What follows belongs to an exercise in optimizing a design on an open flow for small area; a production flow would make more cautious choices. RTL that was checked went through simulation tests only; none was proved equivalent to the original. Some runs may be left out. An edit can pass the tests and still lose a function that they never use. Only the layout flow was run in runs 2 to 7; the RTL was not checked for function there. Power and IR drop assume default switching activity.

[run.sh]
#!/bin/bash
# synth_recipe.tcl (not shown) runs the flow's synth.tcl, then flattens the netlist and writes it again
# the make line also repeats each setting of config.mk as NAME=value (left out here)
make -C /OpenROAD-flow-scripts/flow DESIGN_CONFIG=/design/flow/config.mk WORK_HOME=/design/flow/orfs CLKGATE_MAP_FILE= SYNTH_SCRIPT=/design/flow/synth_recipe.tcl finish
[design.v]
module multAdd4x8(
	input [0:7] a_pq, input [0:7] b_pq, 
	input [0:7] a_rs, input [0:7] b_rs, 
	output [0:16] c_mn
	);
	wire [0:15] ab_pq = a_pq*b_pq;
	wire [0:15] ab_rs = a_rs*b_rs;
	assign c_mn = ab_pq+ab_rs;
endmodule
module matMult4x4x8(
	input [0:7] a_11, input [0:7] b_11, 
	input [0:7] a_12, input [0:7] b_12, 
	input [0:7] a_21, input [0:7] b_21, 
	input [0:7] a_22, input [0:7] b_22, 
	output [0:16] c_11,
	output [0:16] c_12,
	output [0:16] c_21,
	output [0:16] c_22
	);
	multAdd4x8 ma_11 (a_11, b_11, a_12, b_21, c_11);
	multAdd4x8 ma_12 (a_11, b_12, a_12, b_22, c_12);
	multAdd4x8 ma_21 (a_21, b_11, a_22, b_21, c_21);
	multAdd4x8 ma_22 (a_21, b_12, a_22, b_22, c_22);
endmodule
module p_1d(
	input clk, input rst, 
	input [0:7] a_11, input [0:7] b_11, 
	input [0:7] a_12, input [0:7] b_12, 
	input [0:7] a_21, input [0:7] b_21, 
	input [0:7] a_22, input [0:7] b_22, 
	output [0:16] c_11,
	output [0:16] c_12,
	output [0:16] c_21,
	output [0:16] c_22
	);
	wire [0:16] w_11, w_12, w_21, w_22;
	reg [0:16] r_11, r_12, r_21, r_22;
	assign c_11 = r_11;
	assign c_12 = r_12;
	assign c_21 = r_21;
	assign c_22 = r_22;
	matMult4x4x8 mm4x4x8 (	
		a_11, b_11, a_12, b_12,
		a_21, b_21, a_22, b_22,	
		w_11, w_12, w_21, w_22
		);
	always @(posedge clk) begin
		if (rst) begin
			r_11 <= 8'b0;
			r_12 <= 8'b0;
			r_21 <= 8'b0;
			r_22 <= 8'b0;
		end
		else begin
			r_11 <= w_11;
			r_12 <= w_12;
			r_21 <= w_21;
			r_22 <= w_22;
		end
	end
endmodule
[config.mk]
export PLATFORM = sky130hd
export DESIGN_NAME = p_1d
export DESIGN_NICKNAME = p_1d
export VERILOG_FILES = /design/flow/design.v
export SDC_FILE = /design/flow/constraint.sdc
export NUM_CORES = 4
export LEC_CHECK = 0
export CAP_MARGIN = 20
export CORE_MARGIN = 2
export CORE_UTILIZATION = 40
export SLEW_MARGIN = 20
[constraint.sdc]
create_clock -name core_clock -period 7.0 [get_ports {clk}]
set_input_delay 1.4000 -clock core_clock [delete_from_list [all_inputs] [get_ports {clk}]]
set_output_delay 1.4000 -clock core_clock [all_outputs]
set_load 0.01 [all_outputs]
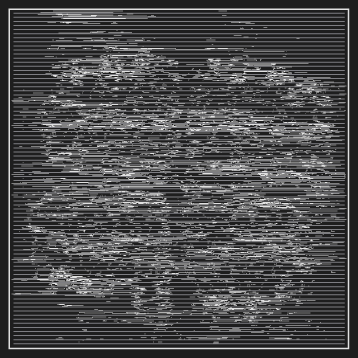
Run 1: met1 routing
Drawn at 1.5 px/um. Supply wires on this layer in gray.
The wires run mostly horizontal. The layer holds 43% of the routed length. The longest straight run is 63.5 um. The layer carries 20.2 mm of wire.

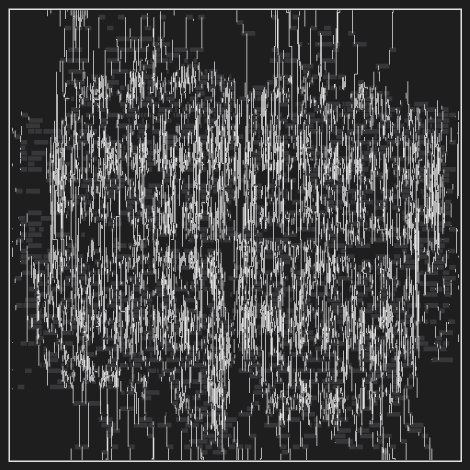
Run 1: M2 wires
Drawn at 2 px/um. Cells faint in the background.
The longest straight run is 64.9 um. The wires run mostly vertical. The layer holds 49% of the routed length.

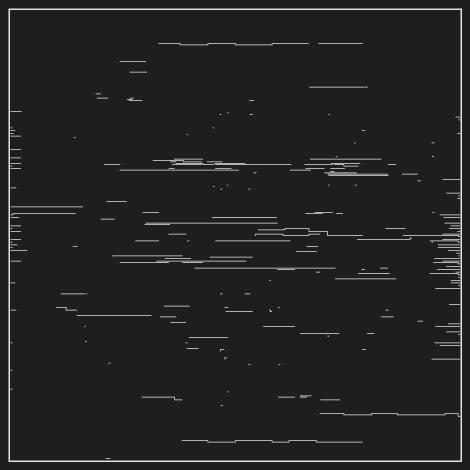
Run 1: metal 3
Drawn at 2 px/um.
144 nets have wire on it. The layer holds 4.5% of the routed length. The longest straight run is 70.4 um.
final wirelength: 46,820 um
Via Count: 14,791
met3 Track Usage GR: 3.364%

==> results.py, run 1 <==
metrics = {
    "pwr": {
        "power.largest_group": "combinational logic",
        "switching_share_pct": 48.23,
        "finalPower_mw": 11.96,
        "p_clk_mw": 0.534,
        "seqPwrFrac_pct": 5.4,
        "p_per_area_mw_per_mm2": 513.1,
        "power.leakage_nw": 12.10,
        "irDropWorstVdd_v": 0.0004921,
        "seq_power_mw": 0.642,
    },
    "place": {
        "place_inst": 2999,
        "gp_congestion": 0.8514,
        "portBuffers": 133,
    },
    "yosys": {
        "synth_common_cells": "inv_1 (534), fa_1 (388), and2_1 (339)",
        "ys_async_sr_fraction_pct": 0,
        "synth_seq_cells": 68,
        "yosys_warnings": 1,
        "avgSynthCellArea_um2": 8.972,
        "synthMuxAreaShare_pct": 0.7414,
        "synthCells": 2182,
        "yosys.area.top_type_share_pct": 39.68,
    },
    "finish": {
        "design.seq.count": 68,
        "inverters": 534,
        "fin_nets": 3102,
        "num-multi-input-gates": 1504,
        "n_fill_cell": 4727,
        "fin_cells": 3015,
        "drive_gt1_share_pct": 7.438,
        "largest_cell_class": "multi-input combinational cells",
    },
    "floorplanning": {
        "die_x_um": 225.2,
        "rows": 81,
        "ios": 134,
        "die_h_um": 225.2,
        "start_util_pct": 40.24,
        "core_mm2": 0.04865,
        "num_tap_cells": 622,
        "die_area_mm2": 0.05073,
    },
    "route": {
        "drc": 0,
        "ant_nets": 0,
        "drt_iter0_drc": 677,
        "highest_layer": "met5",
        "dr_wl_met2_um": 23160,
        "route.layer.met1.wl_um": 20210,
    },
    "worst_setup_path": {
        "startpoint": "b_22[5]",
        "path_max_fanout": 7,
        "path_class": "input pin to flop",
        "slowest_stage": "clkdlybuf4s50_1",
        "crit_buf_inv": 4,
    },
    "grt": {
        "grt_max_degree": 90,
        "grt_use_total_pct": 20.16,
        "grt_pass1_wl_um": 80580,
        "met2_usage_pct": 34.45,
        "grt_use_met1_pct": 25.88,
        "antenna_found_initial": 2,
    },
    "job": {
        "max-cap-violations": 0,
    },
    "timing": {
        "slew_viol_final": 0,
        "hold_viol_final": 0,
        "hold_slack_ps": 1651,
        "fmax_ghz": 0.1480,
        "worst_pin_slew_ps": 991.0,
        "tns_ps": 0,
        "worst_slack_ps": 243.2,
        "finalCriticalPeriod_ps": 6757,
    },
    "clock_tree": {
        "numCtsBuffers": 9,
        "ctsResizeCount": 0,
        "cts_sinks": 68,
    },
    "run_status": {
        "outcome": "complete, no violations",
    },
    "min_path": {
        "hold_class": "input pin to flop",
    },
}
Run 1, cell placement:
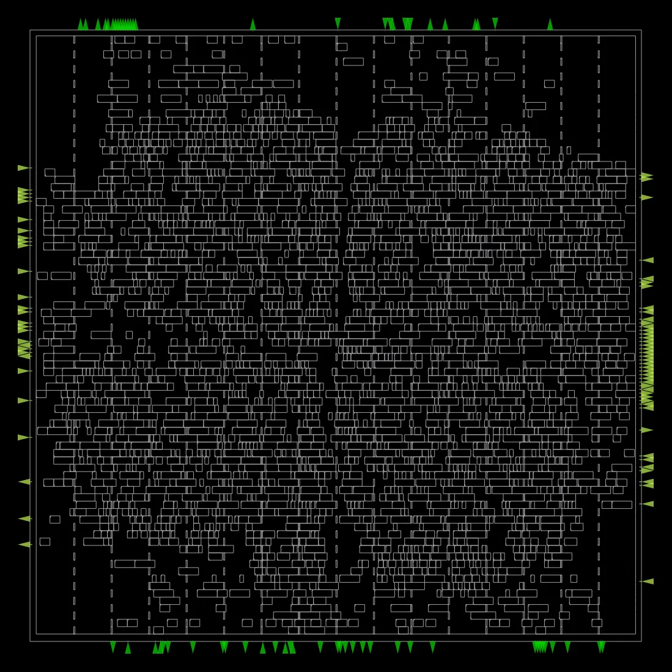

--- run 2 (changed files replaced; the others as in run 1) ---
==> design.v <==
module fa(input a, input b, input c, output s, output co);
	assign s = a ^ b ^ c;
	assign co = (a & b) | (a & c) | (b & c);
endmodule
module hac(input a, input b, output s, output co);
	assign s = ~(a ^ b);
	assign co = a | b;
endmodule
module dotc(input [7:0] x1, input [7:0] y1, input [7:0] x2, input [7:0] y2, output [16:0] t);
  hac un1(.a(~(x1[0]&y1[0])),.b(~(x2[0]&y2[0])),.s(n1),.co(n2));
  fa un3(.a(~(x1[0]&y1[1])),.b(~(x1[1]&y1[0])),.c(~(x2[0]&y2[1])),.s(n3),.co(n4));
  fa un5(.a(~(x2[1]&y2[0])),.b(n2),.c(n3),.s(n5),.co(n6));
  fa un7(.a(~(x1[0]&y1[2])),.b(~(x1[1]&y1[1])),.c(~(x1[2]&y1[0])),.s(n7),.co(n8));
  fa un9(.a(~(x2[0]&y2[2])),.b(~(x2[1]&y2[1])),.c(~(x2[2]&y2[0])),.s(n9),.co(n10));
  fa un11(.a(n4),.b(n7),.c(n9),.s(n11),.co(n12));
  hac un13(.a(n6),.b(n11),.s(n13),.co(n14));
  fa un15(.a(~(x1[0]&y1[3])),.b(~(x1[1]&y1[2])),.c(~(x1[2]&y1[1])),.s(n15),.co(n16));
  fa un17(.a(~(x1[3]&y1[0])),.b(~(x2[0]&y2[3])),.c(~(x2[1]&y2[2])),.s(n17),.co(n18));
  fa un19(.a(~(x2[2]&y2[1])),.b(~(x2[3]&y2[0])),.c(n10),.s(n19),.co(n20));
  fa un21(.a(n8),.b(n15),.c(n17),.s(n21),.co(n22));
  fa un23(.a(n19),.b(n12),.c(n21),.s(n23),.co(n24));
  hac un25(.a(n14),.b(n23),.s(n25),.co(n26));
  fa un27(.a(~(x1[0]&y1[4])),.b(~(x1[1]&y1[3])),.c(~(x1[2]&y1[2])),.s(n27),.co(n28));
  fa un29(.a(~(x1[3]&y1[1])),.b(~(x1[4]&y1[0])),.c(~(x2[0]&y2[4])),.s(n29),.co(n30));
  fa un31(.a(~(x2[1]&y2[3])),.b(~(x2[2]&y2[2])),.c(~(x2[3]&y2[1])),.s(n31),.co(n32));
  fa un33(.a(~(x2[4]&y2[0])),.b(n16),.c(n18),.s(n33),.co(n34));
  fa un35(.a(n27),.b(n29),.c(n31),.s(n35),.co(n36));
  fa un37(.a(n20),.b(n22),.c(n33),.s(n37),.co(n38));
  fa un39(.a(n35),.b(n24),.c(n37),.s(n39),.co(n40));
  hac un41(.a(n26),.b(n39),.s(n41),.co(n42));
  fa un43(.a(~(x1[0]&y1[5])),.b(~(x1[1]&y1[4])),.c(~(x1[2]&y1[3])),.s(n43),.co(n44));
  fa un45(.a(~(x1[3]&y1[2])),.b(~(x1[4]&y1[1])),.c(~(x1[5]&y1[0])),.s(n45),.co(n46));
  fa un47(.a(~(x2[0]&y2[5])),.b(~(x2[1]&y2[4])),.c(~(x2[2]&y2[3])),.s(n47),.co(n48));
  fa un49(.a(~(x2[3]&y2[2])),.b(~(x2[4]&y2[1])),.c(~(x2[5]&y2[0])),.s(n49),.co(n50));
  fa un51(.a(n28),.b(n30),.c(n32),.s(n51),.co(n52));
  fa un53(.a(n43),.b(n45),.c(n47),.s(n53),.co(n54));
  fa un55(.a(n49),.b(n34),.c(n36),.s(n55),.co(n56));
  fa un57(.a(n51),.b(n53),.c(n38),.s(n57),.co(n58));
  fa un59(.a(n55),.b(n40),.c(n57),.s(n59),.co(n60));
  hac un61(.a(n42),.b(n59),.s(n61),.co(n62));
  fa un63(.a(~(x1[0]&y1[6])),.b(~(x1[1]&y1[5])),.c(~(x1[2]&y1[4])),.s(n63),.co(n64));
  fa un65(.a(~(x1[3]&y1[3])),.b(~(x1[4]&y1[2])),.c(~(x1[5]&y1[1])),.s(n65),.co(n66));
  fa un67(.a(~(x1[6]&y1[0])),.b(~(x2[0]&y2[6])),.c(~(x2[1]&y2[5])),.s(n67),.co(n68));
  fa un69(.a(~(x2[2]&y2[4])),.b(~(x2[3]&y2[3])),.c(~(x2[4]&y2[2])),.s(n69),.co(n70));
  fa un71(.a(~(x2[5]&y2[1])),.b(~(x2[6]&y2[0])),.c(n44),.s(n71),.co(n72));
  fa un73(.a(n46),.b(n48),.c(n50),.s(n73),.co(n74));
  fa un75(.a(n63),.b(n65),.c(n67),.s(n75),.co(n76));
  fa un77(.a(n69),.b(n52),.c(n71),.s(n77),.co(n78));
  fa un79(.a(n54),.b(n73),.c(n75),.s(n79),.co(n80));
  fa un81(.a(n56),.b(n77),.c(n79),.s(n81),.co(n82));
  fa un83(.a(n58),.b(n81),.c(n60),.s(n83),.co(n84));
  hac un85(.a(n62),.b(n83),.s(n85),.co(n86));
  fa un87(.a(~(x1[0]&y1[7])),.b(~(x1[1]&y1[6])),.c(~(x1[2]&y1[5])),.s(n87),.co(n88));
  fa un89(.a(~(x1[3]&y1[4])),.b(~(x1[4]&y1[3])),.c(~(x1[5]&y1[2])),.s(n89),.co(n90));
  fa un91(.a(~(x1[6]&y1[1])),.b(~(x1[7]&y1[0])),.c(~(x2[0]&y2[7])),.s(n91),.co(n92));
  fa un93(.a(~(x2[1]&y2[6])),.b(~(x2[2]&y2[5])),.c(~(x2[3]&y2[4])),.s(n93),.co(n94));
  fa un95(.a(~(x2[4]&y2[3])),.b(~(x2[5]&y2[2])),.c(~(x2[6]&y2[1])),.s(n95),.co(n96));
  fa un97(.a(~(x2[7]&y2[0])),.b(n64),.c(n66),.s(n97),.co(n98));
  fa un99(.a(n68),.b(n70),.c(n87),.s(n99),.co(n100));
  fa un101(.a(n89),.b(n91),.c(n93),.s(n101),.co(n102));
  fa un103(.a(n95),.b(n72),.c(n74),.s(n103),.co(n104));
  fa un105(.a(n76),.b(n97),.c(n99),.s(n105),.co(n106));
  fa un107(.a(n101),.b(n78),.c(n103),.s(n107),.co(n108));
  fa un109(.a(n80),.b(n105),.c(n107),.s(n109),.co(n110));
  fa un111(.a(n82),.b(n109),.c(n84),.s(n111),.co(n112));
  hac un113(.a(n86),.b(n111),.s(n113),.co(n114));
  fa un115(.a(~(x1[1]&y1[7])),.b(~(x1[2]&y1[6])),.c(~(x1[3]&y1[5])),.s(n115),.co(n116));
  fa un117(.a(~(x1[4]&y1[4])),.b(~(x1[5]&y1[3])),.c(~(x1[6]&y1[2])),.s(n117),.co(n118));
  fa un119(.a(~(x1[7]&y1[1])),.b(~(x2[1]&y2[7])),.c(~(x2[2]&y2[6])),.s(n119),.co(n120));
  fa un121(.a(~(x2[3]&y2[5])),.b(~(x2[4]&y2[4])),.c(~(x2[5]&y2[3])),.s(n121),.co(n122));
  fa un123(.a(~(x2[6]&y2[2])),.b(~(x2[7]&y2[1])),.c(n88),.s(n123),.co(n124));
  fa un125(.a(n90),.b(n92),.c(n94),.s(n125),.co(n126));
  fa un127(.a(n96),.b(n115),.c(n117),.s(n127),.co(n128));
  fa un129(.a(n119),.b(n121),.c(n98),.s(n129),.co(n130));
  fa un131(.a(n100),.b(n123),.c(n102),.s(n131),.co(n132));
  fa un133(.a(n125),.b(n127),.c(n104),.s(n133),.co(n134));
  fa un135(.a(n129),.b(n106),.c(n131),.s(n135),.co(n136));
  fa un137(.a(n133),.b(n108),.c(n135),.s(n137),.co(n138));
  fa un139(.a(n110),.b(n137),.c(n112),.s(n139),.co(n140));
  hac un141(.a(n114),.b(n139),.s(n141),.co(n142));
  fa un143(.a(~(x1[2]&y1[7])),.b(~(x1[3]&y1[6])),.c(~(x1[4]&y1[5])),.s(n143),.co(n144));
  fa un145(.a(~(x1[5]&y1[4])),.b(~(x1[6]&y1[3])),.c(~(x1[7]&y1[2])),.s(n145),.co(n146));
  fa un147(.a(~(x2[2]&y2[7])),.b(~(x2[3]&y2[6])),.c(~(x2[4]&y2[5])),.s(n147),.co(n148));
  fa un149(.a(~(x2[5]&y2[4])),.b(~(x2[6]&y2[3])),.c(~(x2[7]&y2[2])),.s(n149),.co(n150));
  fa un151(.a(n116),.b(n118),.c(n120),.s(n151),.co(n152));
  fa un153(.a(n122),.b(n143),.c(n145),.s(n153),.co(n154));
  fa un155(.a(n147),.b(n149),.c(n124),.s(n155),.co(n156));
  fa un157(.a(n126),.b(n128),.c(n151),.s(n157),.co(n158));
  fa un159(.a(n153),.b(n130),.c(n155),.s(n159),.co(n160));
  fa un161(.a(n132),.b(n157),.c(n134),.s(n161),.co(n162));
  fa un163(.a(n159),.b(n136),.c(n161),.s(n163),.co(n164));
  fa un165(.a(n138),.b(n163),.c(n140),.s(n165),.co(n166));
  hac un167(.a(n142),.b(n165),.s(n167),.co(n168));
  fa un169(.a(~(x1[3]&y1[7])),.b(~(x1[4]&y1[6])),.c(~(x1[5]&y1[5])),.s(n169),.co(n170));
  fa un171(.a(~(x1[6]&y1[4])),.b(~(x1[7]&y1[3])),.c(~(x2[3]&y2[7])),.s(n171),.co(n172));
  fa un173(.a(~(x2[4]&y2[6])),.b(~(x2[5]&y2[5])),.c(~(x2[6]&y2[4])),.s(n173),.co(n174));
  fa un175(.a(~(x2[7]&y2[3])),.b(n144),.c(n146),.s(n175),.co(n176));
  fa un177(.a(n148),.b(n150),.c(n169),.s(n177),.co(n178));
  fa un179(.a(n171),.b(n173),.c(n152),.s(n179),.co(n180));
  fa un181(.a(n154),.b(n175),.c(n177),.s(n181),.co(n182));
  fa un183(.a(n156),.b(n179),.c(n158),.s(n183),.co(n184));
  fa un185(.a(n181),.b(n160),.c(n183),.s(n185),.co(n186));
  fa un187(.a(n162),.b(n185),.c(n164),.s(n187),.co(n188));
  fa un189(.a(n187),.b(n166),.c(n168),.s(n189),.co(n190));
  fa un191(.a(~(x1[4]&y1[7])),.b(~(x1[5]&y1[6])),.c(~(x1[6]&y1[5])),.s(n191),.co(n192));
  fa un193(.a(~(x1[7]&y1[4])),.b(~(x2[4]&y2[7])),.c(~(x2[5]&y2[6])),.s(n193),.co(n194));
  fa un195(.a(~(x2[6]&y2[5])),.b(~(x2[7]&y2[4])),.c(n170),.s(n195),.co(n196));
  fa un197(.a(n172),.b(n174),.c(n191),.s(n197),.co(n198));
  fa un199(.a(n193),.b(n176),.c(n178),.s(n199),.co(n200));
  fa un201(.a(n195),.b(n197),.c(n180),.s(n201),.co(n202));
  fa un203(.a(n182),.b(n199),.c(n201),.s(n203),.co(n204));
  fa un205(.a(n184),.b(n203),.c(n186),.s(n205),.co(n206));
  fa un207(.a(n205),.b(n188),.c(n190),.s(n207),.co(n208));
  fa un209(.a(~(x1[5]&y1[7])),.b(~(x1[6]&y1[6])),.c(~(x1[7]&y1[5])),.s(n209),.co(n210));
  fa un211(.a(~(x2[5]&y2[7])),.b(~(x2[6]&y2[6])),.c(~(x2[7]&y2[5])),.s(n211),.co(n212));
  fa un213(.a(n192),.b(n194),.c(n209),.s(n213),.co(n214));
  fa un215(.a(n211),.b(n196),.c(n198),.s(n215),.co(n216));
  fa un217(.a(n213),.b(n200),.c(n215),.s(n217),.co(n218));
  fa un219(.a(n202),.b(n217),.c(n204),.s(n219),.co(n220));
  fa un221(.a(n219),.b(n206),.c(n208),.s(n221),.co(n222));
  fa un223(.a(~(x1[6]&y1[7])),.b(~(x1[7]&y1[6])),.c(~(x2[6]&y2[7])),.s(n223),.co(n224));
  fa un225(.a(~(x2[7]&y2[6])),.b(n210),.c(n212),.s(n225),.co(n226));
  fa un227(.a(n223),.b(n214),.c(n225),.s(n227),.co(n228));
  fa un229(.a(n216),.b(n227),.c(n218),.s(n229),.co(n230));
  fa un231(.a(n229),.b(n220),.c(n222),.s(n231),.co(n232));
  fa un233(.a(~(x1[7]&y1[7])),.b(~(x2[7]&y2[7])),.c(n224),.s(n233),.co(n234));
  fa un235(.a(n226),.b(n233),.c(n228),.s(n235),.co(n236));
  fa un237(.a(n235),.b(n230),.c(n232),.s(n237),.co(n238));
  fa un239(.a(n234),.b(n236),.c(n238),.s(n239),.co(n240));
  assign t[0] = n1;
  assign t[1] = n5;
  assign t[2] = n13;
  assign t[3] = n25;
  assign t[4] = n41;
  assign t[5] = n61;
  assign t[6] = n85;
  assign t[7] = n113;
  assign t[8] = n141;
  assign t[9] = n167;
  assign t[10] = n189;
  assign t[11] = n207;
  assign t[12] = n221;
  assign t[13] = n231;
  assign t[14] = n237;
  assign t[15] = n239;
  assign t[16] = n240;
endmodule
module p_1d(
	input clk, input rst,
	input [0:7] a_11, input [0:7] b_11,
	input [0:7] a_12, input [0:7] b_12,
	input [0:7] a_21, input [0:7] b_21,
	input [0:7] a_22, input [0:7] b_22,
	output [0:16] c_11,
	output [0:16] c_12,
	output [0:16] c_21,
	output [0:16] c_22
	);
	wire [16:0] t_11, t_12, t_21, t_22;
	reg [0:16] r_11, r_12, r_21, r_22;
	assign c_11 = r_11;
	assign c_12 = r_12;
	assign c_21 = r_21;
	assign c_22 = r_22;
	dotc d_11 (a_11, b_11, a_12, b_21, t_11);
	dotc d_12 (a_11, b_12, a_12, b_22, t_12);
	dotc d_21 (a_21, b_11, a_22, b_21, t_21);
	dotc d_22 (a_21, b_12, a_22, b_22, t_22);
	always @(posedge clk) begin
		if (rst) begin
			r_11 <= 17'b0;
			r_12 <= 17'b0;
			r_21 <= 17'b0;
			r_22 <= 17'b0;
		end
		else begin
			r_11 <= ~t_11;
			r_12 <= ~t_12;
			r_21 <= ~t_21;
			r_22 <= ~t_22;
		end
	end
endmodule
==> config.mk <==
export PLATFORM = sky130hd
export DESIGN_NAME = p_1d
export DESIGN_NICKNAME = p_1d
export VERILOG_FILES = /design/flow/design.v
export SDC_FILE = /design/flow/constraint.sdc
export NUM_CORES = 4
export LEC_CHECK = 0
export CAP_MARGIN = 20
export CORE_MARGIN = 2
export CORE_UTILIZATION = 40
export SLEW_MARGIN = 20
export SYNTH_HIERARCHICAL = 1
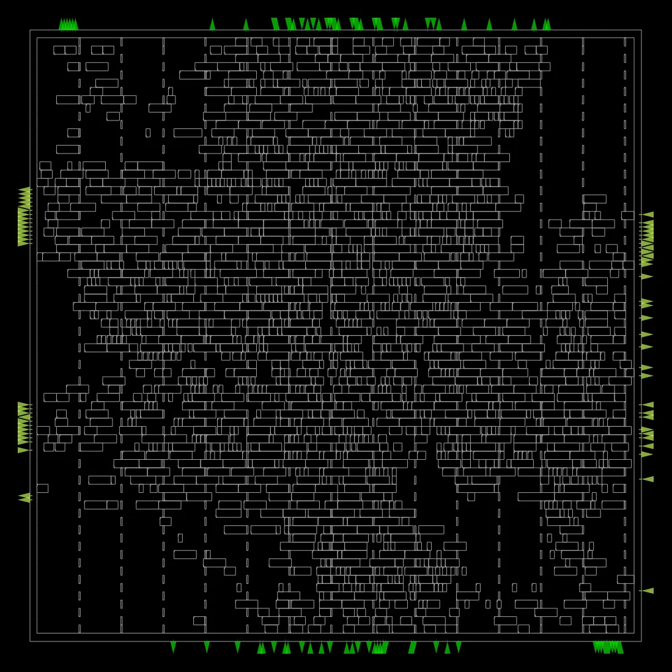
Run 2: cell placement
num tapcells: 518
post-layout util: 50.38%

==> results.py, run 2 <==
metrics = {
    "timing": {
        "tns_ps": -5206,
        "worst_slack_ps": -630.9,
        "fmax_ghz": 0.1310,
        "hold_viol_final": 0,
        "setup_violations": 12,
        "hold_slack_ps": 1375,
        "worst_pin_slew_ps": 739.3,
    },
    "grt": {
        "grt_use_met1_pct": 28.91,
        "grt_use_total_pct": 23.03,
        "met2_usage_pct": 37.57,
        "grt_max_degree": 46,
        "antenna_found_initial": 0,
        "grt.met3_usage_pct": 4.859,
        "grt_pass1_wl_um": 69680,
    },
    "yosys": {
        "synthMuxAreaShare_pct": 0,
        "synthCells": 1476,
        "avgSynthCellArea_um2": 10.53,
        "yosys.area_share.simple_pct": 14.65,
        "yosys_warnings": 247,
        "ys_async_sr_fraction_pct": 0,
        "synth_seq_cells": 68,
        "synth_common_cells": "nand2_1 (512), fa_1 (444), inv_1 (144)",
        "yosys.area.top_type_share_pct": 57.18,
    },
    "route": {
        "drt_iter0_drc": 755,
        "highest_layer": "met4",
        "drc": 0,
        "wirelength_um": 43400,
        "route.layer.met1.wl_um": 16620,
        "ant_nets": 0,
        "via_count": 10864,
        "dr_wl_met2_um": 21080,
    },
    "place": {
        "portBuffers": 133,
        "place_inst": 2112,
        "gp_congestion": 0.9419,
    },
    "finish": {
        "design.seq.count": 68,
        "inverters": 144,
        "fin_nets": 2243,
        "fin_cells": 2220,
        "drive_gt1_share_pct": 31.67,
        "n_fill_cell": 3396,
        "largest_cell_class": "multi-input combinational cells",
        "num-multi-input-gates": 1060,
    },
    "pwr": {
        "seqPwrFrac_pct": 9.5,
        "power.switching_mw": 2.929,
        "switching_share_pct": 45.33,
        "power.largest_group": "combinational logic",
        "irDropWorstVdd_v": 0.0003664,
        "p_per_area_mw_per_mm2": 333.5,
        "finalPower_mw": 6.463,
        "power.leakage_nw": 7.863,
    },
    "clock_tree": {
        "ctsResizeCount": 332,
        "cts_sinks": 68,
        "numCtsBuffers": 9,
    },
    "floorplanning": {
        "die_x_um": 201.1,
        "rows": 72,
        "core_mm2": 0.03847,
        "die_h_um": 201.1,
    },
    "worst_setup_path": {
        "path_max_fanout": 5,
        "slowest_stage": "fa_1",
        "crit_buf_inv": 4,
        "startpoint": "b_11[2]",
    },
    "min_path": {
        "hold_class": "input pin to flop",
    },
    "run_status": {
        "violations": "setup timing",
        "outcome": "complete, but fails checks",
    },
}
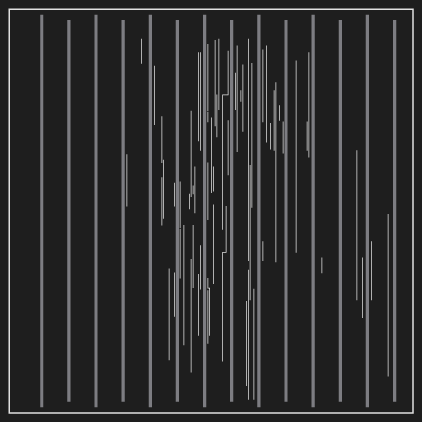
Run 2: met4 routing
Drawn at 2 px/um. Supply wires on this layer in gray.
The longest straight run is 111 um. The layer carries 2,310 um of wire. 55 nets have wire on it. The layer holds 5.3% of the routed length.

Run 2, met1 routing:
Drawn at 2 px/um. Supply wires on this layer in gray.
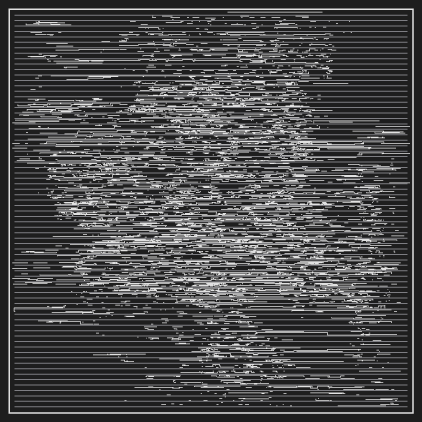

## Run 3: files that changed since run 2, shown whole
removed: run.sh
==> design.v <==
module fa(input a, input b, input c, output s, output co);
	assign s = a ^ b ^ c;
	assign co = (a & b) | (a & c) | (b & c);
endmodule
module hac(input a, input b, output s, output co);
	assign s = ~(a ^ b);
	assign co = a | b;
endmodule
module dotc(input rst, input [7:0] x1, input [7:0] y1, input [7:0] x2, input [7:0] y2, output [16:0] o);
	wire [16:0] t;
	assign o = ~(t | {17{rst}});
	fa un1 (.a(~(x1[0] & y1[0])), .b(~(x2[0] & y2[0])), .c(1'b1), .s(n1), .co(n2));
	fa un3 (.a(~(x1[0] & y1[1])), .b(~(x1[1] & y1[0])), .c(~(x2[0] & y2[1])), .s(n3), .co(n4));
	fa un5 (.a(~(x2[1] & y2[0])), .b(n2), .c(n3), .s(n5), .co(n6));
	fa un7 (.a(~(x1[0] & y1[2])), .b(~(x1[1] & y1[1])), .c(~(x1[2] & y1[0])), .s(n7), .co(n8));
	fa un9 (.a(~(x2[0] & y2[2])), .b(~(x2[1] & y2[1])), .c(~(x2[2] & y2[0])), .s(n9), .co(n10));
	fa un11 (.a(n4), .b(n7), .c(n9), .s(n11), .co(n12));
	fa un13 (.a(n6), .b(n11), .c(1'b1), .s(n13), .co(n14));
	fa un15 (.a(~(x1[0] & y1[3])), .b(~(x1[1] & y1[2])), .c(~(x1[2] & y1[1])), .s(n15), .co(n16));
	fa un17 (.a(~(x1[3] & y1[0])), .b(~(x2[0] & y2[3])), .c(~(x2[1] & y2[2])), .s(n17), .co(n18));
	fa un19 (.a(~(x2[2] & y2[1])), .b(~(x2[3] & y2[0])), .c(n10), .s(n19), .co(n20));
	fa un21 (.a(n8), .b(n15), .c(n17), .s(n21), .co(n22));
	fa un23 (.a(n19), .b(n12), .c(n21), .s(n23), .co(n24));
	fa un25 (.a(n14), .b(n23), .c(1'b1), .s(n25), .co(n26));
	fa un27 (.a(~(x1[0] & y1[4])), .b(~(x1[1] & y1[3])), .c(~(x1[2] & y1[2])), .s(n27), .co(n28));
	fa un29 (.a(~(x1[3] & y1[1])), .b(~(x1[4] & y1[0])), .c(~(x2[0] & y2[4])), .s(n29), .co(n30));
	fa un31 (.a(~(x2[1] & y2[3])), .b(~(x2[2] & y2[2])), .c(~(x2[3] & y2[1])), .s(n31), .co(n32));
	fa un33 (.a(~(x2[4] & y2[0])), .b(n16), .c(n18), .s(n33), .co(n34));
	fa un35 (.a(n27), .b(n29), .c(n31), .s(n35), .co(n36));
	fa un37 (.a(n20), .b(n22), .c(n33), .s(n37), .co(n38));
	fa un39 (.a(n35), .b(n24), .c(n37), .s(n39), .co(n40));
	fa un41 (.a(n26), .b(n39), .c(1'b1), .s(n41), .co(n42));
	fa un43 (.a(~(x1[0] & y1[5])), .b(~(x1[1] & y1[4])), .c(~(x1[2] & y1[3])), .s(n43), .co(n44));
	fa un45 (.a(~(x1[3] & y1[2])), .b(~(x1[4] & y1[1])), .c(~(x1[5] & y1[0])), .s(n45), .co(n46));
	fa un47 (.a(~(x2[0] & y2[5])), .b(~(x2[1] & y2[4])), .c(~(x2[2] & y2[3])), .s(n47), .co(n48));
	fa un49 (.a(~(x2[3] & y2[2])), .b(~(x2[4] & y2[1])), .c(~(x2[5] & y2[0])), .s(n49), .co(n50));
	fa un51 (.a(n28), .b(n30), .c(n32), .s(n51), .co(n52));
	fa un53 (.a(n43), .b(n45), .c(n47), .s(n53), .co(n54));
	fa un55 (.a(n49), .b(n34), .c(n36), .s(n55), .co(n56));
	fa un57 (.a(n51), .b(n53), .c(n38), .s(n57), .co(n58));
	fa un59 (.a(n55), .b(n40), .c(n57), .s(n59), .co(n60));
	fa un61 (.a(~(x1[0] & y1[6])), .b(~(x1[1] & y1[5])), .c(~(x1[2] & y1[4])), .s(n61), .co(n62));
	fa un63 (.a(~(x1[3] & y1[3])), .b(~(x1[4] & y1[2])), .c(~(x1[5] & y1[1])), .s(n63), .co(n64));
	fa un65 (.a(~(x1[6] & y1[0])), .b(~(x2[0] & y2[6])), .c(~(x2[1] & y2[5])), .s(n65), .co(n66));
	fa un67 (.a(~(x2[2] & y2[4])), .b(~(x2[3] & y2[3])), .c(~(x2[4] & y2[2])), .s(n67), .co(n68));
	fa un69 (.a(~(x2[5] & y2[1])), .b(~(x2[6] & y2[0])), .c(n44), .s(n69), .co(n70));
	fa un71 (.a(n46), .b(n48), .c(n50), .s(n71), .co(n72));
	fa un73 (.a(n61), .b(n63), .c(n65), .s(n73), .co(n74));
	fa un75 (.a(n67), .b(n52), .c(n69), .s(n75), .co(n76));
	fa un77 (.a(n54), .b(n71), .c(n73), .s(n77), .co(n78));
	fa un79 (.a(n56), .b(n75), .c(n77), .s(n79), .co(n80));
	fa un81 (.a(n58), .b(n79), .c(n60), .s(n81), .co(n82));
	fa un83 (.a(~(x1[0] & y1[7])), .b(~(x1[1] & y1[6])), .c(~(x1[2] & y1[5])), .s(n83), .co(n84));
	fa un85 (.a(~(x1[3] & y1[4])), .b(~(x1[4] & y1[3])), .c(~(x1[5] & y1[2])), .s(n85), .co(n86));
	fa un87 (.a(~(x1[6] & y1[1])), .b(~(x1[7] & y1[0])), .c(~(x2[0] & y2[7])), .s(n87), .co(n88));
	fa un89 (.a(~(x2[1] & y2[6])), .b(~(x2[2] & y2[5])), .c(~(x2[3] & y2[4])), .s(n89), .co(n90));
	fa un91 (.a(~(x2[4] & y2[3])), .b(~(x2[5] & y2[2])), .c(~(x2[6] & y2[1])), .s(n91), .co(n92));
	fa un93 (.a(~(x2[7] & y2[0])), .b(n62), .c(n64), .s(n93), .co(n94));
	fa un95 (.a(n66), .b(n68), .c(n83), .s(n95), .co(n96));
	fa un97 (.a(n85), .b(n87), .c(n89), .s(n97), .co(n98));
	fa un99 (.a(n91), .b(n70), .c(n72), .s(n99), .co(n100));
	fa un101 (.a(n74), .b(n93), .c(n95), .s(n101), .co(n102));
	fa un103 (.a(n97), .b(n76), .c(n99), .s(n103), .co(n104));
	fa un105 (.a(n78), .b(n101), .c(n103), .s(n105), .co(n106));
	fa un107 (.a(n80), .b(n105), .c(n82), .s(n107), .co(n108));
	fa un109 (.a(~(x1[1] & y1[7])), .b(~(x1[2] & y1[6])), .c(~(x1[3] & y1[5])), .s(n109), .co(n110));
	fa un111 (.a(~(x1[4] & y1[4])), .b(~(x1[5] & y1[3])), .c(~(x1[6] & y1[2])), .s(n111), .co(n112));
	fa un113 (.a(~(x1[7] & y1[1])), .b(~(x2[1] & y2[7])), .c(~(x2[2] & y2[6])), .s(n113), .co(n114));
	fa un115 (.a(~(x2[3] & y2[5])), .b(~(x2[4] & y2[4])), .c(~(x2[5] & y2[3])), .s(n115), .co(n116));
	fa un117 (.a(~(x2[6] & y2[2])), .b(~(x2[7] & y2[1])), .c(n84), .s(n117), .co(n118));
	fa un119 (.a(n86), .b(n88), .c(n90), .s(n119), .co(n120));
	fa un121 (.a(n92), .b(n109), .c(n111), .s(n121), .co(n122));
	fa un123 (.a(n113), .b(n115), .c(n94), .s(n123), .co(n124));
	fa un125 (.a(n96), .b(n117), .c(n119), .s(n125), .co(n126));
	fa un127 (.a(n98), .b(n121), .c(n100), .s(n127), .co(n128));
	fa un129 (.a(n123), .b(n102), .c(n125), .s(n129), .co(n130));
	fa un131 (.a(n127), .b(n104), .c(n129), .s(n131), .co(n132));
	fa un133 (.a(n106), .b(n131), .c(n108), .s(n133), .co(n134));
	fa un135 (.a(~(x1[2] & y1[7])), .b(~(x1[3] & y1[6])), .c(~(x1[4] & y1[5])), .s(n135), .co(n136));
	fa un137 (.a(~(x1[5] & y1[4])), .b(~(x1[6] & y1[3])), .c(~(x1[7] & y1[2])), .s(n137), .co(n138));
	fa un139 (.a(~(x2[2] & y2[7])), .b(~(x2[3] & y2[6])), .c(~(x2[4] & y2[5])), .s(n139), .co(n140));
	fa un141 (.a(~(x2[5] & y2[4])), .b(~(x2[6] & y2[3])), .c(~(x2[7] & y2[2])), .s(n141), .co(n142));
	fa un143 (.a(n110), .b(n112), .c(n114), .s(n143), .co(n144));
	fa un145 (.a(n116), .b(n135), .c(n137), .s(n145), .co(n146));
	fa un147 (.a(n139), .b(n141), .c(n118), .s(n147), .co(n148));
	fa un149 (.a(n120), .b(n122), .c(n143), .s(n149), .co(n150));
	fa un151 (.a(n145), .b(n124), .c(n147), .s(n151), .co(n152));
	fa un153 (.a(n126), .b(n149), .c(n128), .s(n153), .co(n154));
	fa un155 (.a(n151), .b(n130), .c(n153), .s(n155), .co(n156));
	fa un157 (.a(n132), .b(n155), .c(n134), .s(n157), .co(n158));
	fa un159 (.a(~(x1[3] & y1[7])), .b(~(x1[4] & y1[6])), .c(~(x1[5] & y1[5])), .s(n159), .co(n160));
	fa un161 (.a(~(x1[6] & y1[4])), .b(~(x1[7] & y1[3])), .c(~(x2[3] & y2[7])), .s(n161), .co(n162));
	fa un163 (.a(~(x2[4] & y2[6])), .b(~(x2[5] & y2[5])), .c(~(x2[6] & y2[4])), .s(n163), .co(n164));
	fa un165 (.a(~(x2[7] & y2[3])), .b(n136), .c(n138), .s(n165), .co(n166));
	fa un167 (.a(n140), .b(n142), .c(n159), .s(n167), .co(n168));
	fa un169 (.a(n161), .b(n163), .c(n144), .s(n169), .co(n170));
	fa un171 (.a(n146), .b(n165), .c(n167), .s(n171), .co(n172));
	fa un173 (.a(n148), .b(n169), .c(n150), .s(n173), .co(n174));
	fa un175 (.a(n171), .b(n152), .c(n173), .s(n175), .co(n176));
	fa un177 (.a(n154), .b(n175), .c(n156), .s(n177), .co(n178));
	fa un179 (.a(~(x1[4] & y1[7])), .b(~(x1[5] & y1[6])), .c(~(x1[6] & y1[5])), .s(n179), .co(n180));
	fa un181 (.a(~(x1[7] & y1[4])), .b(~(x2[4] & y2[7])), .c(~(x2[5] & y2[6])), .s(n181), .co(n182));
	fa un183 (.a(~(x2[6] & y2[5])), .b(~(x2[7] & y2[4])), .c(n160), .s(n183), .co(n184));
	fa un185 (.a(n162), .b(n164), .c(n179), .s(n185), .co(n186));
	fa un187 (.a(n181), .b(n166), .c(n168), .s(n187), .co(n188));
	fa un189 (.a(n183), .b(n185), .c(n170), .s(n189), .co(n190));
	fa un191 (.a(n172), .b(n187), .c(n189), .s(n191), .co(n192));
	fa un193 (.a(n174), .b(n191), .c(n176), .s(n193), .co(n194));
	fa un195 (.a(~(x1[5] & y1[7])), .b(~(x1[6] & y1[6])), .c(~(x1[7] & y1[5])), .s(n195), .co(n196));
	fa un197 (.a(~(x2[5] & y2[7])), .b(~(x2[6] & y2[6])), .c(~(x2[7] & y2[5])), .s(n197), .co(n198));
	fa un199 (.a(n180), .b(n182), .c(n195), .s(n199), .co(n200));
	fa un201 (.a(n197), .b(n184), .c(n186), .s(n201), .co(n202));
	fa un203 (.a(n199), .b(n188), .c(n201), .s(n203), .co(n204));
	fa un205 (.a(n190), .b(n203), .c(n192), .s(n205), .co(n206));
	fa un207 (.a(~(x1[6] & y1[7])), .b(~(x1[7] & y1[6])), .c(~(x2[6] & y2[7])), .s(n207), .co(n208));
	fa un209 (.a(~(x2[7] & y2[6])), .b(n196), .c(n198), .s(n209), .co(n210));
	fa un211 (.a(n207), .b(n200), .c(n209), .s(n211), .co(n212));
	fa un213 (.a(n202), .b(n211), .c(n204), .s(n213), .co(n214));
	fa un215 (.a(~(x1[7] & y1[7])), .b(~(x2[7] & y2[7])), .c(n208), .s(n215), .co(n216));
	fa un217 (.a(n210), .b(n215), .c(n212), .s(n217), .co(n218));
	assign t[0] = n1;
	assign t[1] = n5;
	assign t[2] = n13;
	assign t[3] = n25;
	assign t[4] = n41;
	wire [11:0] x = {1'b1, n216, n217, n213, n205, n193, n177, n157, n133, n107, n81, n59};
	wire [11:0] y = {1'b1, n218, n214, n206, n194, n178, n158, 1'b1, 1'b1, 1'b1, 1'b1, 1'b1};
	wire ci = n42;
	wire [11:0] s;
	assign t[16:5] = s;
	wire [12:0] g = {x & y, ci};
	wire [12:0] p = {x ^ y, 1'b0};
	wire [11:0] hp = x ^ y;
	wire G1 = g[1] | (p[1] & g[0]);
	wire P1 = p[1] & p[0];
	wire G2 = g[3] | (p[3] & g[2]);
	wire P2 = p[3] & p[2];
	wire G3 = g[5] | (p[5] & g[4]);
	wire P3 = p[5] & p[4];
	wire G4 = g[7] | (p[7] & g[6]);
	wire P4 = p[7] & p[6];
	wire G5 = g[9] | (p[9] & g[8]);
	wire P5 = p[9] & p[8];
	wire G6 = g[11] | (p[11] & g[10]);
	wire P6 = p[11] & p[10];
	wire G7 = G2 | (P2 & G1);
	wire P7 = P2 & P1;
	wire G8 = G4 | (P4 & G3);
	wire P8 = P4 & P3;
	wire G9 = G6 | (P6 & G5);
	wire P9 = P6 & P5;
	wire G10 = G8 | (P8 & G7);
	wire P10 = P8 & P7;
	wire G11 = G9 | (P9 & G10);
	wire P11 = P9 & P10;
	wire G12 = G3 | (P3 & G7);
	wire P12 = P3 & P7;
	wire G13 = G5 | (P5 & G10);
	wire P13 = P5 & P10;
	wire G14 = g[2] | (p[2] & G1);
	wire P14 = p[2] & P1;
	wire G15 = g[4] | (p[4] & G7);
	wire P15 = p[4] & P7;
	wire G16 = g[6] | (p[6] & G12);
	wire P16 = p[6] & P12;
	wire G17 = g[8] | (p[8] & G10);
	wire P17 = p[8] & P10;
	wire G18 = g[10] | (p[10] & G13);
	wire P18 = p[10] & P13;
	wire G19 = g[12] | (p[12] & G11);
	wire P19 = p[12] & P11;
	assign s[0] = hp[0] ^ g[0];
	assign s[1] = hp[1] ^ G1;
	assign s[2] = hp[2] ^ G14;
	assign s[3] = hp[3] ^ G7;
	assign s[4] = hp[4] ^ G15;
	assign s[5] = hp[5] ^ G12;
	assign s[6] = hp[6] ^ G16;
	assign s[7] = hp[7] ^ G10;
	assign s[8] = hp[8] ^ G17;
	assign s[9] = hp[9] ^ G13;
	assign s[10] = hp[10] ^ G18;
	assign s[11] = hp[11] ^ G11;
endmodule
module p_1d(
	input clk, input rst,
	input [0:7] a_11, input [0:7] b_11,
	input [0:7] a_12, input [0:7] b_12,
	input [0:7] a_21, input [0:7] b_21,
	input [0:7] a_22, input [0:7] b_22,
	output [0:16] c_11,
	output [0:16] c_12,
	output [0:16] c_21,
	output [0:16] c_22
	);
	wire [16:0] t_11, t_12, t_21, t_22;
	reg [0:16] r_11, r_12, r_21, r_22;
	assign c_11 = r_11;
	assign c_12 = r_12;
	assign c_21 = r_21;
	assign c_22 = r_22;
	dotc d_11 (rst, a_11, b_11, a_12, b_21, t_11);
	dotc d_12 (rst, a_11, b_12, a_12, b_22, t_12);
	dotc d_21 (rst, a_21, b_11, a_22, b_21, t_21);
	dotc d_22 (rst, a_21, b_12, a_22, b_22, t_22);
	always @(posedge clk) begin
		r_11 <= t_11;
		r_12 <= t_12;
		r_21 <= t_21;
		r_22 <= t_22;
	end
endmodule
==> flow/run.sh <==
#!/bin/bash
# Own layout flow: the standard flow (standard.sh, unchanged synthesis)
# with smaller port buffers, a leaner clock tree (no dummy loads) and area
# recovery on paths with slack. The make output goes to flow_standard.log;
# ORFS keeps each step's own log under orfs/logs/.
set -euo pipefail
bash standard.sh \
  "BUFFER_PORTS_ARGS=-buffer_cell sky130_fd_sc_hd__buf_1" \
  "CTS_ARGS=-sink_clustering_enable -repair_clock_nets -sink_clustering_size 30 -sink_clustering_max_diameter 100 -buf_list {sky130_fd_sc_hd__clkbuf_4 sky130_fd_sc_hd__clkbuf_8} -dont_use_dummy_load" \
  RECOVER_POWER=100 REMOVE_ABC_BUFFERS=1 \
  finish > flow_standard.log 2>&1
==> standard.sh <==
#!/bin/bash
# synth_recipe.tcl (not shown) runs the flow's synth.tcl, then flattens the netlist and writes it again
# the make line also repeats each setting of config.mk as NAME=value (left out here)
make -C /OpenROAD-flow-scripts/flow DESIGN_CONFIG=/design/flow/config.mk WORK_HOME=/design/flow/orfs CLKGATE_MAP_FILE= SYNTH_SCRIPT=/design/flow/synth_recipe.tcl "${@:-finish}"
==> config.mk <==
export PLATFORM = sky130hd
export DESIGN_NAME = p_1d
export DESIGN_NICKNAME = p_1d
export VERILOG_FILES = /design/flow/design.v
export SDC_FILE = /design/flow/constraint.sdc
export NUM_CORES = 4
export LEC_CHECK = 0
export CAP_MARGIN = 0
export CORE_MARGIN = 2
export CORE_UTILIZATION = 60
export CTS_BUF_LIST = sky130_fd_sc_hd__clkbuf_4 sky130_fd_sc_hd__clkbuf_8
export CTS_CLUSTER_DIAMETER = 100
export CTS_CLUSTER_SIZE = 30
export GPL_TIMING_DRIVEN = 0
export SLEW_MARGIN = 0
export SYNTH_HIERARCHICAL = 1
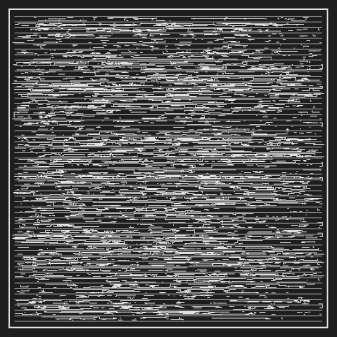
Run 3: met1 routing
Drawn at 2 px/um. Supply wires on this layer in gray.
The longest straight run is 63.5 um. The layer holds 44% of the routed length.
Via Count: 9,789
final wirelength: 34,370 um

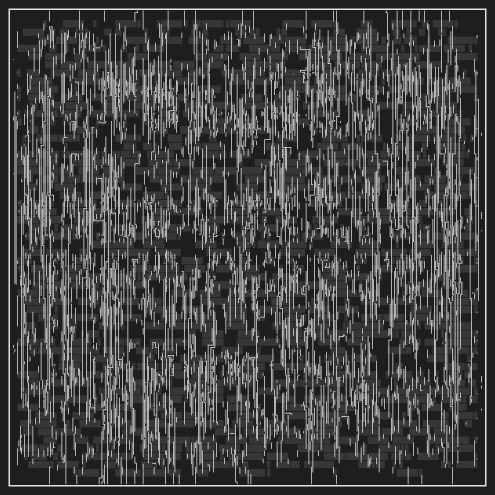
Run 3: M2 wires
Drawn at 3 px/um. Cells faint in the background.
The layer holds 44% of the routed length. The wires run mostly vertical.

==> results.py, run 3 <==
metrics = {
    "yosys": {
        "avgSynthCellArea_um2": 10.35,
        "synthMuxAreaShare_pct": 0,
        "yosys.area_share.simple_pct": 17.23,
        "yosys.area.top_type_share_pct": 62.77,
        "synth_seq_cells": 68,
    },
    "pwr": {
        "power.switching_mw": 3.904,
        "seqPwrFrac_pct": 8.0,
        "p_per_area_mw_per_mm2": 512.2,
        "power.leakage_nw": 5.484,
        "power.largest_group": "combinational logic",
        "switching_share_pct": 50.24,
        "irDropWorstVdd_v": 0.0005376,
        "p_clk_mw": 0.279,
        "seq_power_mw": 0.622,
    },
    "grt": {
        "grt_use_met1_pct": 47.38,
        "grt_pass1_wl_um": 56970,
        "grt_use_total_pct": 30.66,
        "grt.met3_usage_pct": 7.921,
        "antenna_found_initial": 0,
        "grt_max_degree": 42,
    },
    "timing": {
        "worst_pin_slew_ps": 1127,
        "finalCriticalPeriod_ps": 6793,
        "setup_violations": 0,
        "hold_viol_final": 0,
        "slew_viol_final": 0,
        "tns_ps": 0,
        "fmax_ghz": 0.1472,
    },
    "place": {
        "gp_congestion": 0.8351,
        "portBuffers": 133,
        "place_inst": 1713,
    },
    "route": {
        "route.layer.met1.wl_um": 15100,
        "ant_nets": 0,
        "highest_layer": "met4",
        "drt_iter0_drc": 686,
    },
    "finish": {
        "largest_cell_class": "multi-input combinational cells",
        "fin_nets": 1956,
        "n_fill_cell": 1951,
        "num-multi-input-gates": 1156,
        "inverters": 36,
        "final_core_util_pct": 64.83,
        "fin_cells": 1723,
    },
    "floorplanning": {
        "die_area_mm2": 0.02507,
        "start_util_pct": 61.06,
        "num_tap_cells": 319,
        "rows": 56,
        "die_h_um": 158.3,
    },
    "clock_tree": {
        "cts_sinks": 68,
        "numCtsBuffers": 9,
    },
    "worst_setup_path": {
        "slowest_stage": "fa_1",
        "path_max_fanout": 16,
        "path_class": "input pin to flop",
    },
    "min_path": {
        "hold_class": "input pin to flop",
    },
    "job": {
        "max-cap-violations": 0,
    },
    "run_status": {
        "outcome": "complete, no violations",
    },
}
Run 3, cell placement:
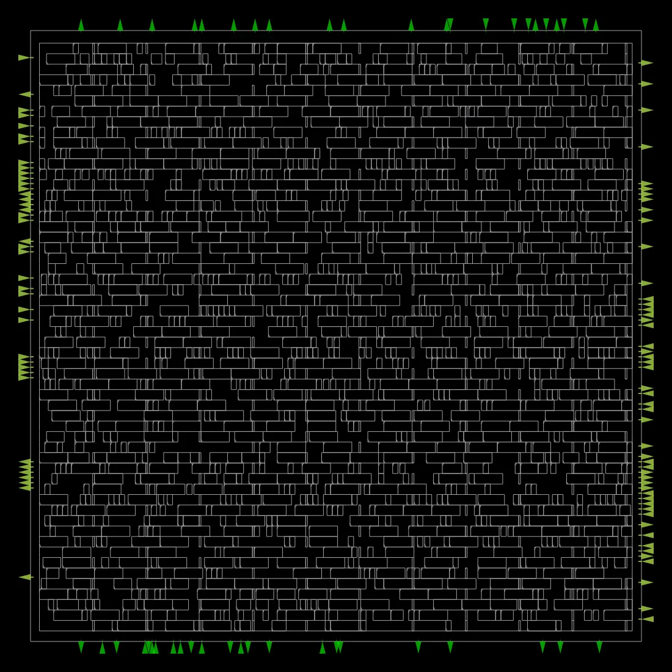

==> run 4: a larger rewrite; changed files in full <==
==> design.v <==
module fa(input a, input b, input c, output s, output co);
	assign s = a ^ b ^ c;
	assign co = (a & b) | (a & c) | (b & c);
endmodule
module hac(input a, input b, output s, output co);
	assign s = ~(a ^ b);
	assign co = a | b;
endmodule
module dotc(input rst, input [7:0] x1, input [7:0] y1, input [7:0] x2, input [7:0] y2, output [16:0] o);
	wire [16:0] t;
	assign o = ~(t | {17{rst}});
	fa un1 (.a(~(x1[0] & y1[0])), .b(~(x2[0] & y2[0])), .c(1'b1), .s(n1), .co(n2));
	fa un3 (.a(~(x1[0] & y1[1])), .b(~(x1[1] & y1[0])), .c(~(x2[0] & y2[1])), .s(n3), .co(n4));
	fa un5 (.a(~(x2[1] & y2[0])), .b(n2), .c(n3), .s(n5), .co(n6));
	fa un7 (.a(~(x1[0] & y1[2])), .b(~(x1[1] & y1[1])), .c(~(x1[2] & y1[0])), .s(n7), .co(n8));
	fa un9 (.a(~(x2[0] & y2[2])), .b(~(x2[1] & y2[1])), .c(~(x2[2] & y2[0])), .s(n9), .co(n10));
	fa un11 (.a(n4), .b(n7), .c(n9), .s(n11), .co(n12));
	fa un13 (.a(n6), .b(n11), .c(1'b1), .s(n13), .co(n14));
	fa un15 (.a(~(x1[0] & y1[3])), .b(~(x1[1] & y1[2])), .c(~(x1[2] & y1[1])), .s(n15), .co(n16));
	fa un17 (.a(~(x1[3] & y1[0])), .b(~(x2[0] & y2[3])), .c(~(x2[1] & y2[2])), .s(n17), .co(n18));
	fa un19 (.a(~(x2[2] & y2[1])), .b(~(x2[3] & y2[0])), .c(n10), .s(n19), .co(n20));
	fa un21 (.a(n8), .b(n15), .c(n17), .s(n21), .co(n22));
	fa un23 (.a(n19), .b(n12), .c(n21), .s(n23), .co(n24));
	fa un25 (.a(n14), .b(n23), .c(1'b1), .s(n25), .co(n26));
	fa un27 (.a(~(x1[0] & y1[4])), .b(~(x1[1] & y1[3])), .c(~(x1[2] & y1[2])), .s(n27), .co(n28));
	fa un29 (.a(~(x1[3] & y1[1])), .b(~(x1[4] & y1[0])), .c(~(x2[0] & y2[4])), .s(n29), .co(n30));
	fa un31 (.a(~(x2[1] & y2[3])), .b(~(x2[2] & y2[2])), .c(~(x2[3] & y2[1])), .s(n31), .co(n32));
	fa un33 (.a(~(x2[4] & y2[0])), .b(n16), .c(n18), .s(n33), .co(n34));
	fa un35 (.a(n27), .b(n29), .c(n31), .s(n35), .co(n36));
	fa un37 (.a(n20), .b(n22), .c(n33), .s(n37), .co(n38));
	fa un39 (.a(n35), .b(n24), .c(n37), .s(n39), .co(n40));
	fa un41 (.a(n26), .b(n39), .c(1'b1), .s(n41), .co(n42));
	fa un43 (.a(~(x1[0] & y1[5])), .b(~(x1[1] & y1[4])), .c(~(x1[2] & y1[3])), .s(n43), .co(n44));
	fa un45 (.a(~(x1[3] & y1[2])), .b(~(x1[4] & y1[1])), .c(~(x1[5] & y1[0])), .s(n45), .co(n46));
	fa un47 (.a(~(x2[0] & y2[5])), .b(~(x2[1] & y2[4])), .c(~(x2[2] & y2[3])), .s(n47), .co(n48));
	fa un49 (.a(~(x2[3] & y2[2])), .b(~(x2[4] & y2[1])), .c(~(x2[5] & y2[0])), .s(n49), .co(n50));
	fa un51 (.a(n28), .b(n30), .c(n32), .s(n51), .co(n52));
	fa un53 (.a(n43), .b(n45), .c(n47), .s(n53), .co(n54));
	fa un55 (.a(n49), .b(n34), .c(n36), .s(n55), .co(n56));
	fa un57 (.a(n51), .b(n53), .c(n38), .s(n57), .co(n58));
	fa un59 (.a(n55), .b(n40), .c(n57), .s(n59), .co(n60));
	fa un61 (.a(n42), .b(n59), .c(1'b1), .s(n61), .co(n62));
	fa un63 (.a(~(x1[0] & y1[6])), .b(~(x1[1] & y1[5])), .c(~(x1[2] & y1[4])), .s(n63), .co(n64));
	fa un65 (.a(~(x1[3] & y1[3])), .b(~(x1[4] & y1[2])), .c(~(x1[5] & y1[1])), .s(n65), .co(n66));
	fa un67 (.a(~(x1[6] & y1[0])), .b(~(x2[0] & y2[6])), .c(~(x2[1] & y2[5])), .s(n67), .co(n68));
	fa un69 (.a(~(x2[2] & y2[4])), .b(~(x2[3] & y2[3])), .c(~(x2[4] & y2[2])), .s(n69), .co(n70));
	fa un71 (.a(~(x2[5] & y2[1])), .b(~(x2[6] & y2[0])), .c(n44), .s(n71), .co(n72));
	fa un73 (.a(n46), .b(n48), .c(n50), .s(n73), .co(n74));
	fa un75 (.a(n63), .b(n65), .c(n67), .s(n75), .co(n76));
	fa un77 (.a(n69), .b(n52), .c(n71), .s(n77), .co(n78));
	fa un79 (.a(n54), .b(n73), .c(n75), .s(n79), .co(n80));
	fa un81 (.a(n56), .b(n77), .c(n79), .s(n81), .co(n82));
	fa un83 (.a(n58), .b(n81), .c(n60), .s(n83), .co(n84));
	fa un85 (.a(~(x1[0] & y1[7])), .b(~(x1[1] & y1[6])), .c(~(x1[2] & y1[5])), .s(n85), .co(n86));
	fa un87 (.a(~(x1[3] & y1[4])), .b(~(x1[4] & y1[3])), .c(~(x1[5] & y1[2])), .s(n87), .co(n88));
	fa un89 (.a(~(x1[6] & y1[1])), .b(~(x1[7] & y1[0])), .c(~(x2[0] & y2[7])), .s(n89), .co(n90));
	fa un91 (.a(~(x2[1] & y2[6])), .b(~(x2[2] & y2[5])), .c(~(x2[3] & y2[4])), .s(n91), .co(n92));
	fa un93 (.a(~(x2[4] & y2[3])), .b(~(x2[5] & y2[2])), .c(~(x2[6] & y2[1])), .s(n93), .co(n94));
	fa un95 (.a(~(x2[7] & y2[0])), .b(n64), .c(n66), .s(n95), .co(n96));
	fa un97 (.a(n68), .b(n70), .c(n85), .s(n97), .co(n98));
	fa un99 (.a(n87), .b(n89), .c(n91), .s(n99), .co(n100));
	fa un101 (.a(n93), .b(n72), .c(n74), .s(n101), .co(n102));
	fa un103 (.a(n76), .b(n95), .c(n97), .s(n103), .co(n104));
	fa un105 (.a(n99), .b(n78), .c(n101), .s(n105), .co(n106));
	fa un107 (.a(n80), .b(n103), .c(n105), .s(n107), .co(n108));
	fa un109 (.a(n82), .b(n107), .c(n84), .s(n109), .co(n110));
	fa un111 (.a(~(x1[1] & y1[7])), .b(~(x1[2] & y1[6])), .c(~(x1[3] & y1[5])), .s(n111), .co(n112));
	fa un113 (.a(~(x1[4] & y1[4])), .b(~(x1[5] & y1[3])), .c(~(x1[6] & y1[2])), .s(n113), .co(n114));
	fa un115 (.a(~(x1[7] & y1[1])), .b(~(x2[1] & y2[7])), .c(~(x2[2] & y2[6])), .s(n115), .co(n116));
	fa un117 (.a(~(x2[3] & y2[5])), .b(~(x2[4] & y2[4])), .c(~(x2[5] & y2[3])), .s(n117), .co(n118));
	fa un119 (.a(~(x2[6] & y2[2])), .b(~(x2[7] & y2[1])), .c(n86), .s(n119), .co(n120));
	fa un121 (.a(n88), .b(n90), .c(n92), .s(n121), .co(n122));
	fa un123 (.a(n94), .b(n111), .c(n113), .s(n123), .co(n124));
	fa un125 (.a(n115), .b(n117), .c(n96), .s(n125), .co(n126));
	fa un127 (.a(n98), .b(n119), .c(n100), .s(n127), .co(n128));
	fa un129 (.a(n121), .b(n123), .c(n102), .s(n129), .co(n130));
	fa un131 (.a(n125), .b(n104), .c(n127), .s(n131), .co(n132));
	fa un133 (.a(n129), .b(n106), .c(n131), .s(n133), .co(n134));
	fa un135 (.a(n108), .b(n133), .c(n110), .s(n135), .co(n136));
	fa un137 (.a(~(x1[2] & y1[7])), .b(~(x1[3] & y1[6])), .c(~(x1[4] & y1[5])), .s(n137), .co(n138));
	fa un139 (.a(~(x1[5] & y1[4])), .b(~(x1[6] & y1[3])), .c(~(x1[7] & y1[2])), .s(n139), .co(n140));
	fa un141 (.a(~(x2[2] & y2[7])), .b(~(x2[3] & y2[6])), .c(~(x2[4] & y2[5])), .s(n141), .co(n142));
	fa un143 (.a(~(x2[5] & y2[4])), .b(~(x2[6] & y2[3])), .c(~(x2[7] & y2[2])), .s(n143), .co(n144));
	fa un145 (.a(n112), .b(n114), .c(n116), .s(n145), .co(n146));
	fa un147 (.a(n118), .b(n137), .c(n139), .s(n147), .co(n148));
	fa un149 (.a(n141), .b(n143), .c(n120), .s(n149), .co(n150));
	fa un151 (.a(n122), .b(n124), .c(n145), .s(n151), .co(n152));
	fa un153 (.a(n147), .b(n126), .c(n149), .s(n153), .co(n154));
	fa un155 (.a(n128), .b(n151), .c(n130), .s(n155), .co(n156));
	fa un157 (.a(n153), .b(n132), .c(n155), .s(n157), .co(n158));
	fa un159 (.a(n134), .b(n157), .c(n136), .s(n159), .co(n160));
	fa un161 (.a(~(x1[3] & y1[7])), .b(~(x1[4] & y1[6])), .c(~(x1[5] & y1[5])), .s(n161), .co(n162));
	fa un163 (.a(~(x1[6] & y1[4])), .b(~(x1[7] & y1[3])), .c(~(x2[3] & y2[7])), .s(n163), .co(n164));
	fa un165 (.a(~(x2[4] & y2[6])), .b(~(x2[5] & y2[5])), .c(~(x2[6] & y2[4])), .s(n165), .co(n166));
	fa un167 (.a(~(x2[7] & y2[3])), .b(n138), .c(n140), .s(n167), .co(n168));
	fa un169 (.a(n142), .b(n144), .c(n161), .s(n169), .co(n170));
	fa un171 (.a(n163), .b(n165), .c(n146), .s(n171), .co(n172));
	fa un173 (.a(n148), .b(n167), .c(n169), .s(n173), .co(n174));
	fa un175 (.a(n150), .b(n171), .c(n152), .s(n175), .co(n176));
	fa un177 (.a(n173), .b(n154), .c(n175), .s(n177), .co(n178));
	fa un179 (.a(n156), .b(n177), .c(n158), .s(n179), .co(n180));
	fa un181 (.a(~(x1[4] & y1[7])), .b(~(x1[5] & y1[6])), .c(~(x1[6] & y1[5])), .s(n181), .co(n182));
	fa un183 (.a(~(x1[7] & y1[4])), .b(~(x2[4] & y2[7])), .c(~(x2[5] & y2[6])), .s(n183), .co(n184));
	fa un185 (.a(~(x2[6] & y2[5])), .b(~(x2[7] & y2[4])), .c(n162), .s(n185), .co(n186));
	fa un187 (.a(n164), .b(n166), .c(n181), .s(n187), .co(n188));
	fa un189 (.a(n183), .b(n168), .c(n170), .s(n189), .co(n190));
	fa un191 (.a(n185), .b(n187), .c(n172), .s(n191), .co(n192));
	fa un193 (.a(n174), .b(n189), .c(n191), .s(n193), .co(n194));
	fa un195 (.a(n176), .b(n193), .c(n178), .s(n195), .co(n196));
	fa un197 (.a(~(x1[5] & y1[7])), .b(~(x1[6] & y1[6])), .c(~(x1[7] & y1[5])), .s(n197), .co(n198));
	fa un199 (.a(~(x2[5] & y2[7])), .b(~(x2[6] & y2[6])), .c(~(x2[7] & y2[5])), .s(n199), .co(n200));
	fa un201 (.a(n182), .b(n184), .c(n197), .s(n201), .co(n202));
	fa un203 (.a(n199), .b(n186), .c(n188), .s(n203), .co(n204));
	fa un205 (.a(n201), .b(n190), .c(n203), .s(n205), .co(n206));
	fa un207 (.a(n192), .b(n205), .c(n194), .s(n207), .co(n208));
	fa un209 (.a(~(x1[6] & y1[7])), .b(~(x1[7] & y1[6])), .c(~(x2[6] & y2[7])), .s(n209), .co(n210));
	fa un211 (.a(~(x2[7] & y2[6])), .b(n198), .c(n200), .s(n211), .co(n212));
	fa un213 (.a(n209), .b(n202), .c(n211), .s(n213), .co(n214));
	fa un215 (.a(n204), .b(n213), .c(n206), .s(n215), .co(n216));
	fa un217 (.a(~(x1[7] & y1[7])), .b(~(x2[7] & y2[7])), .c(n210), .s(n217), .co(n218));
	fa un219 (.a(n212), .b(n217), .c(n214), .s(n219), .co(n220));
	assign t[0] = n1;
	assign t[1] = n5;
	assign t[2] = n13;
	assign t[3] = n25;
	assign t[4] = n41;
	assign t[5] = n61;
	wire [10:0] x = {1'b1, n218, n219, n215, n207, n195, n179, n159, n135, n109, n83};
	wire [10:0] y = {1'b1, n220, n216, n208, n196, n180, n160, 1'b1, 1'b1, 1'b1, 1'b1};
	wire ci = n62;
	wire [10:0] s;
	assign t[16:6] = s;
	wire [11:0] g = {x & y, ci};
	wire [11:0] p = {x ^ y, 1'b0};
	wire [10:0] hp = x ^ y;
	wire G1 = g[1] | (p[1] & g[0]);
	wire P1 = p[1] & p[0];
	wire G2 = g[3] | (p[3] & g[2]);
	wire P2 = p[3] & p[2];
	wire G3 = g[5] | (p[5] & g[4]);
	wire P3 = p[5] & p[4];
	wire G4 = g[7] | (p[7] & g[6]);
	wire P4 = p[7] & p[6];
	wire G5 = g[9] | (p[9] & g[8]);
	wire P5 = p[9] & p[8];
	wire G6 = g[11] | (p[11] & g[10]);
	wire P6 = p[11] & p[10];
	wire G7 = G2 | (P2 & G1);
	wire P7 = P2 & P1;
	wire G8 = G4 | (P4 & G3);
	wire P8 = P4 & P3;
	wire G9 = G6 | (P6 & G5);
	wire P9 = P6 & P5;
	wire G10 = G8 | (P8 & G7);
	wire P10 = P8 & P7;
	wire G11 = G9 | (P9 & G10);
	wire P11 = P9 & P10;
	wire G12 = G3 | (P3 & G7);
	wire P12 = P3 & P7;
	wire G13 = G5 | (P5 & G10);
	wire P13 = P5 & P10;
	wire G14 = g[2] | (p[2] & G1);
	wire P14 = p[2] & P1;
	wire G15 = g[4] | (p[4] & G7);
	wire P15 = p[4] & P7;
	wire G16 = g[6] | (p[6] & G12);
	wire P16 = p[6] & P12;
	wire G17 = g[8] | (p[8] & G10);
	wire P17 = p[8] & P10;
	wire G18 = g[10] | (p[10] & G13);
	wire P18 = p[10] & P13;
	assign s[0] = hp[0] ^ g[0];
	assign s[1] = hp[1] ^ G1;
	assign s[2] = hp[2] ^ G14;
	assign s[3] = hp[3] ^ G7;
	assign s[4] = hp[4] ^ G15;
	assign s[5] = hp[5] ^ G12;
	assign s[6] = hp[6] ^ G16;
	assign s[7] = hp[7] ^ G10;
	assign s[8] = hp[8] ^ G17;
	assign s[9] = hp[9] ^ G13;
	assign s[10] = hp[10] ^ G18;
endmodule
module p_1d(
	input clk, input rst,
	input [0:7] a_11, input [0:7] b_11,
	input [0:7] a_12, input [0:7] b_12,
	input [0:7] a_21, input [0:7] b_21,
	input [0:7] a_22, input [0:7] b_22,
	output [0:16] c_11,
	output [0:16] c_12,
	output [0:16] c_21,
	output [0:16] c_22
	);
	wire [16:0] t_11, t_12, t_21, t_22;
	reg [0:16] r_11, r_12, r_21, r_22;
	assign c_11 = r_11;
	assign c_12 = r_12;
	assign c_21 = r_21;
	assign c_22 = r_22;
	dotc d_11 (rst, a_11, b_11, a_12, b_21, t_11);
	dotc d_12 (rst, a_11, b_12, a_12, b_22, t_12);
	dotc d_21 (rst, a_21, b_11, a_22, b_21, t_21);
	dotc d_22 (rst, a_21, b_12, a_22, b_22, t_22);
	always @(posedge clk) begin
		r_11 <= t_11;
		r_12 <= t_12;
		r_21 <= t_21;
		r_22 <= t_22;
	end
endmodule
==> config.mk <==
export PLATFORM = sky130hd
export DESIGN_NAME = p_1d
export DESIGN_NICKNAME = p_1d
export VERILOG_FILES = /design/flow/design.v
export SDC_FILE = /design/flow/constraint.sdc
export NUM_CORES = 4
export LEC_CHECK = 0
export CAP_MARGIN = 0
export CORE_MARGIN = 2
export CORE_UTILIZATION = 75
export CTS_BUF_LIST = sky130_fd_sc_hd__clkbuf_4 sky130_fd_sc_hd__clkbuf_8
export CTS_CLUSTER_DIAMETER = 100
export CTS_CLUSTER_SIZE = 30
export GPL_TIMING_DRIVEN = 0
export SLEW_MARGIN = 0
export SYNTH_HIERARCHICAL = 1
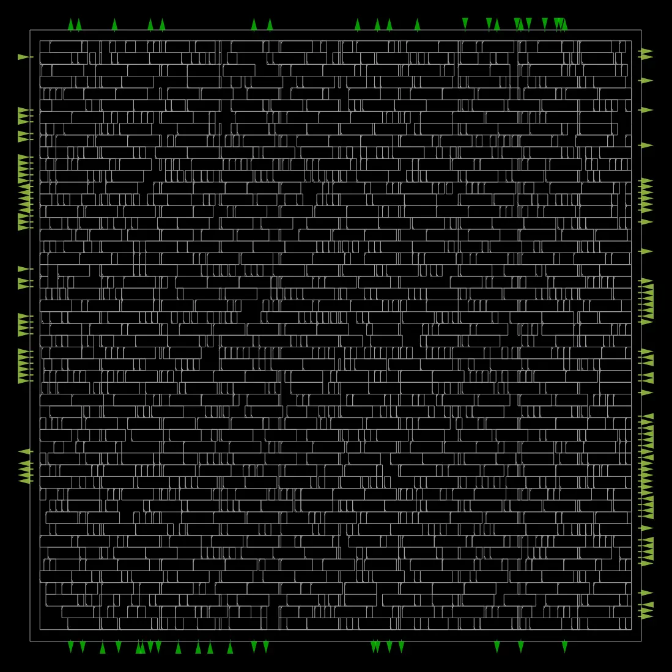
Run 4: cell placement
post-layout util: 80.53%
Seq cells: 68

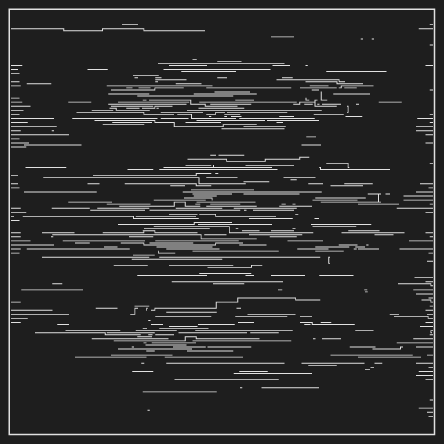
Run 4: metal 3
Drawn at 3 px/um.
The wires run mostly horizontal. The longest straight run is 53.4 um. 194 nets have wire on it. The layer holds 14% of the routed length.
met3 Track Usage GR: 9.273%
Via Count: 9,908
final wirelength: 33,520 um

==> results.py, run 4 <==
metrics = {
    "yosys": {
        "synth_seq_cells": 68,
        "synth_adder_area_share_pct": 66.90,
        "synth_common_cells": "nand2_1 (516), fa_1 (452), clkbuf_1 (132)",
        "synthCells": 1360,
        "yosys_warnings": 227,
        "avgSynthCellArea_um2": 10.38,
        "synthMuxAreaShare_pct": 0,
        "ys_async_sr_fraction_pct": 0,
    },
    "grt": {
        "grt_use_total_pct": 37.29,
        "grt_use_met1_pct": 54.64,
        "grt_pass1_wl_um": 56260,
        "met2_usage_pct": 57.64,
        "antenna_found_initial": 0,
        "grt_max_degree": 43,
    },
    "worst_setup_path": {
        "slowest_stage": "clkbuf_1",
        "path_class": "input pin to flop",
        "crit_buf_inv": 2,
        "path_max_fanout": 16,
        "startpoint": "b_21[0]",
    },
    "timing": {
        "worst_slack_ps": 141.3,
        "hold_viol_final": 0,
        "fmax_ghz": 0.1458,
        "finalCriticalPeriod_ps": 6859,
        "hold_slack_ps": 1500,
        "worst_pin_slew_ps": 994.6,
        "slew_viol_final": 0,
        "setup_violations": 0,
        "tns_ps": 0,
    },
    "floorplanning": {
        "ios": 134,
        "start_util_pct": 76.01,
        "die_area_mm2": 0.01994,
        "core_mm2": 0.01858,
        "die_h_um": 141.2,
        "rows": 50,
        "num_tap_cells": 234,
    },
    "pwr": {
        "seqPwrFrac_pct": 8.6,
        "power.largest_group": "combinational logic",
        "finalPower_mw": 7.401,
        "switching_share_pct": 48.57,
        "p_per_area_mw_per_mm2": 494.7,
        "seq_power_mw": 0.633,
        "power.switching_mw": 3.595,
        "irDropWorstVdd_v": 0.0005205,
        "power.leakage_nw": 5.512,
    },
    "finish": {
        "n_fill_cell": 1183,
        "inverters": 40,
        "drive_gt1_share_pct": 6.412,
        "fin_cells": 1622,
        "num-multi-input-gates": 1136,
        "largest_cell_class": "multi-input combinational cells",
        "fin_nets": 1940,
    },
    "route": {
        "drt_iter0_drc": 838,
        "dr_wl_met2_um": 15840,
        "drc": 0,
        "ant_nets": 0,
        "route.layer.met1.wl_um": 12370,
    },
    "clock_tree": {
        "ctsResizeCount": 191,
    },
    "place": {
        "gp_congestion": 0.8789,
    },
    "min_path": {
        "hold_class": "input pin to flop",
    },
    "run_status": {
        "outcome": "complete, no violations",
    },
}
Run 4, met1 routing:
Drawn at 3 px/um. Supply wires on this layer in gray.
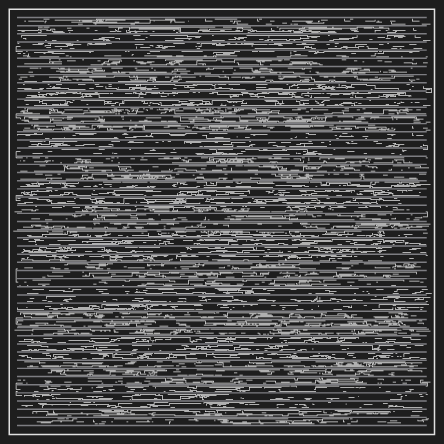

==> run 4 -> run 5 <==
--- a/config.mk
+++ b/config.mk
@@ -8,5 +8,5 @@
 export CAP_MARGIN = 0
 export CORE_MARGIN = 2
-export CORE_UTILIZATION = 75
+export CORE_UTILIZATION = 60
 export CTS_BUF_LIST = sky130_fd_sc_hd__clkbuf_4 sky130_fd_sc_hd__clkbuf_8
 export CTS_CLUSTER_DIAMETER = 100
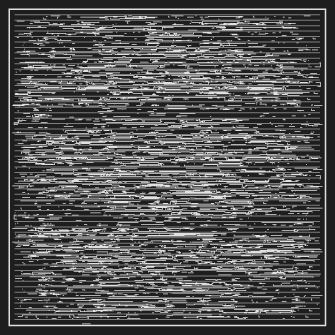
Run 5: met1 routing
Drawn at 2 px/um. Supply wires on this layer in gray.
The longest straight run is 46.9 um. The layer carries 14,400 um of wire. The layer holds 43% of the routed length.
final wirelength: 33,630 um
grt met1 use: 46.10%
Via Count: 9,619

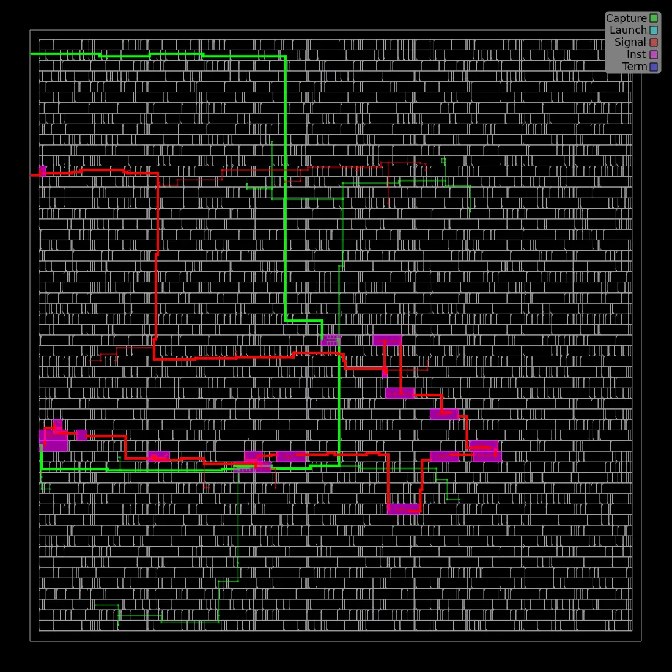
Run 5: critical path on the layout
setup TNS: 0 ps
final worst slack: 155.9 ps
Non-Filler Instances: 1,710
Tmin final: 6844 ps
post-layout util: 64.95%

==> results.py, run 5 <==
metrics = {
    "run_status": {
        "outcome": "complete, no violations",
    },
    "finish": {
        "num-clock-buffers": 9,
        "clock_area_share_pct": 0.8198,
        "inverters": 40,
        "n_fill_cell": 1992,
        "fin_nets": 1943,
        "drive_gt1_share_pct": 6.542,
        "layout_commonest_cell": "nand2_1",
        "design.seq.count": 68,
        "regArea_mm2": 0.001361,
        "buffer_area_share_pct": 5.714,
        "num-multi-input-gates": 1136,
        "multi_input_area_mm2": 0.01221,
        "largest_cell_class": "multi-input combinational cells",
    },
    "worst_setup_path": {
        "crit_buf_inv": 1,
        "path_max_fanout": 16,
        "slowest_stage": "fa_1",
        "critical-path-top-delay-family": "adder cells",
        "path_class": "input pin to flop",
        "startpoint": "b_11[2]",
    },
    "place": {
        "gp_congestion": 0.8299,
        "place_inst": 1697,
        "placedInstanceArea_mm2": 0.01461,
        "portBuffers": 133,
        "place_ws_ps": -1071,
    },
    "clock_tree": {
        "cts_sinks": 68,
        "cts_setup_buffers": 0,
        "postCtsHoldBufs": 0,
        "numCtsBuffers": 9,
        "htree_levels": 3,
        "ctsResizeCount": 198,
    },
    "route": {
        "route.layer.met1.wl_um": 14450,
        "ant_nets": 0,
        "drc": 0,
        "routed-wl-met3_um": 3478,
        "vias_per_cell": 5.625,
        "drt_iter0_drc": 661,
        "dr_wl_met2_um": 15160,
        "highest_layer": "met4",
        "avgRoutedWirePerCell_um": 19.66,
    },
    "pwr": {
        "switching_share_pct": 47.54,
        "power.leakage_nw": 5.529,
        "seqPwrFrac_pct": 8.5,
        "power.switching_mw": 3.547,
        "power.largest_group": "combinational logic",
        "seq_power_mw": 0.631,
        "irDropWorstVdd_v": 0.0005109,
        "p_per_area_mw_per_mm2": 493.8,
        "p_clk_mw": 0.275,
        "finalPower_mw": 7.461,
        "internal_power_mw": 3.914,
    },
    "timing": {
        "worst_pin_slew_ps": 983.9,
        "slew_viol_final": 0,
        "setup_violations": 0,
        "fin_crit_sh_pct": 97.77,
        "hold_viol_final": 0,
        "hold_slack_ps": 1513,
        "fmax_ghz": 0.1461,
    },
    "yosys": {
        "synth_common_cells": "nand2_1 (516), fa_1 (452), clkbuf_1 (132)",
        "synth.most_common_cell": "nand2_1",
        "yosys_warnings": 227,
        "synthMuxAreaShare_pct": 0,
        "synth_adder_area_share_pct": 66.90,
        "synthCells": 1360,
        "avgSynthCellArea_um2": 10.38,
        "yosys.area.top_type_share_pct": 64.07,
        "yosys.area_share.simple_pct": 16.65,
        "ys_async_sr_fraction_pct": 0,
        "syn_area_mm2": 0.01412,
        "synth_seq_cells": 68,
    },
    "grt": {
        "overflow": 0,
        "grt_pass1_wl_um": 55190,
        "top_usage_layer": "met1",
        "met2_usage_pct": 44.33,
        "grt.met3_usage_pct": 6.883,
        "grt_use_total_pct": 29.94,
        "grt_max_degree": 38,
        "antenna_found_initial": 0,
    },
    "floorplanning": {
        "die_h_um": 157.4,
        "die_area_mm2": 0.02478,
        "num_tap_cells": 319,
        "rows": 56,
        "core_mm2": 0.02326,
        "start_util_pct": 60.71,
        "die_x_um": 157.4,
        "ios": 134,
    },
    "job": {
        "max-cap-violations": 0,
    },
    "min_path": {
        "whs_endpoint": "r_22[15]",
        "hold_class": "input pin to flop",
    },
}
Run 5, M2 wires:
Drawn at 3 px/um. Cells faint in the background.
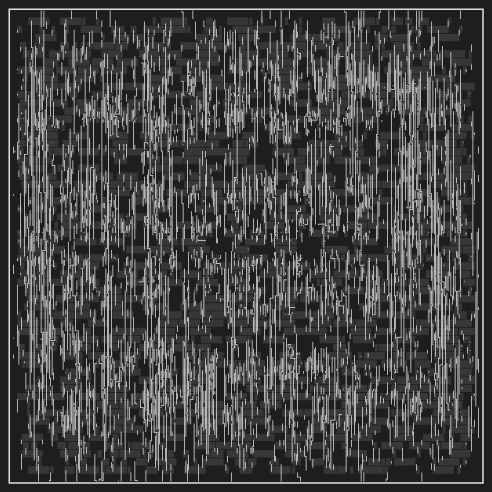

--- run 6 (changed files replaced; the others as in run 5) ---
removed: flow/run.sh
removed: standard.sh
==> design.v <==
module fa(input a, input b, input c, output s, output co);
	assign s = a ^ b ^ c;
	assign co = (a & b) | (a & c) | (b & c);
endmodule
module hac(input a, input b, output s, output co);
	assign s = ~(a ^ b);
	assign co = a | b;
endmodule
module add10(input [9:0] x, input [9:0] y, input ci, output [9:0] s);
	wire [10:0] g = {x & y, ci};
	wire [10:0] p = {x ^ y, 1'b0};
	wire [9:0] hp = x ^ y;
	wire G1 = g[1] | (p[1] & g[0]);
	wire P1 = p[1] & p[0];
	wire G2 = g[3] | (p[3] & g[2]);
	wire P2 = p[3] & p[2];
	wire G3 = g[5] | (p[5] & g[4]);
	wire P3 = p[5] & p[4];
	wire G4 = g[7] | (p[7] & g[6]);
	wire P4 = p[7] & p[6];
	wire G5 = g[9] | (p[9] & g[8]);
	wire P5 = p[9] & p[8];
	wire G6 = G2 | (P2 & G1);
	wire P6 = P2 & P1;
	wire G7 = G4 | (P4 & G3);
	wire P7 = P4 & P3;
	wire G8 = G7 | (P7 & G6);
	wire P8 = P7 & P6;
	wire G9 = G3 | (P3 & G6);
	wire P9 = P3 & P6;
	wire G10 = G5 | (P5 & G8);
	wire P10 = P5 & P8;
	wire G11 = g[2] | (p[2] & G1);
	wire P11 = p[2] & P1;
	wire G12 = g[4] | (p[4] & G6);
	wire P12 = p[4] & P6;
	wire G13 = g[6] | (p[6] & G9);
	wire P13 = p[6] & P9;
	wire G14 = g[8] | (p[8] & G8);
	wire P14 = p[8] & P8;
	wire G15 = g[10] | (p[10] & G10);
	wire P15 = p[10] & P10;
	assign s[0] = hp[0] ^ g[0];
	assign s[1] = hp[1] ^ G1;
	assign s[2] = hp[2] ^ G11;
	assign s[3] = hp[3] ^ G6;
	assign s[4] = hp[4] ^ G12;
	assign s[5] = hp[5] ^ G9;
	assign s[6] = hp[6] ^ G13;
	assign s[7] = hp[7] ^ G8;
	assign s[8] = hp[8] ^ G14;
	assign s[9] = hp[9] ^ G10;
endmodule
module dotc(input [7:0] x1, input [7:0] y1, input [7:0] x2, input [7:0] y2, output [16:0] t);
	hac un1 (.a(~(x1[0] & y1[0])), .b(~(x2[0] & y2[0])), .s(n1), .co(n2));
	fa un3 (.a(~(x1[0] & y1[1])), .b(~(x1[1] & y1[0])), .c(~(x2[0] & y2[1])), .s(n3), .co(n4));
	fa un5 (.a(~(x2[1] & y2[0])), .b(n2), .c(n3), .s(n5), .co(n6));
	fa un7 (.a(~(x1[0] & y1[2])), .b(~(x1[1] & y1[1])), .c(~(x1[2] & y1[0])), .s(n7), .co(n8));
	fa un9 (.a(~(x2[0] & y2[2])), .b(~(x2[1] & y2[1])), .c(~(x2[2] & y2[0])), .s(n9), .co(n10));
	fa un11 (.a(n4), .b(n7), .c(n9), .s(n11), .co(n12));
	hac un13 (.a(n6), .b(n11), .s(n13), .co(n14));
	fa un15 (.a(~(x1[0] & y1[3])), .b(~(x1[1] & y1[2])), .c(~(x1[2] & y1[1])), .s(n15), .co(n16));
	fa un17 (.a(~(x1[3] & y1[0])), .b(~(x2[0] & y2[3])), .c(~(x2[1] & y2[2])), .s(n17), .co(n18));
	fa un19 (.a(~(x2[2] & y2[1])), .b(~(x2[3] & y2[0])), .c(n10), .s(n19), .co(n20));
	fa un21 (.a(n8), .b(n15), .c(n17), .s(n21), .co(n22));
	fa un23 (.a(n19), .b(n12), .c(n21), .s(n23), .co(n24));
	hac un25 (.a(n14), .b(n23), .s(n25), .co(n26));
	fa un27 (.a(~(x1[0] & y1[4])), .b(~(x1[1] & y1[3])), .c(~(x1[2] & y1[2])), .s(n27), .co(n28));
	fa un29 (.a(~(x1[3] & y1[1])), .b(~(x1[4] & y1[0])), .c(~(x2[0] & y2[4])), .s(n29), .co(n30));
	fa un31 (.a(~(x2[1] & y2[3])), .b(~(x2[2] & y2[2])), .c(~(x2[3] & y2[1])), .s(n31), .co(n32));
	fa un33 (.a(~(x2[4] & y2[0])), .b(n16), .c(n18), .s(n33), .co(n34));
	fa un35 (.a(n27), .b(n29), .c(n31), .s(n35), .co(n36));
	fa un37 (.a(n20), .b(n22), .c(n33), .s(n37), .co(n38));
	fa un39 (.a(n35), .b(n24), .c(n37), .s(n39), .co(n40));
	hac un41 (.a(n26), .b(n39), .s(n41), .co(n42));
	fa un43 (.a(~(x1[0] & y1[5])), .b(~(x1[1] & y1[4])), .c(~(x1[2] & y1[3])), .s(n43), .co(n44));
	fa un45 (.a(~(x1[3] & y1[2])), .b(~(x1[4] & y1[1])), .c(~(x1[5] & y1[0])), .s(n45), .co(n46));
	fa un47 (.a(~(x2[0] & y2[5])), .b(~(x2[1] & y2[4])), .c(~(x2[2] & y2[3])), .s(n47), .co(n48));
	fa un49 (.a(~(x2[3] & y2[2])), .b(~(x2[4] & y2[1])), .c(~(x2[5] & y2[0])), .s(n49), .co(n50));
	fa un51 (.a(n28), .b(n30), .c(n32), .s(n51), .co(n52));
	fa un53 (.a(n43), .b(n45), .c(n47), .s(n53), .co(n54));
	fa un55 (.a(n49), .b(n34), .c(n36), .s(n55), .co(n56));
	fa un57 (.a(n51), .b(n53), .c(n38), .s(n57), .co(n58));
	fa un59 (.a(n55), .b(n40), .c(n57), .s(n59), .co(n60));
	hac un61 (.a(n42), .b(n59), .s(n61), .co(n62));
	fa un63 (.a(~(x1[0] & y1[6])), .b(~(x1[1] & y1[5])), .c(~(x1[2] & y1[4])), .s(n63), .co(n64));
	fa un65 (.a(~(x1[3] & y1[3])), .b(~(x1[4] & y1[2])), .c(~(x1[5] & y1[1])), .s(n65), .co(n66));
	fa un67 (.a(~(x1[6] & y1[0])), .b(~(x2[0] & y2[6])), .c(~(x2[1] & y2[5])), .s(n67), .co(n68));
	fa un69 (.a(~(x2[2] & y2[4])), .b(~(x2[3] & y2[3])), .c(~(x2[4] & y2[2])), .s(n69), .co(n70));
	fa un71 (.a(~(x2[5] & y2[1])), .b(~(x2[6] & y2[0])), .c(n44), .s(n71), .co(n72));
	fa un73 (.a(n46), .b(n48), .c(n50), .s(n73), .co(n74));
	fa un75 (.a(n63), .b(n65), .c(n67), .s(n75), .co(n76));
	fa un77 (.a(n69), .b(n52), .c(n71), .s(n77), .co(n78));
	fa un79 (.a(n54), .b(n73), .c(n75), .s(n79), .co(n80));
	fa un81 (.a(n56), .b(n77), .c(n79), .s(n81), .co(n82));
	fa un83 (.a(n58), .b(n81), .c(n60), .s(n83), .co(n84));
	hac un85 (.a(n62), .b(n83), .s(n85), .co(n86));
	fa un87 (.a(~(x1[0] & y1[7])), .b(~(x1[1] & y1[6])), .c(~(x1[2] & y1[5])), .s(n87), .co(n88));
	fa un89 (.a(~(x1[3] & y1[4])), .b(~(x1[4] & y1[3])), .c(~(x1[5] & y1[2])), .s(n89), .co(n90));
	fa un91 (.a(~(x1[6] & y1[1])), .b(~(x1[7] & y1[0])), .c(~(x2[0] & y2[7])), .s(n91), .co(n92));
	fa un93 (.a(~(x2[1] & y2[6])), .b(~(x2[2] & y2[5])), .c(~(x2[3] & y2[4])), .s(n93), .co(n94));
	fa un95 (.a(~(x2[4] & y2[3])), .b(~(x2[5] & y2[2])), .c(~(x2[6] & y2[1])), .s(n95), .co(n96));
	fa un97 (.a(~(x2[7] & y2[0])), .b(n64), .c(n66), .s(n97), .co(n98));
	fa un99 (.a(n68), .b(n70), .c(n87), .s(n99), .co(n100));
	fa un101 (.a(n89), .b(n91), .c(n93), .s(n101), .co(n102));
	fa un103 (.a(n95), .b(n72), .c(n74), .s(n103), .co(n104));
	fa un105 (.a(n76), .b(n97), .c(n99), .s(n105), .co(n106));
	fa un107 (.a(n101), .b(n78), .c(n103), .s(n107), .co(n108));
	fa un109 (.a(n80), .b(n105), .c(n107), .s(n109), .co(n110));
	fa un111 (.a(n82), .b(n109), .c(n84), .s(n111), .co(n112));
	fa un113 (.a(~(x1[1] & y1[7])), .b(~(x1[2] & y1[6])), .c(~(x1[3] & y1[5])), .s(n113), .co(n114));
	fa un115 (.a(~(x1[4] & y1[4])), .b(~(x1[5] & y1[3])), .c(~(x1[6] & y1[2])), .s(n115), .co(n116));
	fa un117 (.a(~(x1[7] & y1[1])), .b(~(x2[1] & y2[7])), .c(~(x2[2] & y2[6])), .s(n117), .co(n118));
	fa un119 (.a(~(x2[3] & y2[5])), .b(~(x2[4] & y2[4])), .c(~(x2[5] & y2[3])), .s(n119), .co(n120));
	fa un121 (.a(~(x2[6] & y2[2])), .b(~(x2[7] & y2[1])), .c(n88), .s(n121), .co(n122));
	fa un123 (.a(n90), .b(n92), .c(n94), .s(n123), .co(n124));
	fa un125 (.a(n96), .b(n113), .c(n115), .s(n125), .co(n126));
	fa un127 (.a(n117), .b(n119), .c(n98), .s(n127), .co(n128));
	fa un129 (.a(n100), .b(n121), .c(n102), .s(n129), .co(n130));
	fa un131 (.a(n123), .b(n125), .c(n104), .s(n131), .co(n132));
	fa un133 (.a(n127), .b(n106), .c(n129), .s(n133), .co(n134));
	fa un135 (.a(n131), .b(n108), .c(n133), .s(n135), .co(n136));
	fa un137 (.a(n110), .b(n135), .c(n112), .s(n137), .co(n138));
	fa un139 (.a(~(x1[2] & y1[7])), .b(~(x1[3] & y1[6])), .c(~(x1[4] & y1[5])), .s(n139), .co(n140));
	fa un141 (.a(~(x1[5] & y1[4])), .b(~(x1[6] & y1[3])), .c(~(x1[7] & y1[2])), .s(n141), .co(n142));
	fa un143 (.a(~(x2[2] & y2[7])), .b(~(x2[3] & y2[6])), .c(~(x2[4] & y2[5])), .s(n143), .co(n144));
	fa un145 (.a(~(x2[5] & y2[4])), .b(~(x2[6] & y2[3])), .c(~(x2[7] & y2[2])), .s(n145), .co(n146));
	fa un147 (.a(n114), .b(n116), .c(n118), .s(n147), .co(n148));
	fa un149 (.a(n120), .b(n139), .c(n141), .s(n149), .co(n150));
	fa un151 (.a(n143), .b(n145), .c(n122), .s(n151), .co(n152));
	fa un153 (.a(n124), .b(n126), .c(n147), .s(n153), .co(n154));
	fa un155 (.a(n149), .b(n128), .c(n151), .s(n155), .co(n156));
	fa un157 (.a(n130), .b(n153), .c(n132), .s(n157), .co(n158));
	fa un159 (.a(n155), .b(n134), .c(n157), .s(n159), .co(n160));
	fa un161 (.a(n136), .b(n159), .c(n138), .s(n161), .co(n162));
	fa un163 (.a(~(x1[3] & y1[7])), .b(~(x1[4] & y1[6])), .c(~(x1[5] & y1[5])), .s(n163), .co(n164));
	fa un165 (.a(~(x1[6] & y1[4])), .b(~(x1[7] & y1[3])), .c(~(x2[3] & y2[7])), .s(n165), .co(n166));
	fa un167 (.a(~(x2[4] & y2[6])), .b(~(x2[5] & y2[5])), .c(~(x2[6] & y2[4])), .s(n167), .co(n168));
	fa un169 (.a(~(x2[7] & y2[3])), .b(n140), .c(n142), .s(n169), .co(n170));
	fa un171 (.a(n144), .b(n146), .c(n163), .s(n171), .co(n172));
	fa un173 (.a(n165), .b(n167), .c(n148), .s(n173), .co(n174));
	fa un175 (.a(n150), .b(n169), .c(n171), .s(n175), .co(n176));
	fa un177 (.a(n152), .b(n173), .c(n154), .s(n177), .co(n178));
	fa un179 (.a(n175), .b(n156), .c(n177), .s(n179), .co(n180));
	fa un181 (.a(n158), .b(n179), .c(n160), .s(n181), .co(n182));
	fa un183 (.a(~(x1[4] & y1[7])), .b(~(x1[5] & y1[6])), .c(~(x1[6] & y1[5])), .s(n183), .co(n184));
	fa un185 (.a(~(x1[7] & y1[4])), .b(~(x2[4] & y2[7])), .c(~(x2[5] & y2[6])), .s(n185), .co(n186));
	fa un187 (.a(~(x2[6] & y2[5])), .b(~(x2[7] & y2[4])), .c(n164), .s(n187), .co(n188));
	fa un189 (.a(n166), .b(n168), .c(n183), .s(n189), .co(n190));
	fa un191 (.a(n185), .b(n170), .c(n172), .s(n191), .co(n192));
	fa un193 (.a(n187), .b(n189), .c(n174), .s(n193), .co(n194));
	fa un195 (.a(n176), .b(n191), .c(n193), .s(n195), .co(n196));
	fa un197 (.a(n178), .b(n195), .c(n180), .s(n197), .co(n198));
	fa un199 (.a(~(x1[5] & y1[7])), .b(~(x1[6] & y1[6])), .c(~(x1[7] & y1[5])), .s(n199), .co(n200));
	fa un201 (.a(~(x2[5] & y2[7])), .b(~(x2[6] & y2[6])), .c(~(x2[7] & y2[5])), .s(n201), .co(n202));
	fa un203 (.a(n184), .b(n186), .c(n199), .s(n203), .co(n204));
	fa un205 (.a(n201), .b(n188), .c(n190), .s(n205), .co(n206));
	fa un207 (.a(n203), .b(n192), .c(n205), .s(n207), .co(n208));
	fa un209 (.a(n194), .b(n207), .c(n196), .s(n209), .co(n210));
	fa un211 (.a(~(x1[6] & y1[7])), .b(~(x1[7] & y1[6])), .c(~(x2[6] & y2[7])), .s(n211), .co(n212));
	fa un213 (.a(~(x2[7] & y2[6])), .b(n200), .c(n202), .s(n213), .co(n214));
	fa un215 (.a(n211), .b(n204), .c(n213), .s(n215), .co(n216));
	fa un217 (.a(n206), .b(n215), .c(n208), .s(n217), .co(n218));
	fa un219 (.a(~(x1[7] & y1[7])), .b(~(x2[7] & y2[7])), .c(n212), .s(n219), .co(n220));
	fa un221 (.a(n214), .b(n219), .c(n216), .s(n221), .co(n222));
	assign t[0] = n1;
	assign t[1] = n5;
	assign t[2] = n13;
	assign t[3] = n25;
	assign t[4] = n41;
	assign t[5] = n61;
	assign t[6] = n85;
	add10 ua (.x({1'b1, n220, n221, n217, n209, n197, n181, n161, n137, n111}), .y({1'b1, n222, n218, n210, n198, n182, n162, 1'b1, 1'b1, 1'b1}), .ci(n86), .s(t[16:7]));
endmodule
module p_1d(
	input clk, input rst,
	input [0:7] a_11, input [0:7] b_11,
	input [0:7] a_12, input [0:7] b_12,
	input [0:7] a_21, input [0:7] b_21,
	input [0:7] a_22, input [0:7] b_22,
	output [0:16] c_11,
	output [0:16] c_12,
	output [0:16] c_21,
	output [0:16] c_22
	);
	wire [16:0] t_11, t_12, t_21, t_22;
	reg [0:16] r_11, r_12, r_21, r_22;
	assign c_11 = r_11;
	assign c_12 = r_12;
	assign c_21 = r_21;
	assign c_22 = r_22;
	dotc d_11 (a_11, b_11, a_12, b_21, t_11);
	dotc d_12 (a_11, b_12, a_12, b_22, t_12);
	dotc d_21 (a_21, b_11, a_22, b_21, t_21);
	dotc d_22 (a_21, b_12, a_22, b_22, t_22);
	always @(posedge clk) begin
		if (rst) begin
			r_11 <= 17'b0;
			r_12 <= 17'b0;
			r_21 <= 17'b0;
			r_22 <= 17'b0;
		end
		else begin
			r_11 <= ~t_11;
			r_12 <= ~t_12;
			r_21 <= ~t_21;
			r_22 <= ~t_22;
		end
	end
endmodule
==> run.sh <==
#!/bin/bash
# synth_recipe.tcl (not shown) runs the flow's synth.tcl, then flattens the netlist and writes it again
# the make line also repeats each setting of config.mk as NAME=value (left out here)
make -C /OpenROAD-flow-scripts/flow DESIGN_CONFIG=/design/flow/config.mk WORK_HOME=/design/flow/orfs CLKGATE_MAP_FILE= SYNTH_SCRIPT=/design/flow/synth_recipe.tcl finish
==> config.mk <==
export PLATFORM = sky130hd
export DESIGN_NAME = p_1d
export DESIGN_NICKNAME = p_1d
export VERILOG_FILES = /design/flow/design.v
export SDC_FILE = /design/flow/constraint.sdc
export NUM_CORES = 4
export LEC_CHECK = 0
export CAP_MARGIN = 20
export CORE_MARGIN = 2
export CORE_UTILIZATION = 40
export SLEW_MARGIN = 20
export SYNTH_HIERARCHICAL = 1
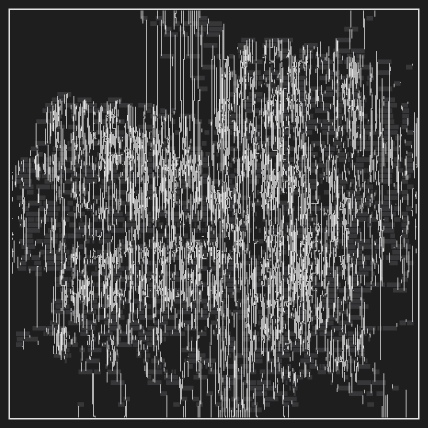
Run 6: M2 wires
Drawn at 2 px/um. Cells faint in the background.
The layer carries 20.7 mm of wire. 2,029 nets have wire on it. The layer holds 49% of the routed length. The wires run mostly vertical.

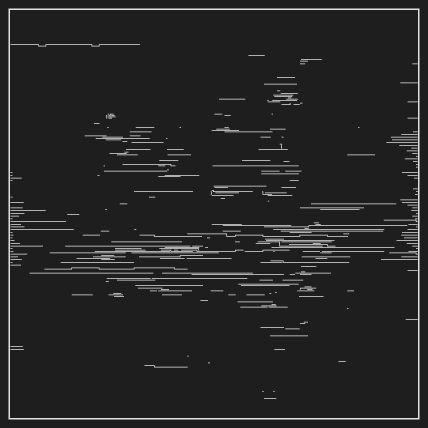
Run 6: metal 3
Drawn at 2 px/um.
The layer carries 3,280 um of wire. 217 nets have wire on it.

==> results.py, run 6 <==
metrics = {
    "yosys": {
        "yosys.area.top_type_share_pct": 54.54,
        "synth_adder_area_share_pct": 58.92,
        "synthMuxAreaShare_pct": 0,
        "ys_async_sr_fraction_pct": 0,
        "yosys.area_share.simple_pct": 15.67,
        "syn_area_mm2": 0.01600,
        "synth_common_cells": "nand2_1 (516), fa_1 (436), buf_6 (131)",
        "synthCells": 1532,
        "synth_seq_cells": 68,
    },
    "route": {
        "drc": 0,
        "highest_layer": "met5",
        "via_count": 11241,
        "drt_iter0_drc": 848,
        "vias_per_cell": 4.935,
        "wirelength_um": 42070,
        "dr_wl_met2_um": 20670,
        "ant_nets": 0,
    },
    "pwr": {
        "seqPwrFrac_pct": 5.9,
        "p_per_area_mw_per_mm2": 572.3,
        "irDropWorstVdd_v": 0.0005713,
        "power.leakage_nw": 7.819,
        "power.switching_mw": 4.982,
        "seq_power_mw": 0.649,
        "power.largest_group": "combinational logic",
        "p_clk_mw": 0.547,
        "internal_power_mw": 6.039,
    },
    "floorplanning": {
        "die_area_mm2": 0.04163,
        "ios": 134,
        "die_h_um": 204.0,
        "die_x_um": 204.0,
        "rows": 73,
        "num_tap_cells": 525,
        "start_util_pct": 40.37,
    },
    "timing": {
        "tns_ps": 0,
        "slew_viol_final": 0,
        "fmax_ghz": 0.1463,
        "setup_violations": 0,
        "worst_pin_slew_ps": 630.3,
        "hold_slack_ps": 1415,
        "finalCriticalPeriod_ps": 6837,
        "worst_slack_ps": 163.2,
    },
    "grt": {
        "grt_use_total_pct": 21.27,
        "grt.met3_usage_pct": 4.448,
        "top_usage_layer": "met2",
        "grt_max_degree": 38,
        "antenna_found_initial": 1,
        "overflow": 0,
        "grt_use_met1_pct": 28.48,
        "met2_usage_pct": 34.92,
    },
    "clock_tree": {
        "numCtsBuffers": 9,
        "postCtsHoldBufs": 0,
    },
    "finish": {
        "buffer_area_share_pct": 18.86,
        "inverters": 112,
        "drive_gt1_share_pct": 20.02,
        "layout_commonest_cell": "nand2_1",
        "num-multi-input-gates": 1208,
        "design.seq.count": 68,
        "fin_nets": 2306,
        "clock_area_share_pct": 1.813,
        "multi_input_area_mm2": 0.01284,
        "fin_cells": 2278,
        "regArea_mm2": 0.001361,
    },
    "worst_setup_path": {
        "critical-path-top-delay-family": "adder cells",
        "path_max_fanout": 5,
        "startpoint": "a_21[6]",
        "path_class": "input pin to flop",
        "slowest_stage": "fa_2",
    },
    "run_status": {
        "outcome": "complete, no violations",
    },
    "place": {
        "place_ws_ps": -808.7,
        "place_inst": 2247,
    },
    "min_path": {
        "whs_endpoint": "r_21[8]",
    },
}
Run 6, met1 routing:
Drawn at 2 px/um. Supply wires on this layer in gray.
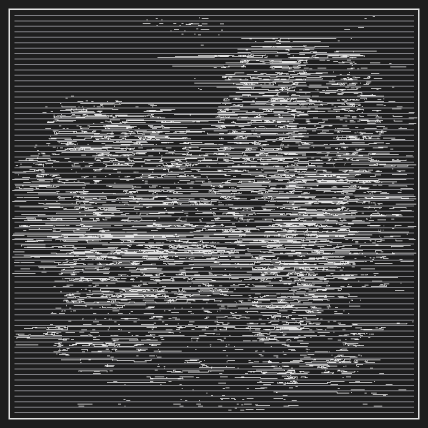

==> run 6 -> run 7 <==
--- a/config.mk
+++ b/config.mk
@@ -8,5 +8,6 @@
 export CAP_MARGIN = 20
 export CORE_MARGIN = 2
-export CORE_UTILIZATION = 40
+export CORE_UTILIZATION = 65
+export PLACE_DENSITY = 0.75
 export SLEW_MARGIN = 20
 export SYNTH_HIERARCHICAL = 1
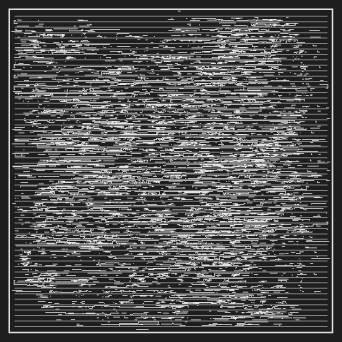
Run 7: met1 routing
Drawn at 2 px/um. Supply wires on this layer in gray.
The layer holds 34% of the routed length. The layer carries 14,500 um of wire. The wires run mostly horizontal. The longest straight run is 68.5 um.
grt met1 use: 42.42%
Via Count: 11,820
final wirelength: 42,410 um

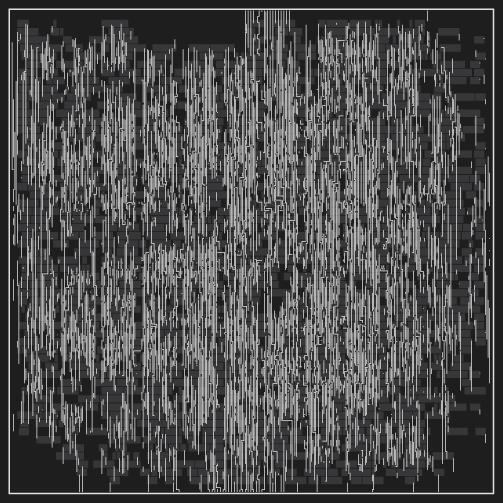
Run 7: M2 wires
Drawn at 3 px/um. Cells faint in the background.
2,090 nets have wire on it. The wires run mostly vertical. The layer holds 50% of the routed length.

==> results.py, run 7 <==
metrics = {
    "clock_tree": {
        "ctsResizeCount": 111,
        "htree_levels": 3,
        "cts_setup_buffers": 13,
        "numCtsBuffers": 9,
        "cts_sinks": 68,
        "postCtsHoldBufs": 0,
    },
    "yosys": {
        "yosys_warnings": 229,
        "synthMuxAreaShare_pct": 0,
        "yosys.area_share.simple_pct": 15.67,
        "synth_adder_area_share_pct": 58.92,
        "avgSynthCellArea_um2": 10.45,
        "synthCells": 1532,
        "ys_async_sr_fraction_pct": 0,
        "synth_seq_cells": 68,
        "synth.most_common_cell": "nand2_1",
        "syn_area_mm2": 0.01600,
    },
    "timing": {
        "worst_slack_ps": 112.9,
        "fin_crit_sh_pct": 98.39,
        "setup_violations": 0,
        "fmax_ghz": 0.1452,
        "finalCriticalPeriod_ps": 6887,
        "worst_pin_slew_ps": 990.1,
        "slew_viol_final": 0,
        "hold_viol_final": 0,
        "hold_slack_ps": 1643,
        "tns_ps": 0,
    },
    "pwr": {
        "seqPwrFrac_pct": 5.6,
        "p_clk_mw": 0.523,
        "power.leakage_nw": 7.713,
        "irDropWorstVdd_v": 0.001308,
        "finalPower_mw": 11.47,
        "internal_power_mw": 6.160,
        "power.switching_mw": 5.305,
        "switching_share_pct": 46.27,
        "power.largest_group": "combinational logic",
    },
    "min_path": {
        "whs_endpoint": "r_12[12]",
        "hold_class": "input pin to flop",
    },
    "floorplanning": {
        "rows": 57,
        "start_util_pct": 66.00,
        "core_mm2": 0.02425,
        "ios": 134,
        "die_x_um": 160.9,
        "die_area_mm2": 0.02589,
        "num_tap_cells": 324,
    },
    "finish": {
        "multi_input_area_mm2": 0.01292,
        "final_core_util_pct": 78.01,
        "fin_nets": 2311,
        "regArea_mm2": 0.001361,
        "layout_commonest_cell": "nand2_1",
        "antenna_cells": 1,
        "num-clock-buffers": 9,
        "fin_cells": 2082,
        "num-multi-input-gates": 1208,
        "design.seq.count": 68,
        "drive_gt1_share_pct": 21.91,
        "clock_area_share_pct": 1.660,
        "buffer_area_share_pct": 18.45,
        "largest_cell_class": "multi-input combinational cells",
        "inverters": 112,
    },
    "worst_setup_path": {
        "startpoint": "b_11[7]",
        "crit_required_ps": 7290,
        "path_max_fanout": 5,
        "path_class": "input pin to flop",
        "crit_buf_inv": 6,
        "critical-path-top-delay-family": "adder cells",
        "slowest_stage": "fa_1",
    },
    "route": {
        "vias_per_cell": 5.677,
        "route.layer.met1.wl_um": 14500,
        "highest_layer": "met4",
        "ant_nets": 0,
        "avgRoutedWirePerCell_um": 20.37,
        "dr_wl_met2_um": 21130,
        "routed-wl-met3_um": 4005,
        "drt_iter0_drc": 1138,
        "drc": 0,
    },
    "place": {
        "gp_congestion": 0.9703,
        "place_inst": 2041,
        "place_ws_ps": -849.3,
        "portBuffers": 133,
    },
    "grt": {
        "overflow": 0,
        "grt_use_total_pct": 34.75,
        "antenna_found_initial": 1,
        "top_usage_layer": "met2",
        "grt_max_degree": 69,
        "met2_usage_pct": 57.30,
        "grt_pass1_wl_um": 67980,
        "grt.met3_usage_pct": 8.084,
    },
    "job": {
        "max-cap-violations": 0,
    },
    "run_status": {
        "outcome": "complete, no violations",
    },
}
Run 7, metal 3:
Drawn at 3 px/um.
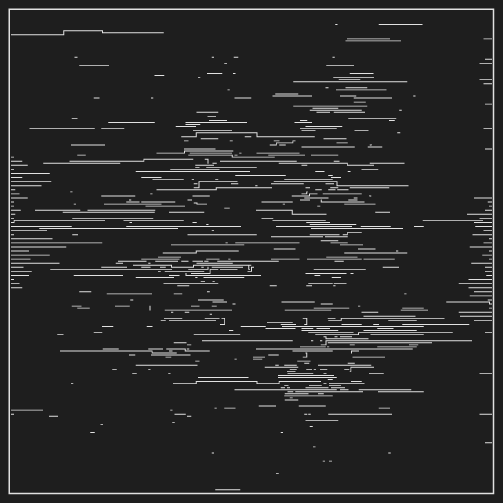

==> run 7 -> run 8 <==
--- a/design.v
+++ b/design.v
@@ -6,49 +6,4 @@
 	assign s = ~(a ^ b);
 	assign co = a | b;
-endmodule
-module add10(input [9:0] x, input [9:0] y, input ci, output [9:0] s);
-	wire [10:0] g = {x & y, ci};
-	wire [10:0] p = {x ^ y, 1'b0};
-	wire [9:0] hp = x ^ y;
-	wire G1 = g[1] | (p[1] & g[0]);
-	wire P1 = p[1] & p[0];
-	wire G2 = g[3] | (p[3] & g[2]);
-	wire P2 = p[3] & p[2];
-	wire G3 = g[5] | (p[5] & g[4]);
-	wire P3 = p[5] & p[4];
-	wire G4 = g[7] | (p[7] & g[6]);
-	wire P4 = p[7] & p[6];
-	wire G5 = g[9] | (p[9] & g[8]);
-	wire P5 = p[9] & p[8];
-	wire G6 = G2 | (P2 & G1);
-	wire P6 = P2 & P1;
-	wire G7 = G4 | (P4 & G3);
-	wire P7 = P4 & P3;
-	wire G8 = G7 | (P7 & G6);
-	wire P8 = P7 & P6;
-	wire G9 = G3 | (P3 & G6);
-	wire P9 = P3 & P6;
-	wire G10 = G5 | (P5 & G8);
-	wire P10 = P5 & P8;
-	wire G11 = g[2] | (p[2] & G1);
-	wire P11 = p[2] & P1;
-	wire G12 = g[4] | (p[4] & G6);
-	wire P12 = p[4] & P6;
-	wire G13 = g[6] | (p[6] & G9);
-	wire P13 = p[6] & P9;
-	wire G14 = g[8] | (p[8] & G8);
-	wire P14 = p[8] & P8;
-	wire G15 = g[10] | (p[10] & G10);
-	wire P15 = p[10] & P10;
-	assign s[0] = hp[0] ^ g[0];
-	assign s[1] = hp[1] ^ G1;
-	assign s[2] = hp[2] ^ G11;
-	assign s[3] = hp[3] ^ G6;
-	assign s[4] = hp[4] ^ G12;
-	assign s[5] = hp[5] ^ G9;
-	assign s[6] = hp[6] ^ G13;
-	assign s[7] = hp[7] ^ G8;
-	assign s[8] = hp[8] ^ G14;
-	assign s[9] = hp[9] ^ G10;
 endmodule
 module dotc(input [7:0] x1, input [7:0] y1, input [7:0] x2, input [7:0] y2, output [16:0] t);
@@ -171,5 +126,52 @@
 	assign t[5] = n61;
 	assign t[6] = n85;
-	add10 ua (.x({1'b1, n220, n221, n217, n209, n197, n181, n161, n137, n111}), .y({1'b1, n222, n218, n210, n198, n182, n162, 1'b1, 1'b1, 1'b1}), .ci(n86), .s(t[16:7]));
+	wire [9:0] x = {1'b1, n220, n221, n217, n209, n197, n181, n161, n137, n111};
+	wire [9:0] y = {1'b1, n222, n218, n210, n198, n182, n162, 1'b1, 1'b1, 1'b1};
+	wire ci = n86;
+	wire [9:0] s;
+	assign t[16:7] = s;
+	wire [10:0] g = {x & y, ci};
+	wire [10:0] p = {x ^ y, 1'b0};
+	wire [9:0] hp = x ^ y;
+	wire G1 = g[1] | (p[1] & g[0]);
+	wire P1 = p[1] & p[0];
+	wire G2 = g[3] | (p[3] & g[2]);
+	wire P2 = p[3] & p[2];
+	wire G3 = g[5] | (p[5] & g[4]);
+	wire P3 = p[5] & p[4];
+	wire G4 = g[7] | (p[7] & g[6]);
+	wire P4 = p[7] & p[6];
+	wire G5 = g[9] | (p[9] & g[8]);
+	wire P5 = p[9] & p[8];
+	wire G6 = G2 | (P2 & G1);
+	wire P6 = P2 & P1;
+	wire G7 = G4 | (P4 & G3);
+	wire P7 = P4 & P3;
+	wire G8 = G7 | (P7 & G6);
+	wire P8 = P7 & P6;
+	wire G9 = G3 | (P3 & G6);
+	wire P9 = P3 & P6;
+	wire G10 = G5 | (P5 & G8);
+	wire P10 = P5 & P8;
+	wire G11 = g[2] | (p[2] & G1);
+	wire P11 = p[2] & P1;
+	wire G12 = g[4] | (p[4] & G6);
+	wire P12 = p[4] & P6;
+	wire G13 = g[6] | (p[6] & G9);
+	wire P13 = p[6] & P9;
+	wire G14 = g[8] | (p[8] & G8);
+	wire P14 = p[8] & P8;
+	wire G15 = g[10] | (p[10] & G10);
+	wire P15 = p[10] & P10;
+	assign s[0] = hp[0] ^ g[0];
+	assign s[1] = hp[1] ^ G1;
+	assign s[2] = hp[2] ^ G11;
+	assign s[3] = hp[3] ^ G6;
+	assign s[4] = hp[4] ^ G12;
+	assign s[5] = hp[5] ^ G9;
+	assign s[6] = hp[6] ^ G13;
+	assign s[7] = hp[7] ^ G8;
+	assign s[8] = hp[8] ^ G14;
+	assign s[9] = hp[9] ^ G10;
 endmodule
 module p_1d(
--- a/config.mk
+++ b/config.mk
@@ -8,6 +8,6 @@
 export CAP_MARGIN = 20
 export CORE_MARGIN = 2
-export CORE_UTILIZATION = 65
-export PLACE_DENSITY = 0.75
+export CORE_UTILIZATION = 40
+export GPL_TIMING_DRIVEN = 0
 export SLEW_MARGIN = 20
 export SYNTH_HIERARCHICAL = 1
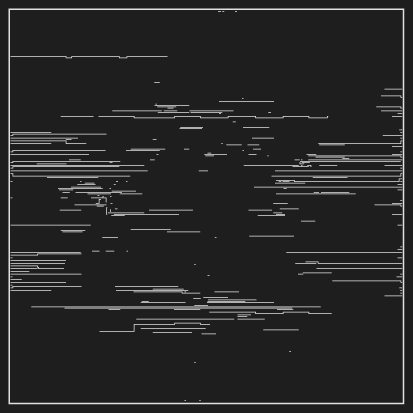
Run 8: metal 3
Drawn at 2 px/um.
The layer holds 9.6% of the routed length. The longest straight run is 144 um. The wires run mostly horizontal.
met3 Track Usage GR: 6.537%
final wirelength: 37,760 um
Via Count: 10,207

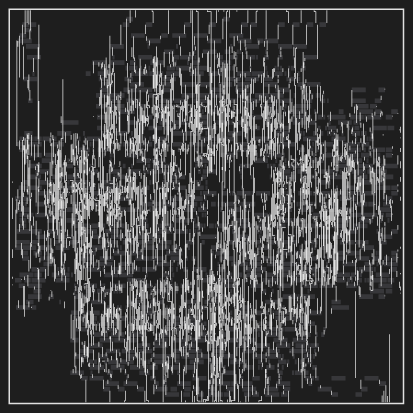
Run 8: M2 wires
Drawn at 2 px/um. Cells faint in the background.
The wires run mostly vertical. The longest straight run is 105 um. The layer carries 18,500 um of wire.
met2 GRT Util: 35.01%

==> results.py, run 8 <==
metrics = {
    "grt": {
        "grt_max_degree": 12,
        "grt_use_total_pct": 21.36,
        "top_usage_layer": "met2",
        "grt_use_met1_pct": 27.65,
        "overflow": 0,
        "antenna_found_initial": 0,
    },
    "timing": {
        "hold_viol_final": 0,
        "worst_slack_ps": 161.2,
        "fmax_ghz": 0.1462,
        "hold_slack_ps": 1444,
        "finalCriticalPeriod_ps": 6839,
        "fin_crit_sh_pct": 97.70,
        "slew_viol_final": 0,
    },
    "yosys": {
        "yosys_warnings": 229,
        "synth_adder_area_share_pct": 63.18,
        "yosys.area_share.simple_pct": 16.03,
        "synthCells": 1504,
        "synth_common_cells": "nand2_1 (524), fa_1 (432), inv_1 (140)",
        "ys_async_sr_fraction_pct": 0,
        "synth.most_common_cell": "nand2_1",
        "yosys.area.top_type_share_pct": 58.44,
        "avgSynthCellArea_um2": 9.839,
        "synth_seq_cells": 68,
    },
    "finish": {
        "clock_area_share_pct": 1.770,
        "final_core_util_pct": 44.91,
        "antenna_cells": 0,
        "num-multi-input-gates": 1128,
        "regArea_mm2": 0.001361,
        "design.seq.count": 68,
        "inverters": 140,
        "drive_gt1_share_pct": 7.935,
        "layout_commonest_cell": "nand2_1",
        "multi_input_area_mm2": 0.01212,
        "fin_nets": 2137,
        "num-clock-buffers": 13,
        "n_fill_cell": 3558,
    },
    "worst_setup_path": {
        "crit_required_ps": 7270,
        "slowest_stage": "fa_1",
        "path_class": "input pin to flop",
        "path_max_fanout": 8,
        "startpoint": "a_22[6]",
        "critical-path-top-delay-family": "adder cells",
    },
    "place": {
        "gp_congestion": 0.9446,
        "place_inst": 2040,
    },
    "clock_tree": {
        "numCtsBuffers": 9,
        "ctsResizeCount": 0,
        "cts_setup_buffers": 0,
        "postCtsHoldBufs": 0,
    },
    "pwr": {
        "switching_share_pct": 48.07,
        "power.leakage_nw": 6.423,
        "power.largest_group": "combinational logic",
        "seq_power_mw": 0.618,
        "power.switching_mw": 3.706,
        "finalPower_mw": 7.709,
        "internal_power_mw": 4.003,
    },
    "floorplanning": {
        "start_util_pct": 40.52,
        "rows": 70,
        "ios": 134,
        "die_x_um": 196.3,
        "core_mm2": 0.03652,
        "die_h_um": 196.3,
    },
    "route": {
        "dr_wl_met2_um": 18530,
        "routed-wl-met3_um": 3630,
        "route.layer.met1.wl_um": 14750,
        "drt_iter0_drc": 725,
        "avgRoutedWirePerCell_um": 18.37,
    },
    "min_path": {
        "hold_class": "input pin to flop",
        "whs_endpoint": "r_21[9]",
    },
    "job": {
        "max-cap-violations": 0,
    },
    "run_status": {
        "outcome": "complete, no violations",
    },
}
Run 8, cell placement:
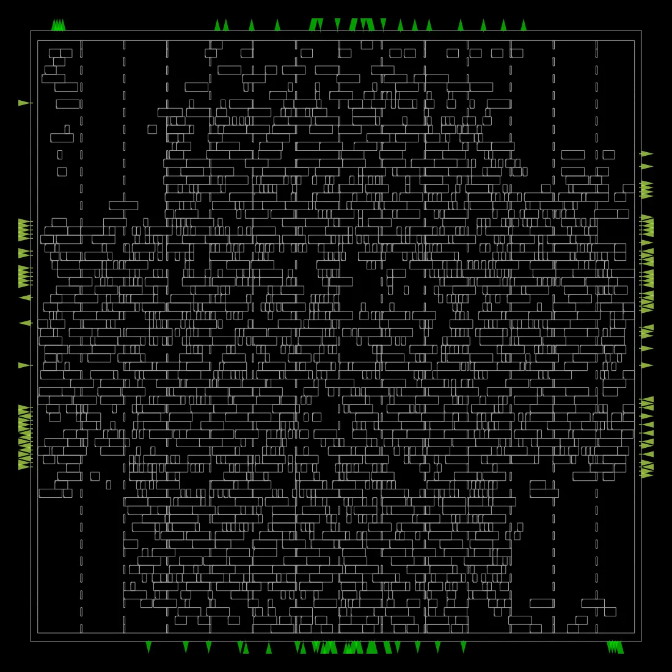

==> run 8 -> run 9 <==
--- a/config.mk
+++ b/config.mk
@@ -6,8 +6,8 @@
 export NUM_CORES = 4
 export LEC_CHECK = 0
-export CAP_MARGIN = 20
+export CAP_MARGIN = 0
 export CORE_MARGIN = 2
-export CORE_UTILIZATION = 40
+export CORE_UTILIZATION = 60
 export GPL_TIMING_DRIVEN = 0
-export SLEW_MARGIN = 20
+export SLEW_MARGIN = 0
 export SYNTH_HIERARCHICAL = 1
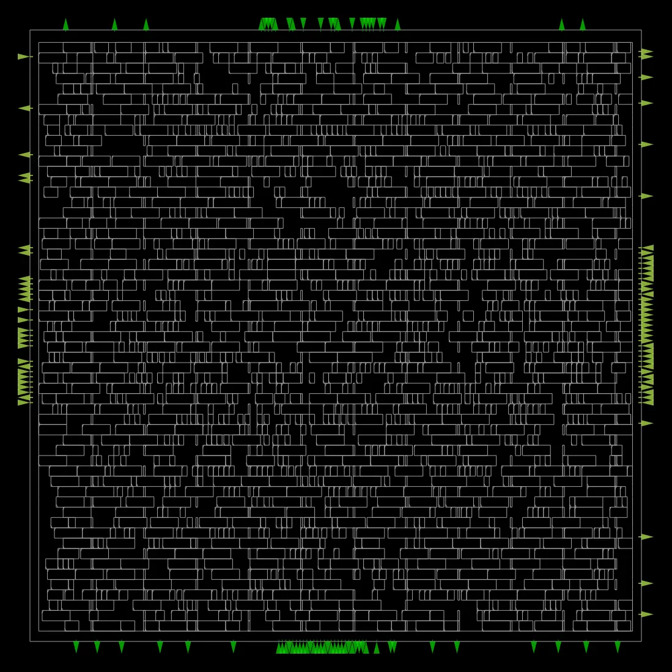
Run 9: cell placement
Non-Filler Instances: 1,911
# fillers: 2,017
sequential cell area share: 8.399%
Core ar.: 0.02425 mm2
num tapcells: 324

==> results.py, run 9 <==
metrics = {
    "grt": {
        "overflow": 0,
        "met2_usage_pct": 50.00,
        "grt_use_total_pct": 30.52,
        "grt_max_degree": 11,
        "top_usage_layer": "met2",
        "antenna_found_initial": 0,
    },
    "run_status": {
        "outcome": "complete, no violations",
    },
    "pwr": {
        "power.leakage_nw": 6.404,
        "irDropWorstVdd_v": 0.0008914,
        "power.largest_group": "combinational logic",
        "seqPwrFrac_pct": 8.0,
        "share_comb_of_total_power_pct": 86.1,
        "switching_share_pct": 47.62,
        "internal_power_mw": 3.994,
        "seq_power_mw": 0.613,
        "finalPower_mw": 7.624,
        "p_clk_mw": 0.449,
        "power.switching_mw": 3.631,
        "clkPwrFrac_pct": 5.9,
        "p_per_area_mw_per_mm2": 470.4,
    },
    "timing": {
        "worst_pin_slew_ps": 594.4,
        "tns_ps": 0,
        "setup_violations": 0,
        "finalCriticalPeriod_ps": 6840,
        "worst_slack_ps": 160.1,
        "hold_viol_final": 0,
        "hold_slack_ps": 1461,
        "fin_crit_sh_pct": 97.71,
        "slew_viol_final": 0,
        "fmax_ghz": 0.1462,
    },
    "clock_tree": {
        "numCtsBuffers": 9,
        "ctsResizeCount": 0,
        "postCtsHoldBufs": 0,
        "htree_levels": 3,
    },
    "worst_setup_path": {
        "critPathArrivalTime_ps": 7070,
        "critical-path-top-delay-family": "adder cells",
        "slowest_stage": "fa_1",
        "crit_required_ps": 7230,
        "crit_buf_inv": 1,
        "path_max_fanout": 8,
        "startpoint": "b_21[4]",
        "start_kind": "input pin",
        "path_class": "input pin to flop",
    },
    "route": {
        "drt_iter0_drc": 772,
        "highest_layer": "met4",
        "vias_per_cell": 5.440,
        "ant_nets": 0,
        "route.layer.met1.wl_um": 14130,
        "dr_wl_met2_um": 18050,
        "routed-wl-met3_um": 2991,
        "drc": 0,
        "avgRoutedWirePerCell_um": 19.05,
    },
    "place": {
        "placedInstanceArea_mm2": 0.01588,
        "place_ws_ps": -343.4,
        "portBuffers": 68,
        "place_inst": 1896,
        "gp_congestion": 0.9193,
    },
    "finish": {
        "num-clock-buffers": 13,
        "buffer_area_share_pct": 9.387,
        "clock_area_share_pct": 1.667,
        "fin_nets": 2137,
        "regArea_mm2": 0.001361,
        "drive_gt1_share_pct": 7.498,
        "num-multi-input-gates": 1128,
        "design.seq.count": 68,
        "inverters": 140,
        "final_core_util_pct": 66.84,
        "antenna_cells": 0,
        "largest_cell_class": "multi-input combinational cells",
    },
    "yosys": {
        "synth.most_common_cell": "nand2_1",
        "synthCells": 1504,
        "ys_async_sr_fraction_pct": 0,
        "synth_adder_area_share_pct": 63.18,
        "yosys_warnings": 229,
        "syn_area_mm2": 0.01480,
        "yosys.area.top_type_share_pct": 58.44,
        "yosys.area_share.simple_pct": 16.03,
        "avgSynthCellArea_um2": 9.839,
    },
    "floorplanning": {
        "start_util_pct": 61.03,
        "ios": 134,
        "die_h_um": 161.0,
        "die_area_mm2": 0.02594,
        "die_x_um": 161.0,
        "rows": 57,
    },
    "min_path": {
        "hold_class": "input pin to flop",
        "whs_endpoint": "r_22[10]",
    },
    "job": {
        "max-cap-violations": 0,
    },
}
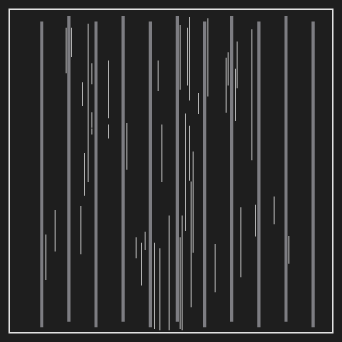
Run 9: met4 routing
Drawn at 2 px/um. Supply wires on this layer in gray.
39 nets have wire on it. The wires run mostly vertical.
final wirelength: 36,400 um
Via Count: 10,396

Run 9, metal 3:
Drawn at 3 px/um.
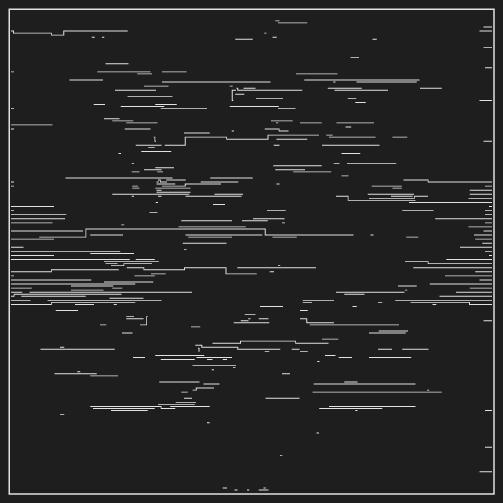

==> run 9 -> run 10 <==
--- a/design.v
+++ b/design.v
@@ -7,6 +7,8 @@
 	assign co = a | b;
 endmodule
-module dotc(input [7:0] x1, input [7:0] y1, input [7:0] x2, input [7:0] y2, output [16:0] t);
-	hac un1 (.a(~(x1[0] & y1[0])), .b(~(x2[0] & y2[0])), .s(n1), .co(n2));
+module dotc(input rst, input [7:0] x1, input [7:0] y1, input [7:0] x2, input [7:0] y2, output [16:0] o);
+	wire [16:0] t;
+	assign o = ~(t | {17{rst}});
+	fa un1 (.a(~(x1[0] & y1[0])), .b(~(x2[0] & y2[0])), .c(1'b1), .s(n1), .co(n2));
 	fa un3 (.a(~(x1[0] & y1[1])), .b(~(x1[1] & y1[0])), .c(~(x2[0] & y2[1])), .s(n3), .co(n4));
 	fa un5 (.a(~(x2[1] & y2[0])), .b(n2), .c(n3), .s(n5), .co(n6));
@@ -14,5 +16,5 @@
 	fa un9 (.a(~(x2[0] & y2[2])), .b(~(x2[1] & y2[1])), .c(~(x2[2] & y2[0])), .s(n9), .co(n10));
 	fa un11 (.a(n4), .b(n7), .c(n9), .s(n11), .co(n12));
-	hac un13 (.a(n6), .b(n11), .s(n13), .co(n14));
+	fa un13 (.a(n6), .b(n11), .c(1'b1), .s(n13), .co(n14));
 	fa un15 (.a(~(x1[0] & y1[3])), .b(~(x1[1] & y1[2])), .c(~(x1[2] & y1[1])), .s(n15), .co(n16));
 	fa un17 (.a(~(x1[3] & y1[0])), .b(~(x2[0] & y2[3])), .c(~(x2[1] & y2[2])), .s(n17), .co(n18));
@@ -20,5 +22,5 @@
 	fa un21 (.a(n8), .b(n15), .c(n17), .s(n21), .co(n22));
 	fa un23 (.a(n19), .b(n12), .c(n21), .s(n23), .co(n24));
-	hac un25 (.a(n14), .b(n23), .s(n25), .co(n26));
+	fa un25 (.a(n14), .b(n23), .c(1'b1), .s(n25), .co(n26));
 	fa un27 (.a(~(x1[0] & y1[4])), .b(~(x1[1] & y1[3])), .c(~(x1[2] & y1[2])), .s(n27), .co(n28));
 	fa un29 (.a(~(x1[3] & y1[1])), .b(~(x1[4] & y1[0])), .c(~(x2[0] & y2[4])), .s(n29), .co(n30));
@@ -28,5 +30,5 @@
 	fa un37 (.a(n20), .b(n22), .c(n33), .s(n37), .co(n38));
 	fa un39 (.a(n35), .b(n24), .c(n37), .s(n39), .co(n40));
-	hac un41 (.a(n26), .b(n39), .s(n41), .co(n42));
+	fa un41 (.a(n26), .b(n39), .c(1'b1), .s(n41), .co(n42));
 	fa un43 (.a(~(x1[0] & y1[5])), .b(~(x1[1] & y1[4])), .c(~(x1[2] & y1[3])), .s(n43), .co(n44));
 	fa un45 (.a(~(x1[3] & y1[2])), .b(~(x1[4] & y1[1])), .c(~(x1[5] & y1[0])), .s(n45), .co(n46));
@@ -38,5 +40,5 @@
 	fa un57 (.a(n51), .b(n53), .c(n38), .s(n57), .co(n58));
 	fa un59 (.a(n55), .b(n40), .c(n57), .s(n59), .co(n60));
-	hac un61 (.a(n42), .b(n59), .s(n61), .co(n62));
+	fa un61 (.a(n42), .b(n59), .c(1'b1), .s(n61), .co(n62));
 	fa un63 (.a(~(x1[0] & y1[6])), .b(~(x1[1] & y1[5])), .c(~(x1[2] & y1[4])), .s(n63), .co(n64));
 	fa un65 (.a(~(x1[3] & y1[3])), .b(~(x1[4] & y1[2])), .c(~(x1[5] & y1[1])), .s(n65), .co(n66));
@@ -50,5 +52,5 @@
 	fa un81 (.a(n56), .b(n77), .c(n79), .s(n81), .co(n82));
 	fa un83 (.a(n58), .b(n81), .c(n60), .s(n83), .co(n84));
-	hac un85 (.a(n62), .b(n83), .s(n85), .co(n86));
+	fa un85 (.a(n62), .b(n83), .c(1'b1), .s(n85), .co(n86));
 	fa un87 (.a(~(x1[0] & y1[7])), .b(~(x1[1] & y1[6])), .c(~(x1[2] & y1[5])), .s(n87), .co(n88));
 	fa un89 (.a(~(x1[3] & y1[4])), .b(~(x1[4] & y1[3])), .c(~(x1[5] & y1[2])), .s(n89), .co(n90));
@@ -192,21 +194,13 @@
 	assign c_21 = r_21;
 	assign c_22 = r_22;
-	dotc d_11 (a_11, b_11, a_12, b_21, t_11);
-	dotc d_12 (a_11, b_12, a_12, b_22, t_12);
-	dotc d_21 (a_21, b_11, a_22, b_21, t_21);
-	dotc d_22 (a_21, b_12, a_22, b_22, t_22);
+	dotc d_11 (rst, a_11, b_11, a_12, b_21, t_11);
+	dotc d_12 (rst, a_11, b_12, a_12, b_22, t_12);
+	dotc d_21 (rst, a_21, b_11, a_22, b_21, t_21);
+	dotc d_22 (rst, a_21, b_12, a_22, b_22, t_22);
 	always @(posedge clk) begin
-		if (rst) begin
-			r_11 <= 17'b0;
-			r_12 <= 17'b0;
-			r_21 <= 17'b0;
-			r_22 <= 17'b0;
-		end
-		else begin
-			r_11 <= ~t_11;
-			r_12 <= ~t_12;
-			r_21 <= ~t_21;
-			r_22 <= ~t_22;
-		end
+		r_11 <= t_11;
+		r_12 <= t_12;
+		r_21 <= t_21;
+		r_22 <= t_22;
 	end
 endmodule
--- a/config.mk
+++ b/config.mk
@@ -9,4 +9,7 @@
 export CORE_MARGIN = 2
 export CORE_UTILIZATION = 60
+export CTS_BUF_LIST = sky130_fd_sc_hd__clkbuf_4 sky130_fd_sc_hd__clkbuf_8
+export CTS_CLUSTER_DIAMETER = 100
+export CTS_CLUSTER_SIZE = 30
 export GPL_TIMING_DRIVEN = 0
 export SLEW_MARGIN = 0
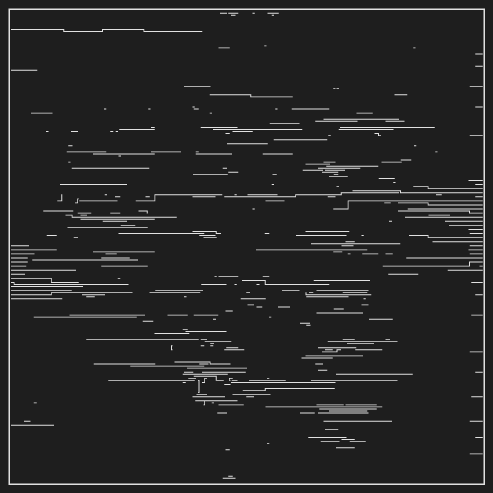
Run 10: metal 3
Drawn at 3 px/um.
The layer carries 2,820 um of wire. The layer holds 8.0% of the routed length. The longest straight run is 44.7 um.
Via Count: 10,077
final wirelength: 35,420 um

==> results.py, run 10 <==
metrics = {
    "run_status": {
        "outcome": "complete, no violations",
    },
    "grt": {
        "top_usage_layer": "met2",
        "grt_pass1_wl_um": 58480,
        "grt_max_degree": 33,
        "grt_use_total_pct": 31.69,
        "antenna_found_initial": 0,
        "overflow": 0,
        "grt_use_met1_pct": 39.64,
    },
    "finish": {
        "largest_cell_class": "multi-input combinational cells",
        "fin_cells": 1788,
        "inverters": 28,
        "num-clock-buffers": 10,
        "n_fill_cell": 1935,
        "regArea_mm2": 0.001361,
        "buffer_area_share_pct": 7.819,
        "multi_input_area_mm2": 0.01230,
        "num-multi-input-gates": 1156,
        "design.seq.count": 68,
    },
    "place": {
        "placedInstanceArea_mm2": 0.01535,
        "place_ws_ps": -280.5,
    },
    "timing": {
        "fmax_ghz": 0.1468,
        "worst_pin_slew_ps": 799.4,
        "hold_slack_ps": 1538,
        "worst_slack_ps": 187.7,
        "setup_violations": 0,
    },
    "yosys": {
        "yosys_warnings": 229,
        "synth_common_cells": "nand2_1 (524), fa_1 (456), clkbuf_1 (128)",
        "avgSynthCellArea_um2": 10.41,
        "synthMuxAreaShare_pct": 0,
        "yosys.area_share.simple_pct": 16.54,
        "synth_seq_cells": 68,
    },
    "pwr": {
        "p_clk_mw": 0.424,
        "power.largest_group": "combinational logic",
        "finalPower_mw": 7.488,
        "power.switching_mw": 3.465,
        "internal_power_mw": 4.023,
        "p_per_area_mw_per_mm2": 478.9,
        "power.leakage_nw": 5.614,
        "irDropWorstVdd_v": 0.0006482,
    },
    "clock_tree": {
        "ctsResizeCount": 0,
        "numCtsBuffers": 9,
    },
    "floorplanning": {
        "die_x_um": 157.8,
        "rows": 56,
        "start_util_pct": 60.83,
        "core_mm2": 0.02333,
        "die_area_mm2": 0.02490,
    },
    "worst_setup_path": {
        "critPathArrivalTime_ps": 7080,
        "crit_buf_inv": 1,
        "startpoint": "b_12[7]",
    },
    "min_path": {
        "hold_class": "input pin to flop",
        "whs_endpoint": "r_12[16]",
    },
    "route": {
        "vias_per_cell": 5.636,
    },
    "job": {
        "max-cap-violations": 0,
    },
}
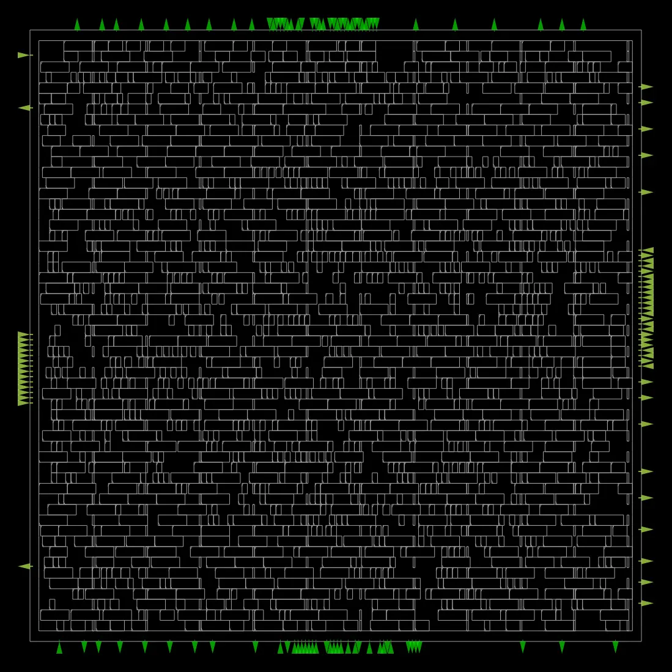
Run 10: cell placement
post-layout util: 67.00%
num tapcells: 319

## afterwards: timing with drivers on the ports
How much do the figures lean on ideal ports? The routed layouts below were timed once more, with nothing changed but the port constraints.
Step 1 (the two cells are an assumption about what drives the block):
set clk [get_ports {clk}]
set_driving_cell -lib_cell sky130_fd_sc_hd__clkbuf_16 $clk
set_driving_cell -lib_cell sky130_fd_sc_hd__buf_2 [delete_from_list [all_inputs] $clk]
Step 2 moves the port delays by t, midway between the first and last clock arrival at a register: inputs arrive t later, outputs are due t later. That takes back most of the time a late clock gives input paths.
Three values: ideal ports, drivers, drivers and shift; two values: the first two.
run	t (ns)	slack for setup (ns)	worst data-port slew with drivers (ns)
run 1	0.435	0.243 / 0.253 / -0.183	0.07
run 2	0.428	-0.631 / -0.624 / -1.053	0.06
run 3	0.405	0.207 / 0.224 / -0.181	0.06
run 4	0.413	0.141 / 0.154 / -0.259	0.06
run 5	0.409	0.156 / 0.170 / -0.239	0.06
run 6	0.420	0.163 / 0.195 / -0.226	0.07
run 7	0.405	0.113 / 0.139 / -0.266	0.06
run 8	0.420	0.161 / 0.134 / -0.286	0.11
run 9	0.398	0.160 / 0.142 / -0.256	0.12
run 10	0.423	0.188 / 0.161 / -0.262	0.11
Met with ideal ports but missed after step 2: setup timing in 9 of these runs. For run 10, which loses most, drivers alone change the setup slack by -0.027 ns; drivers and shift together by -0.450 ns.
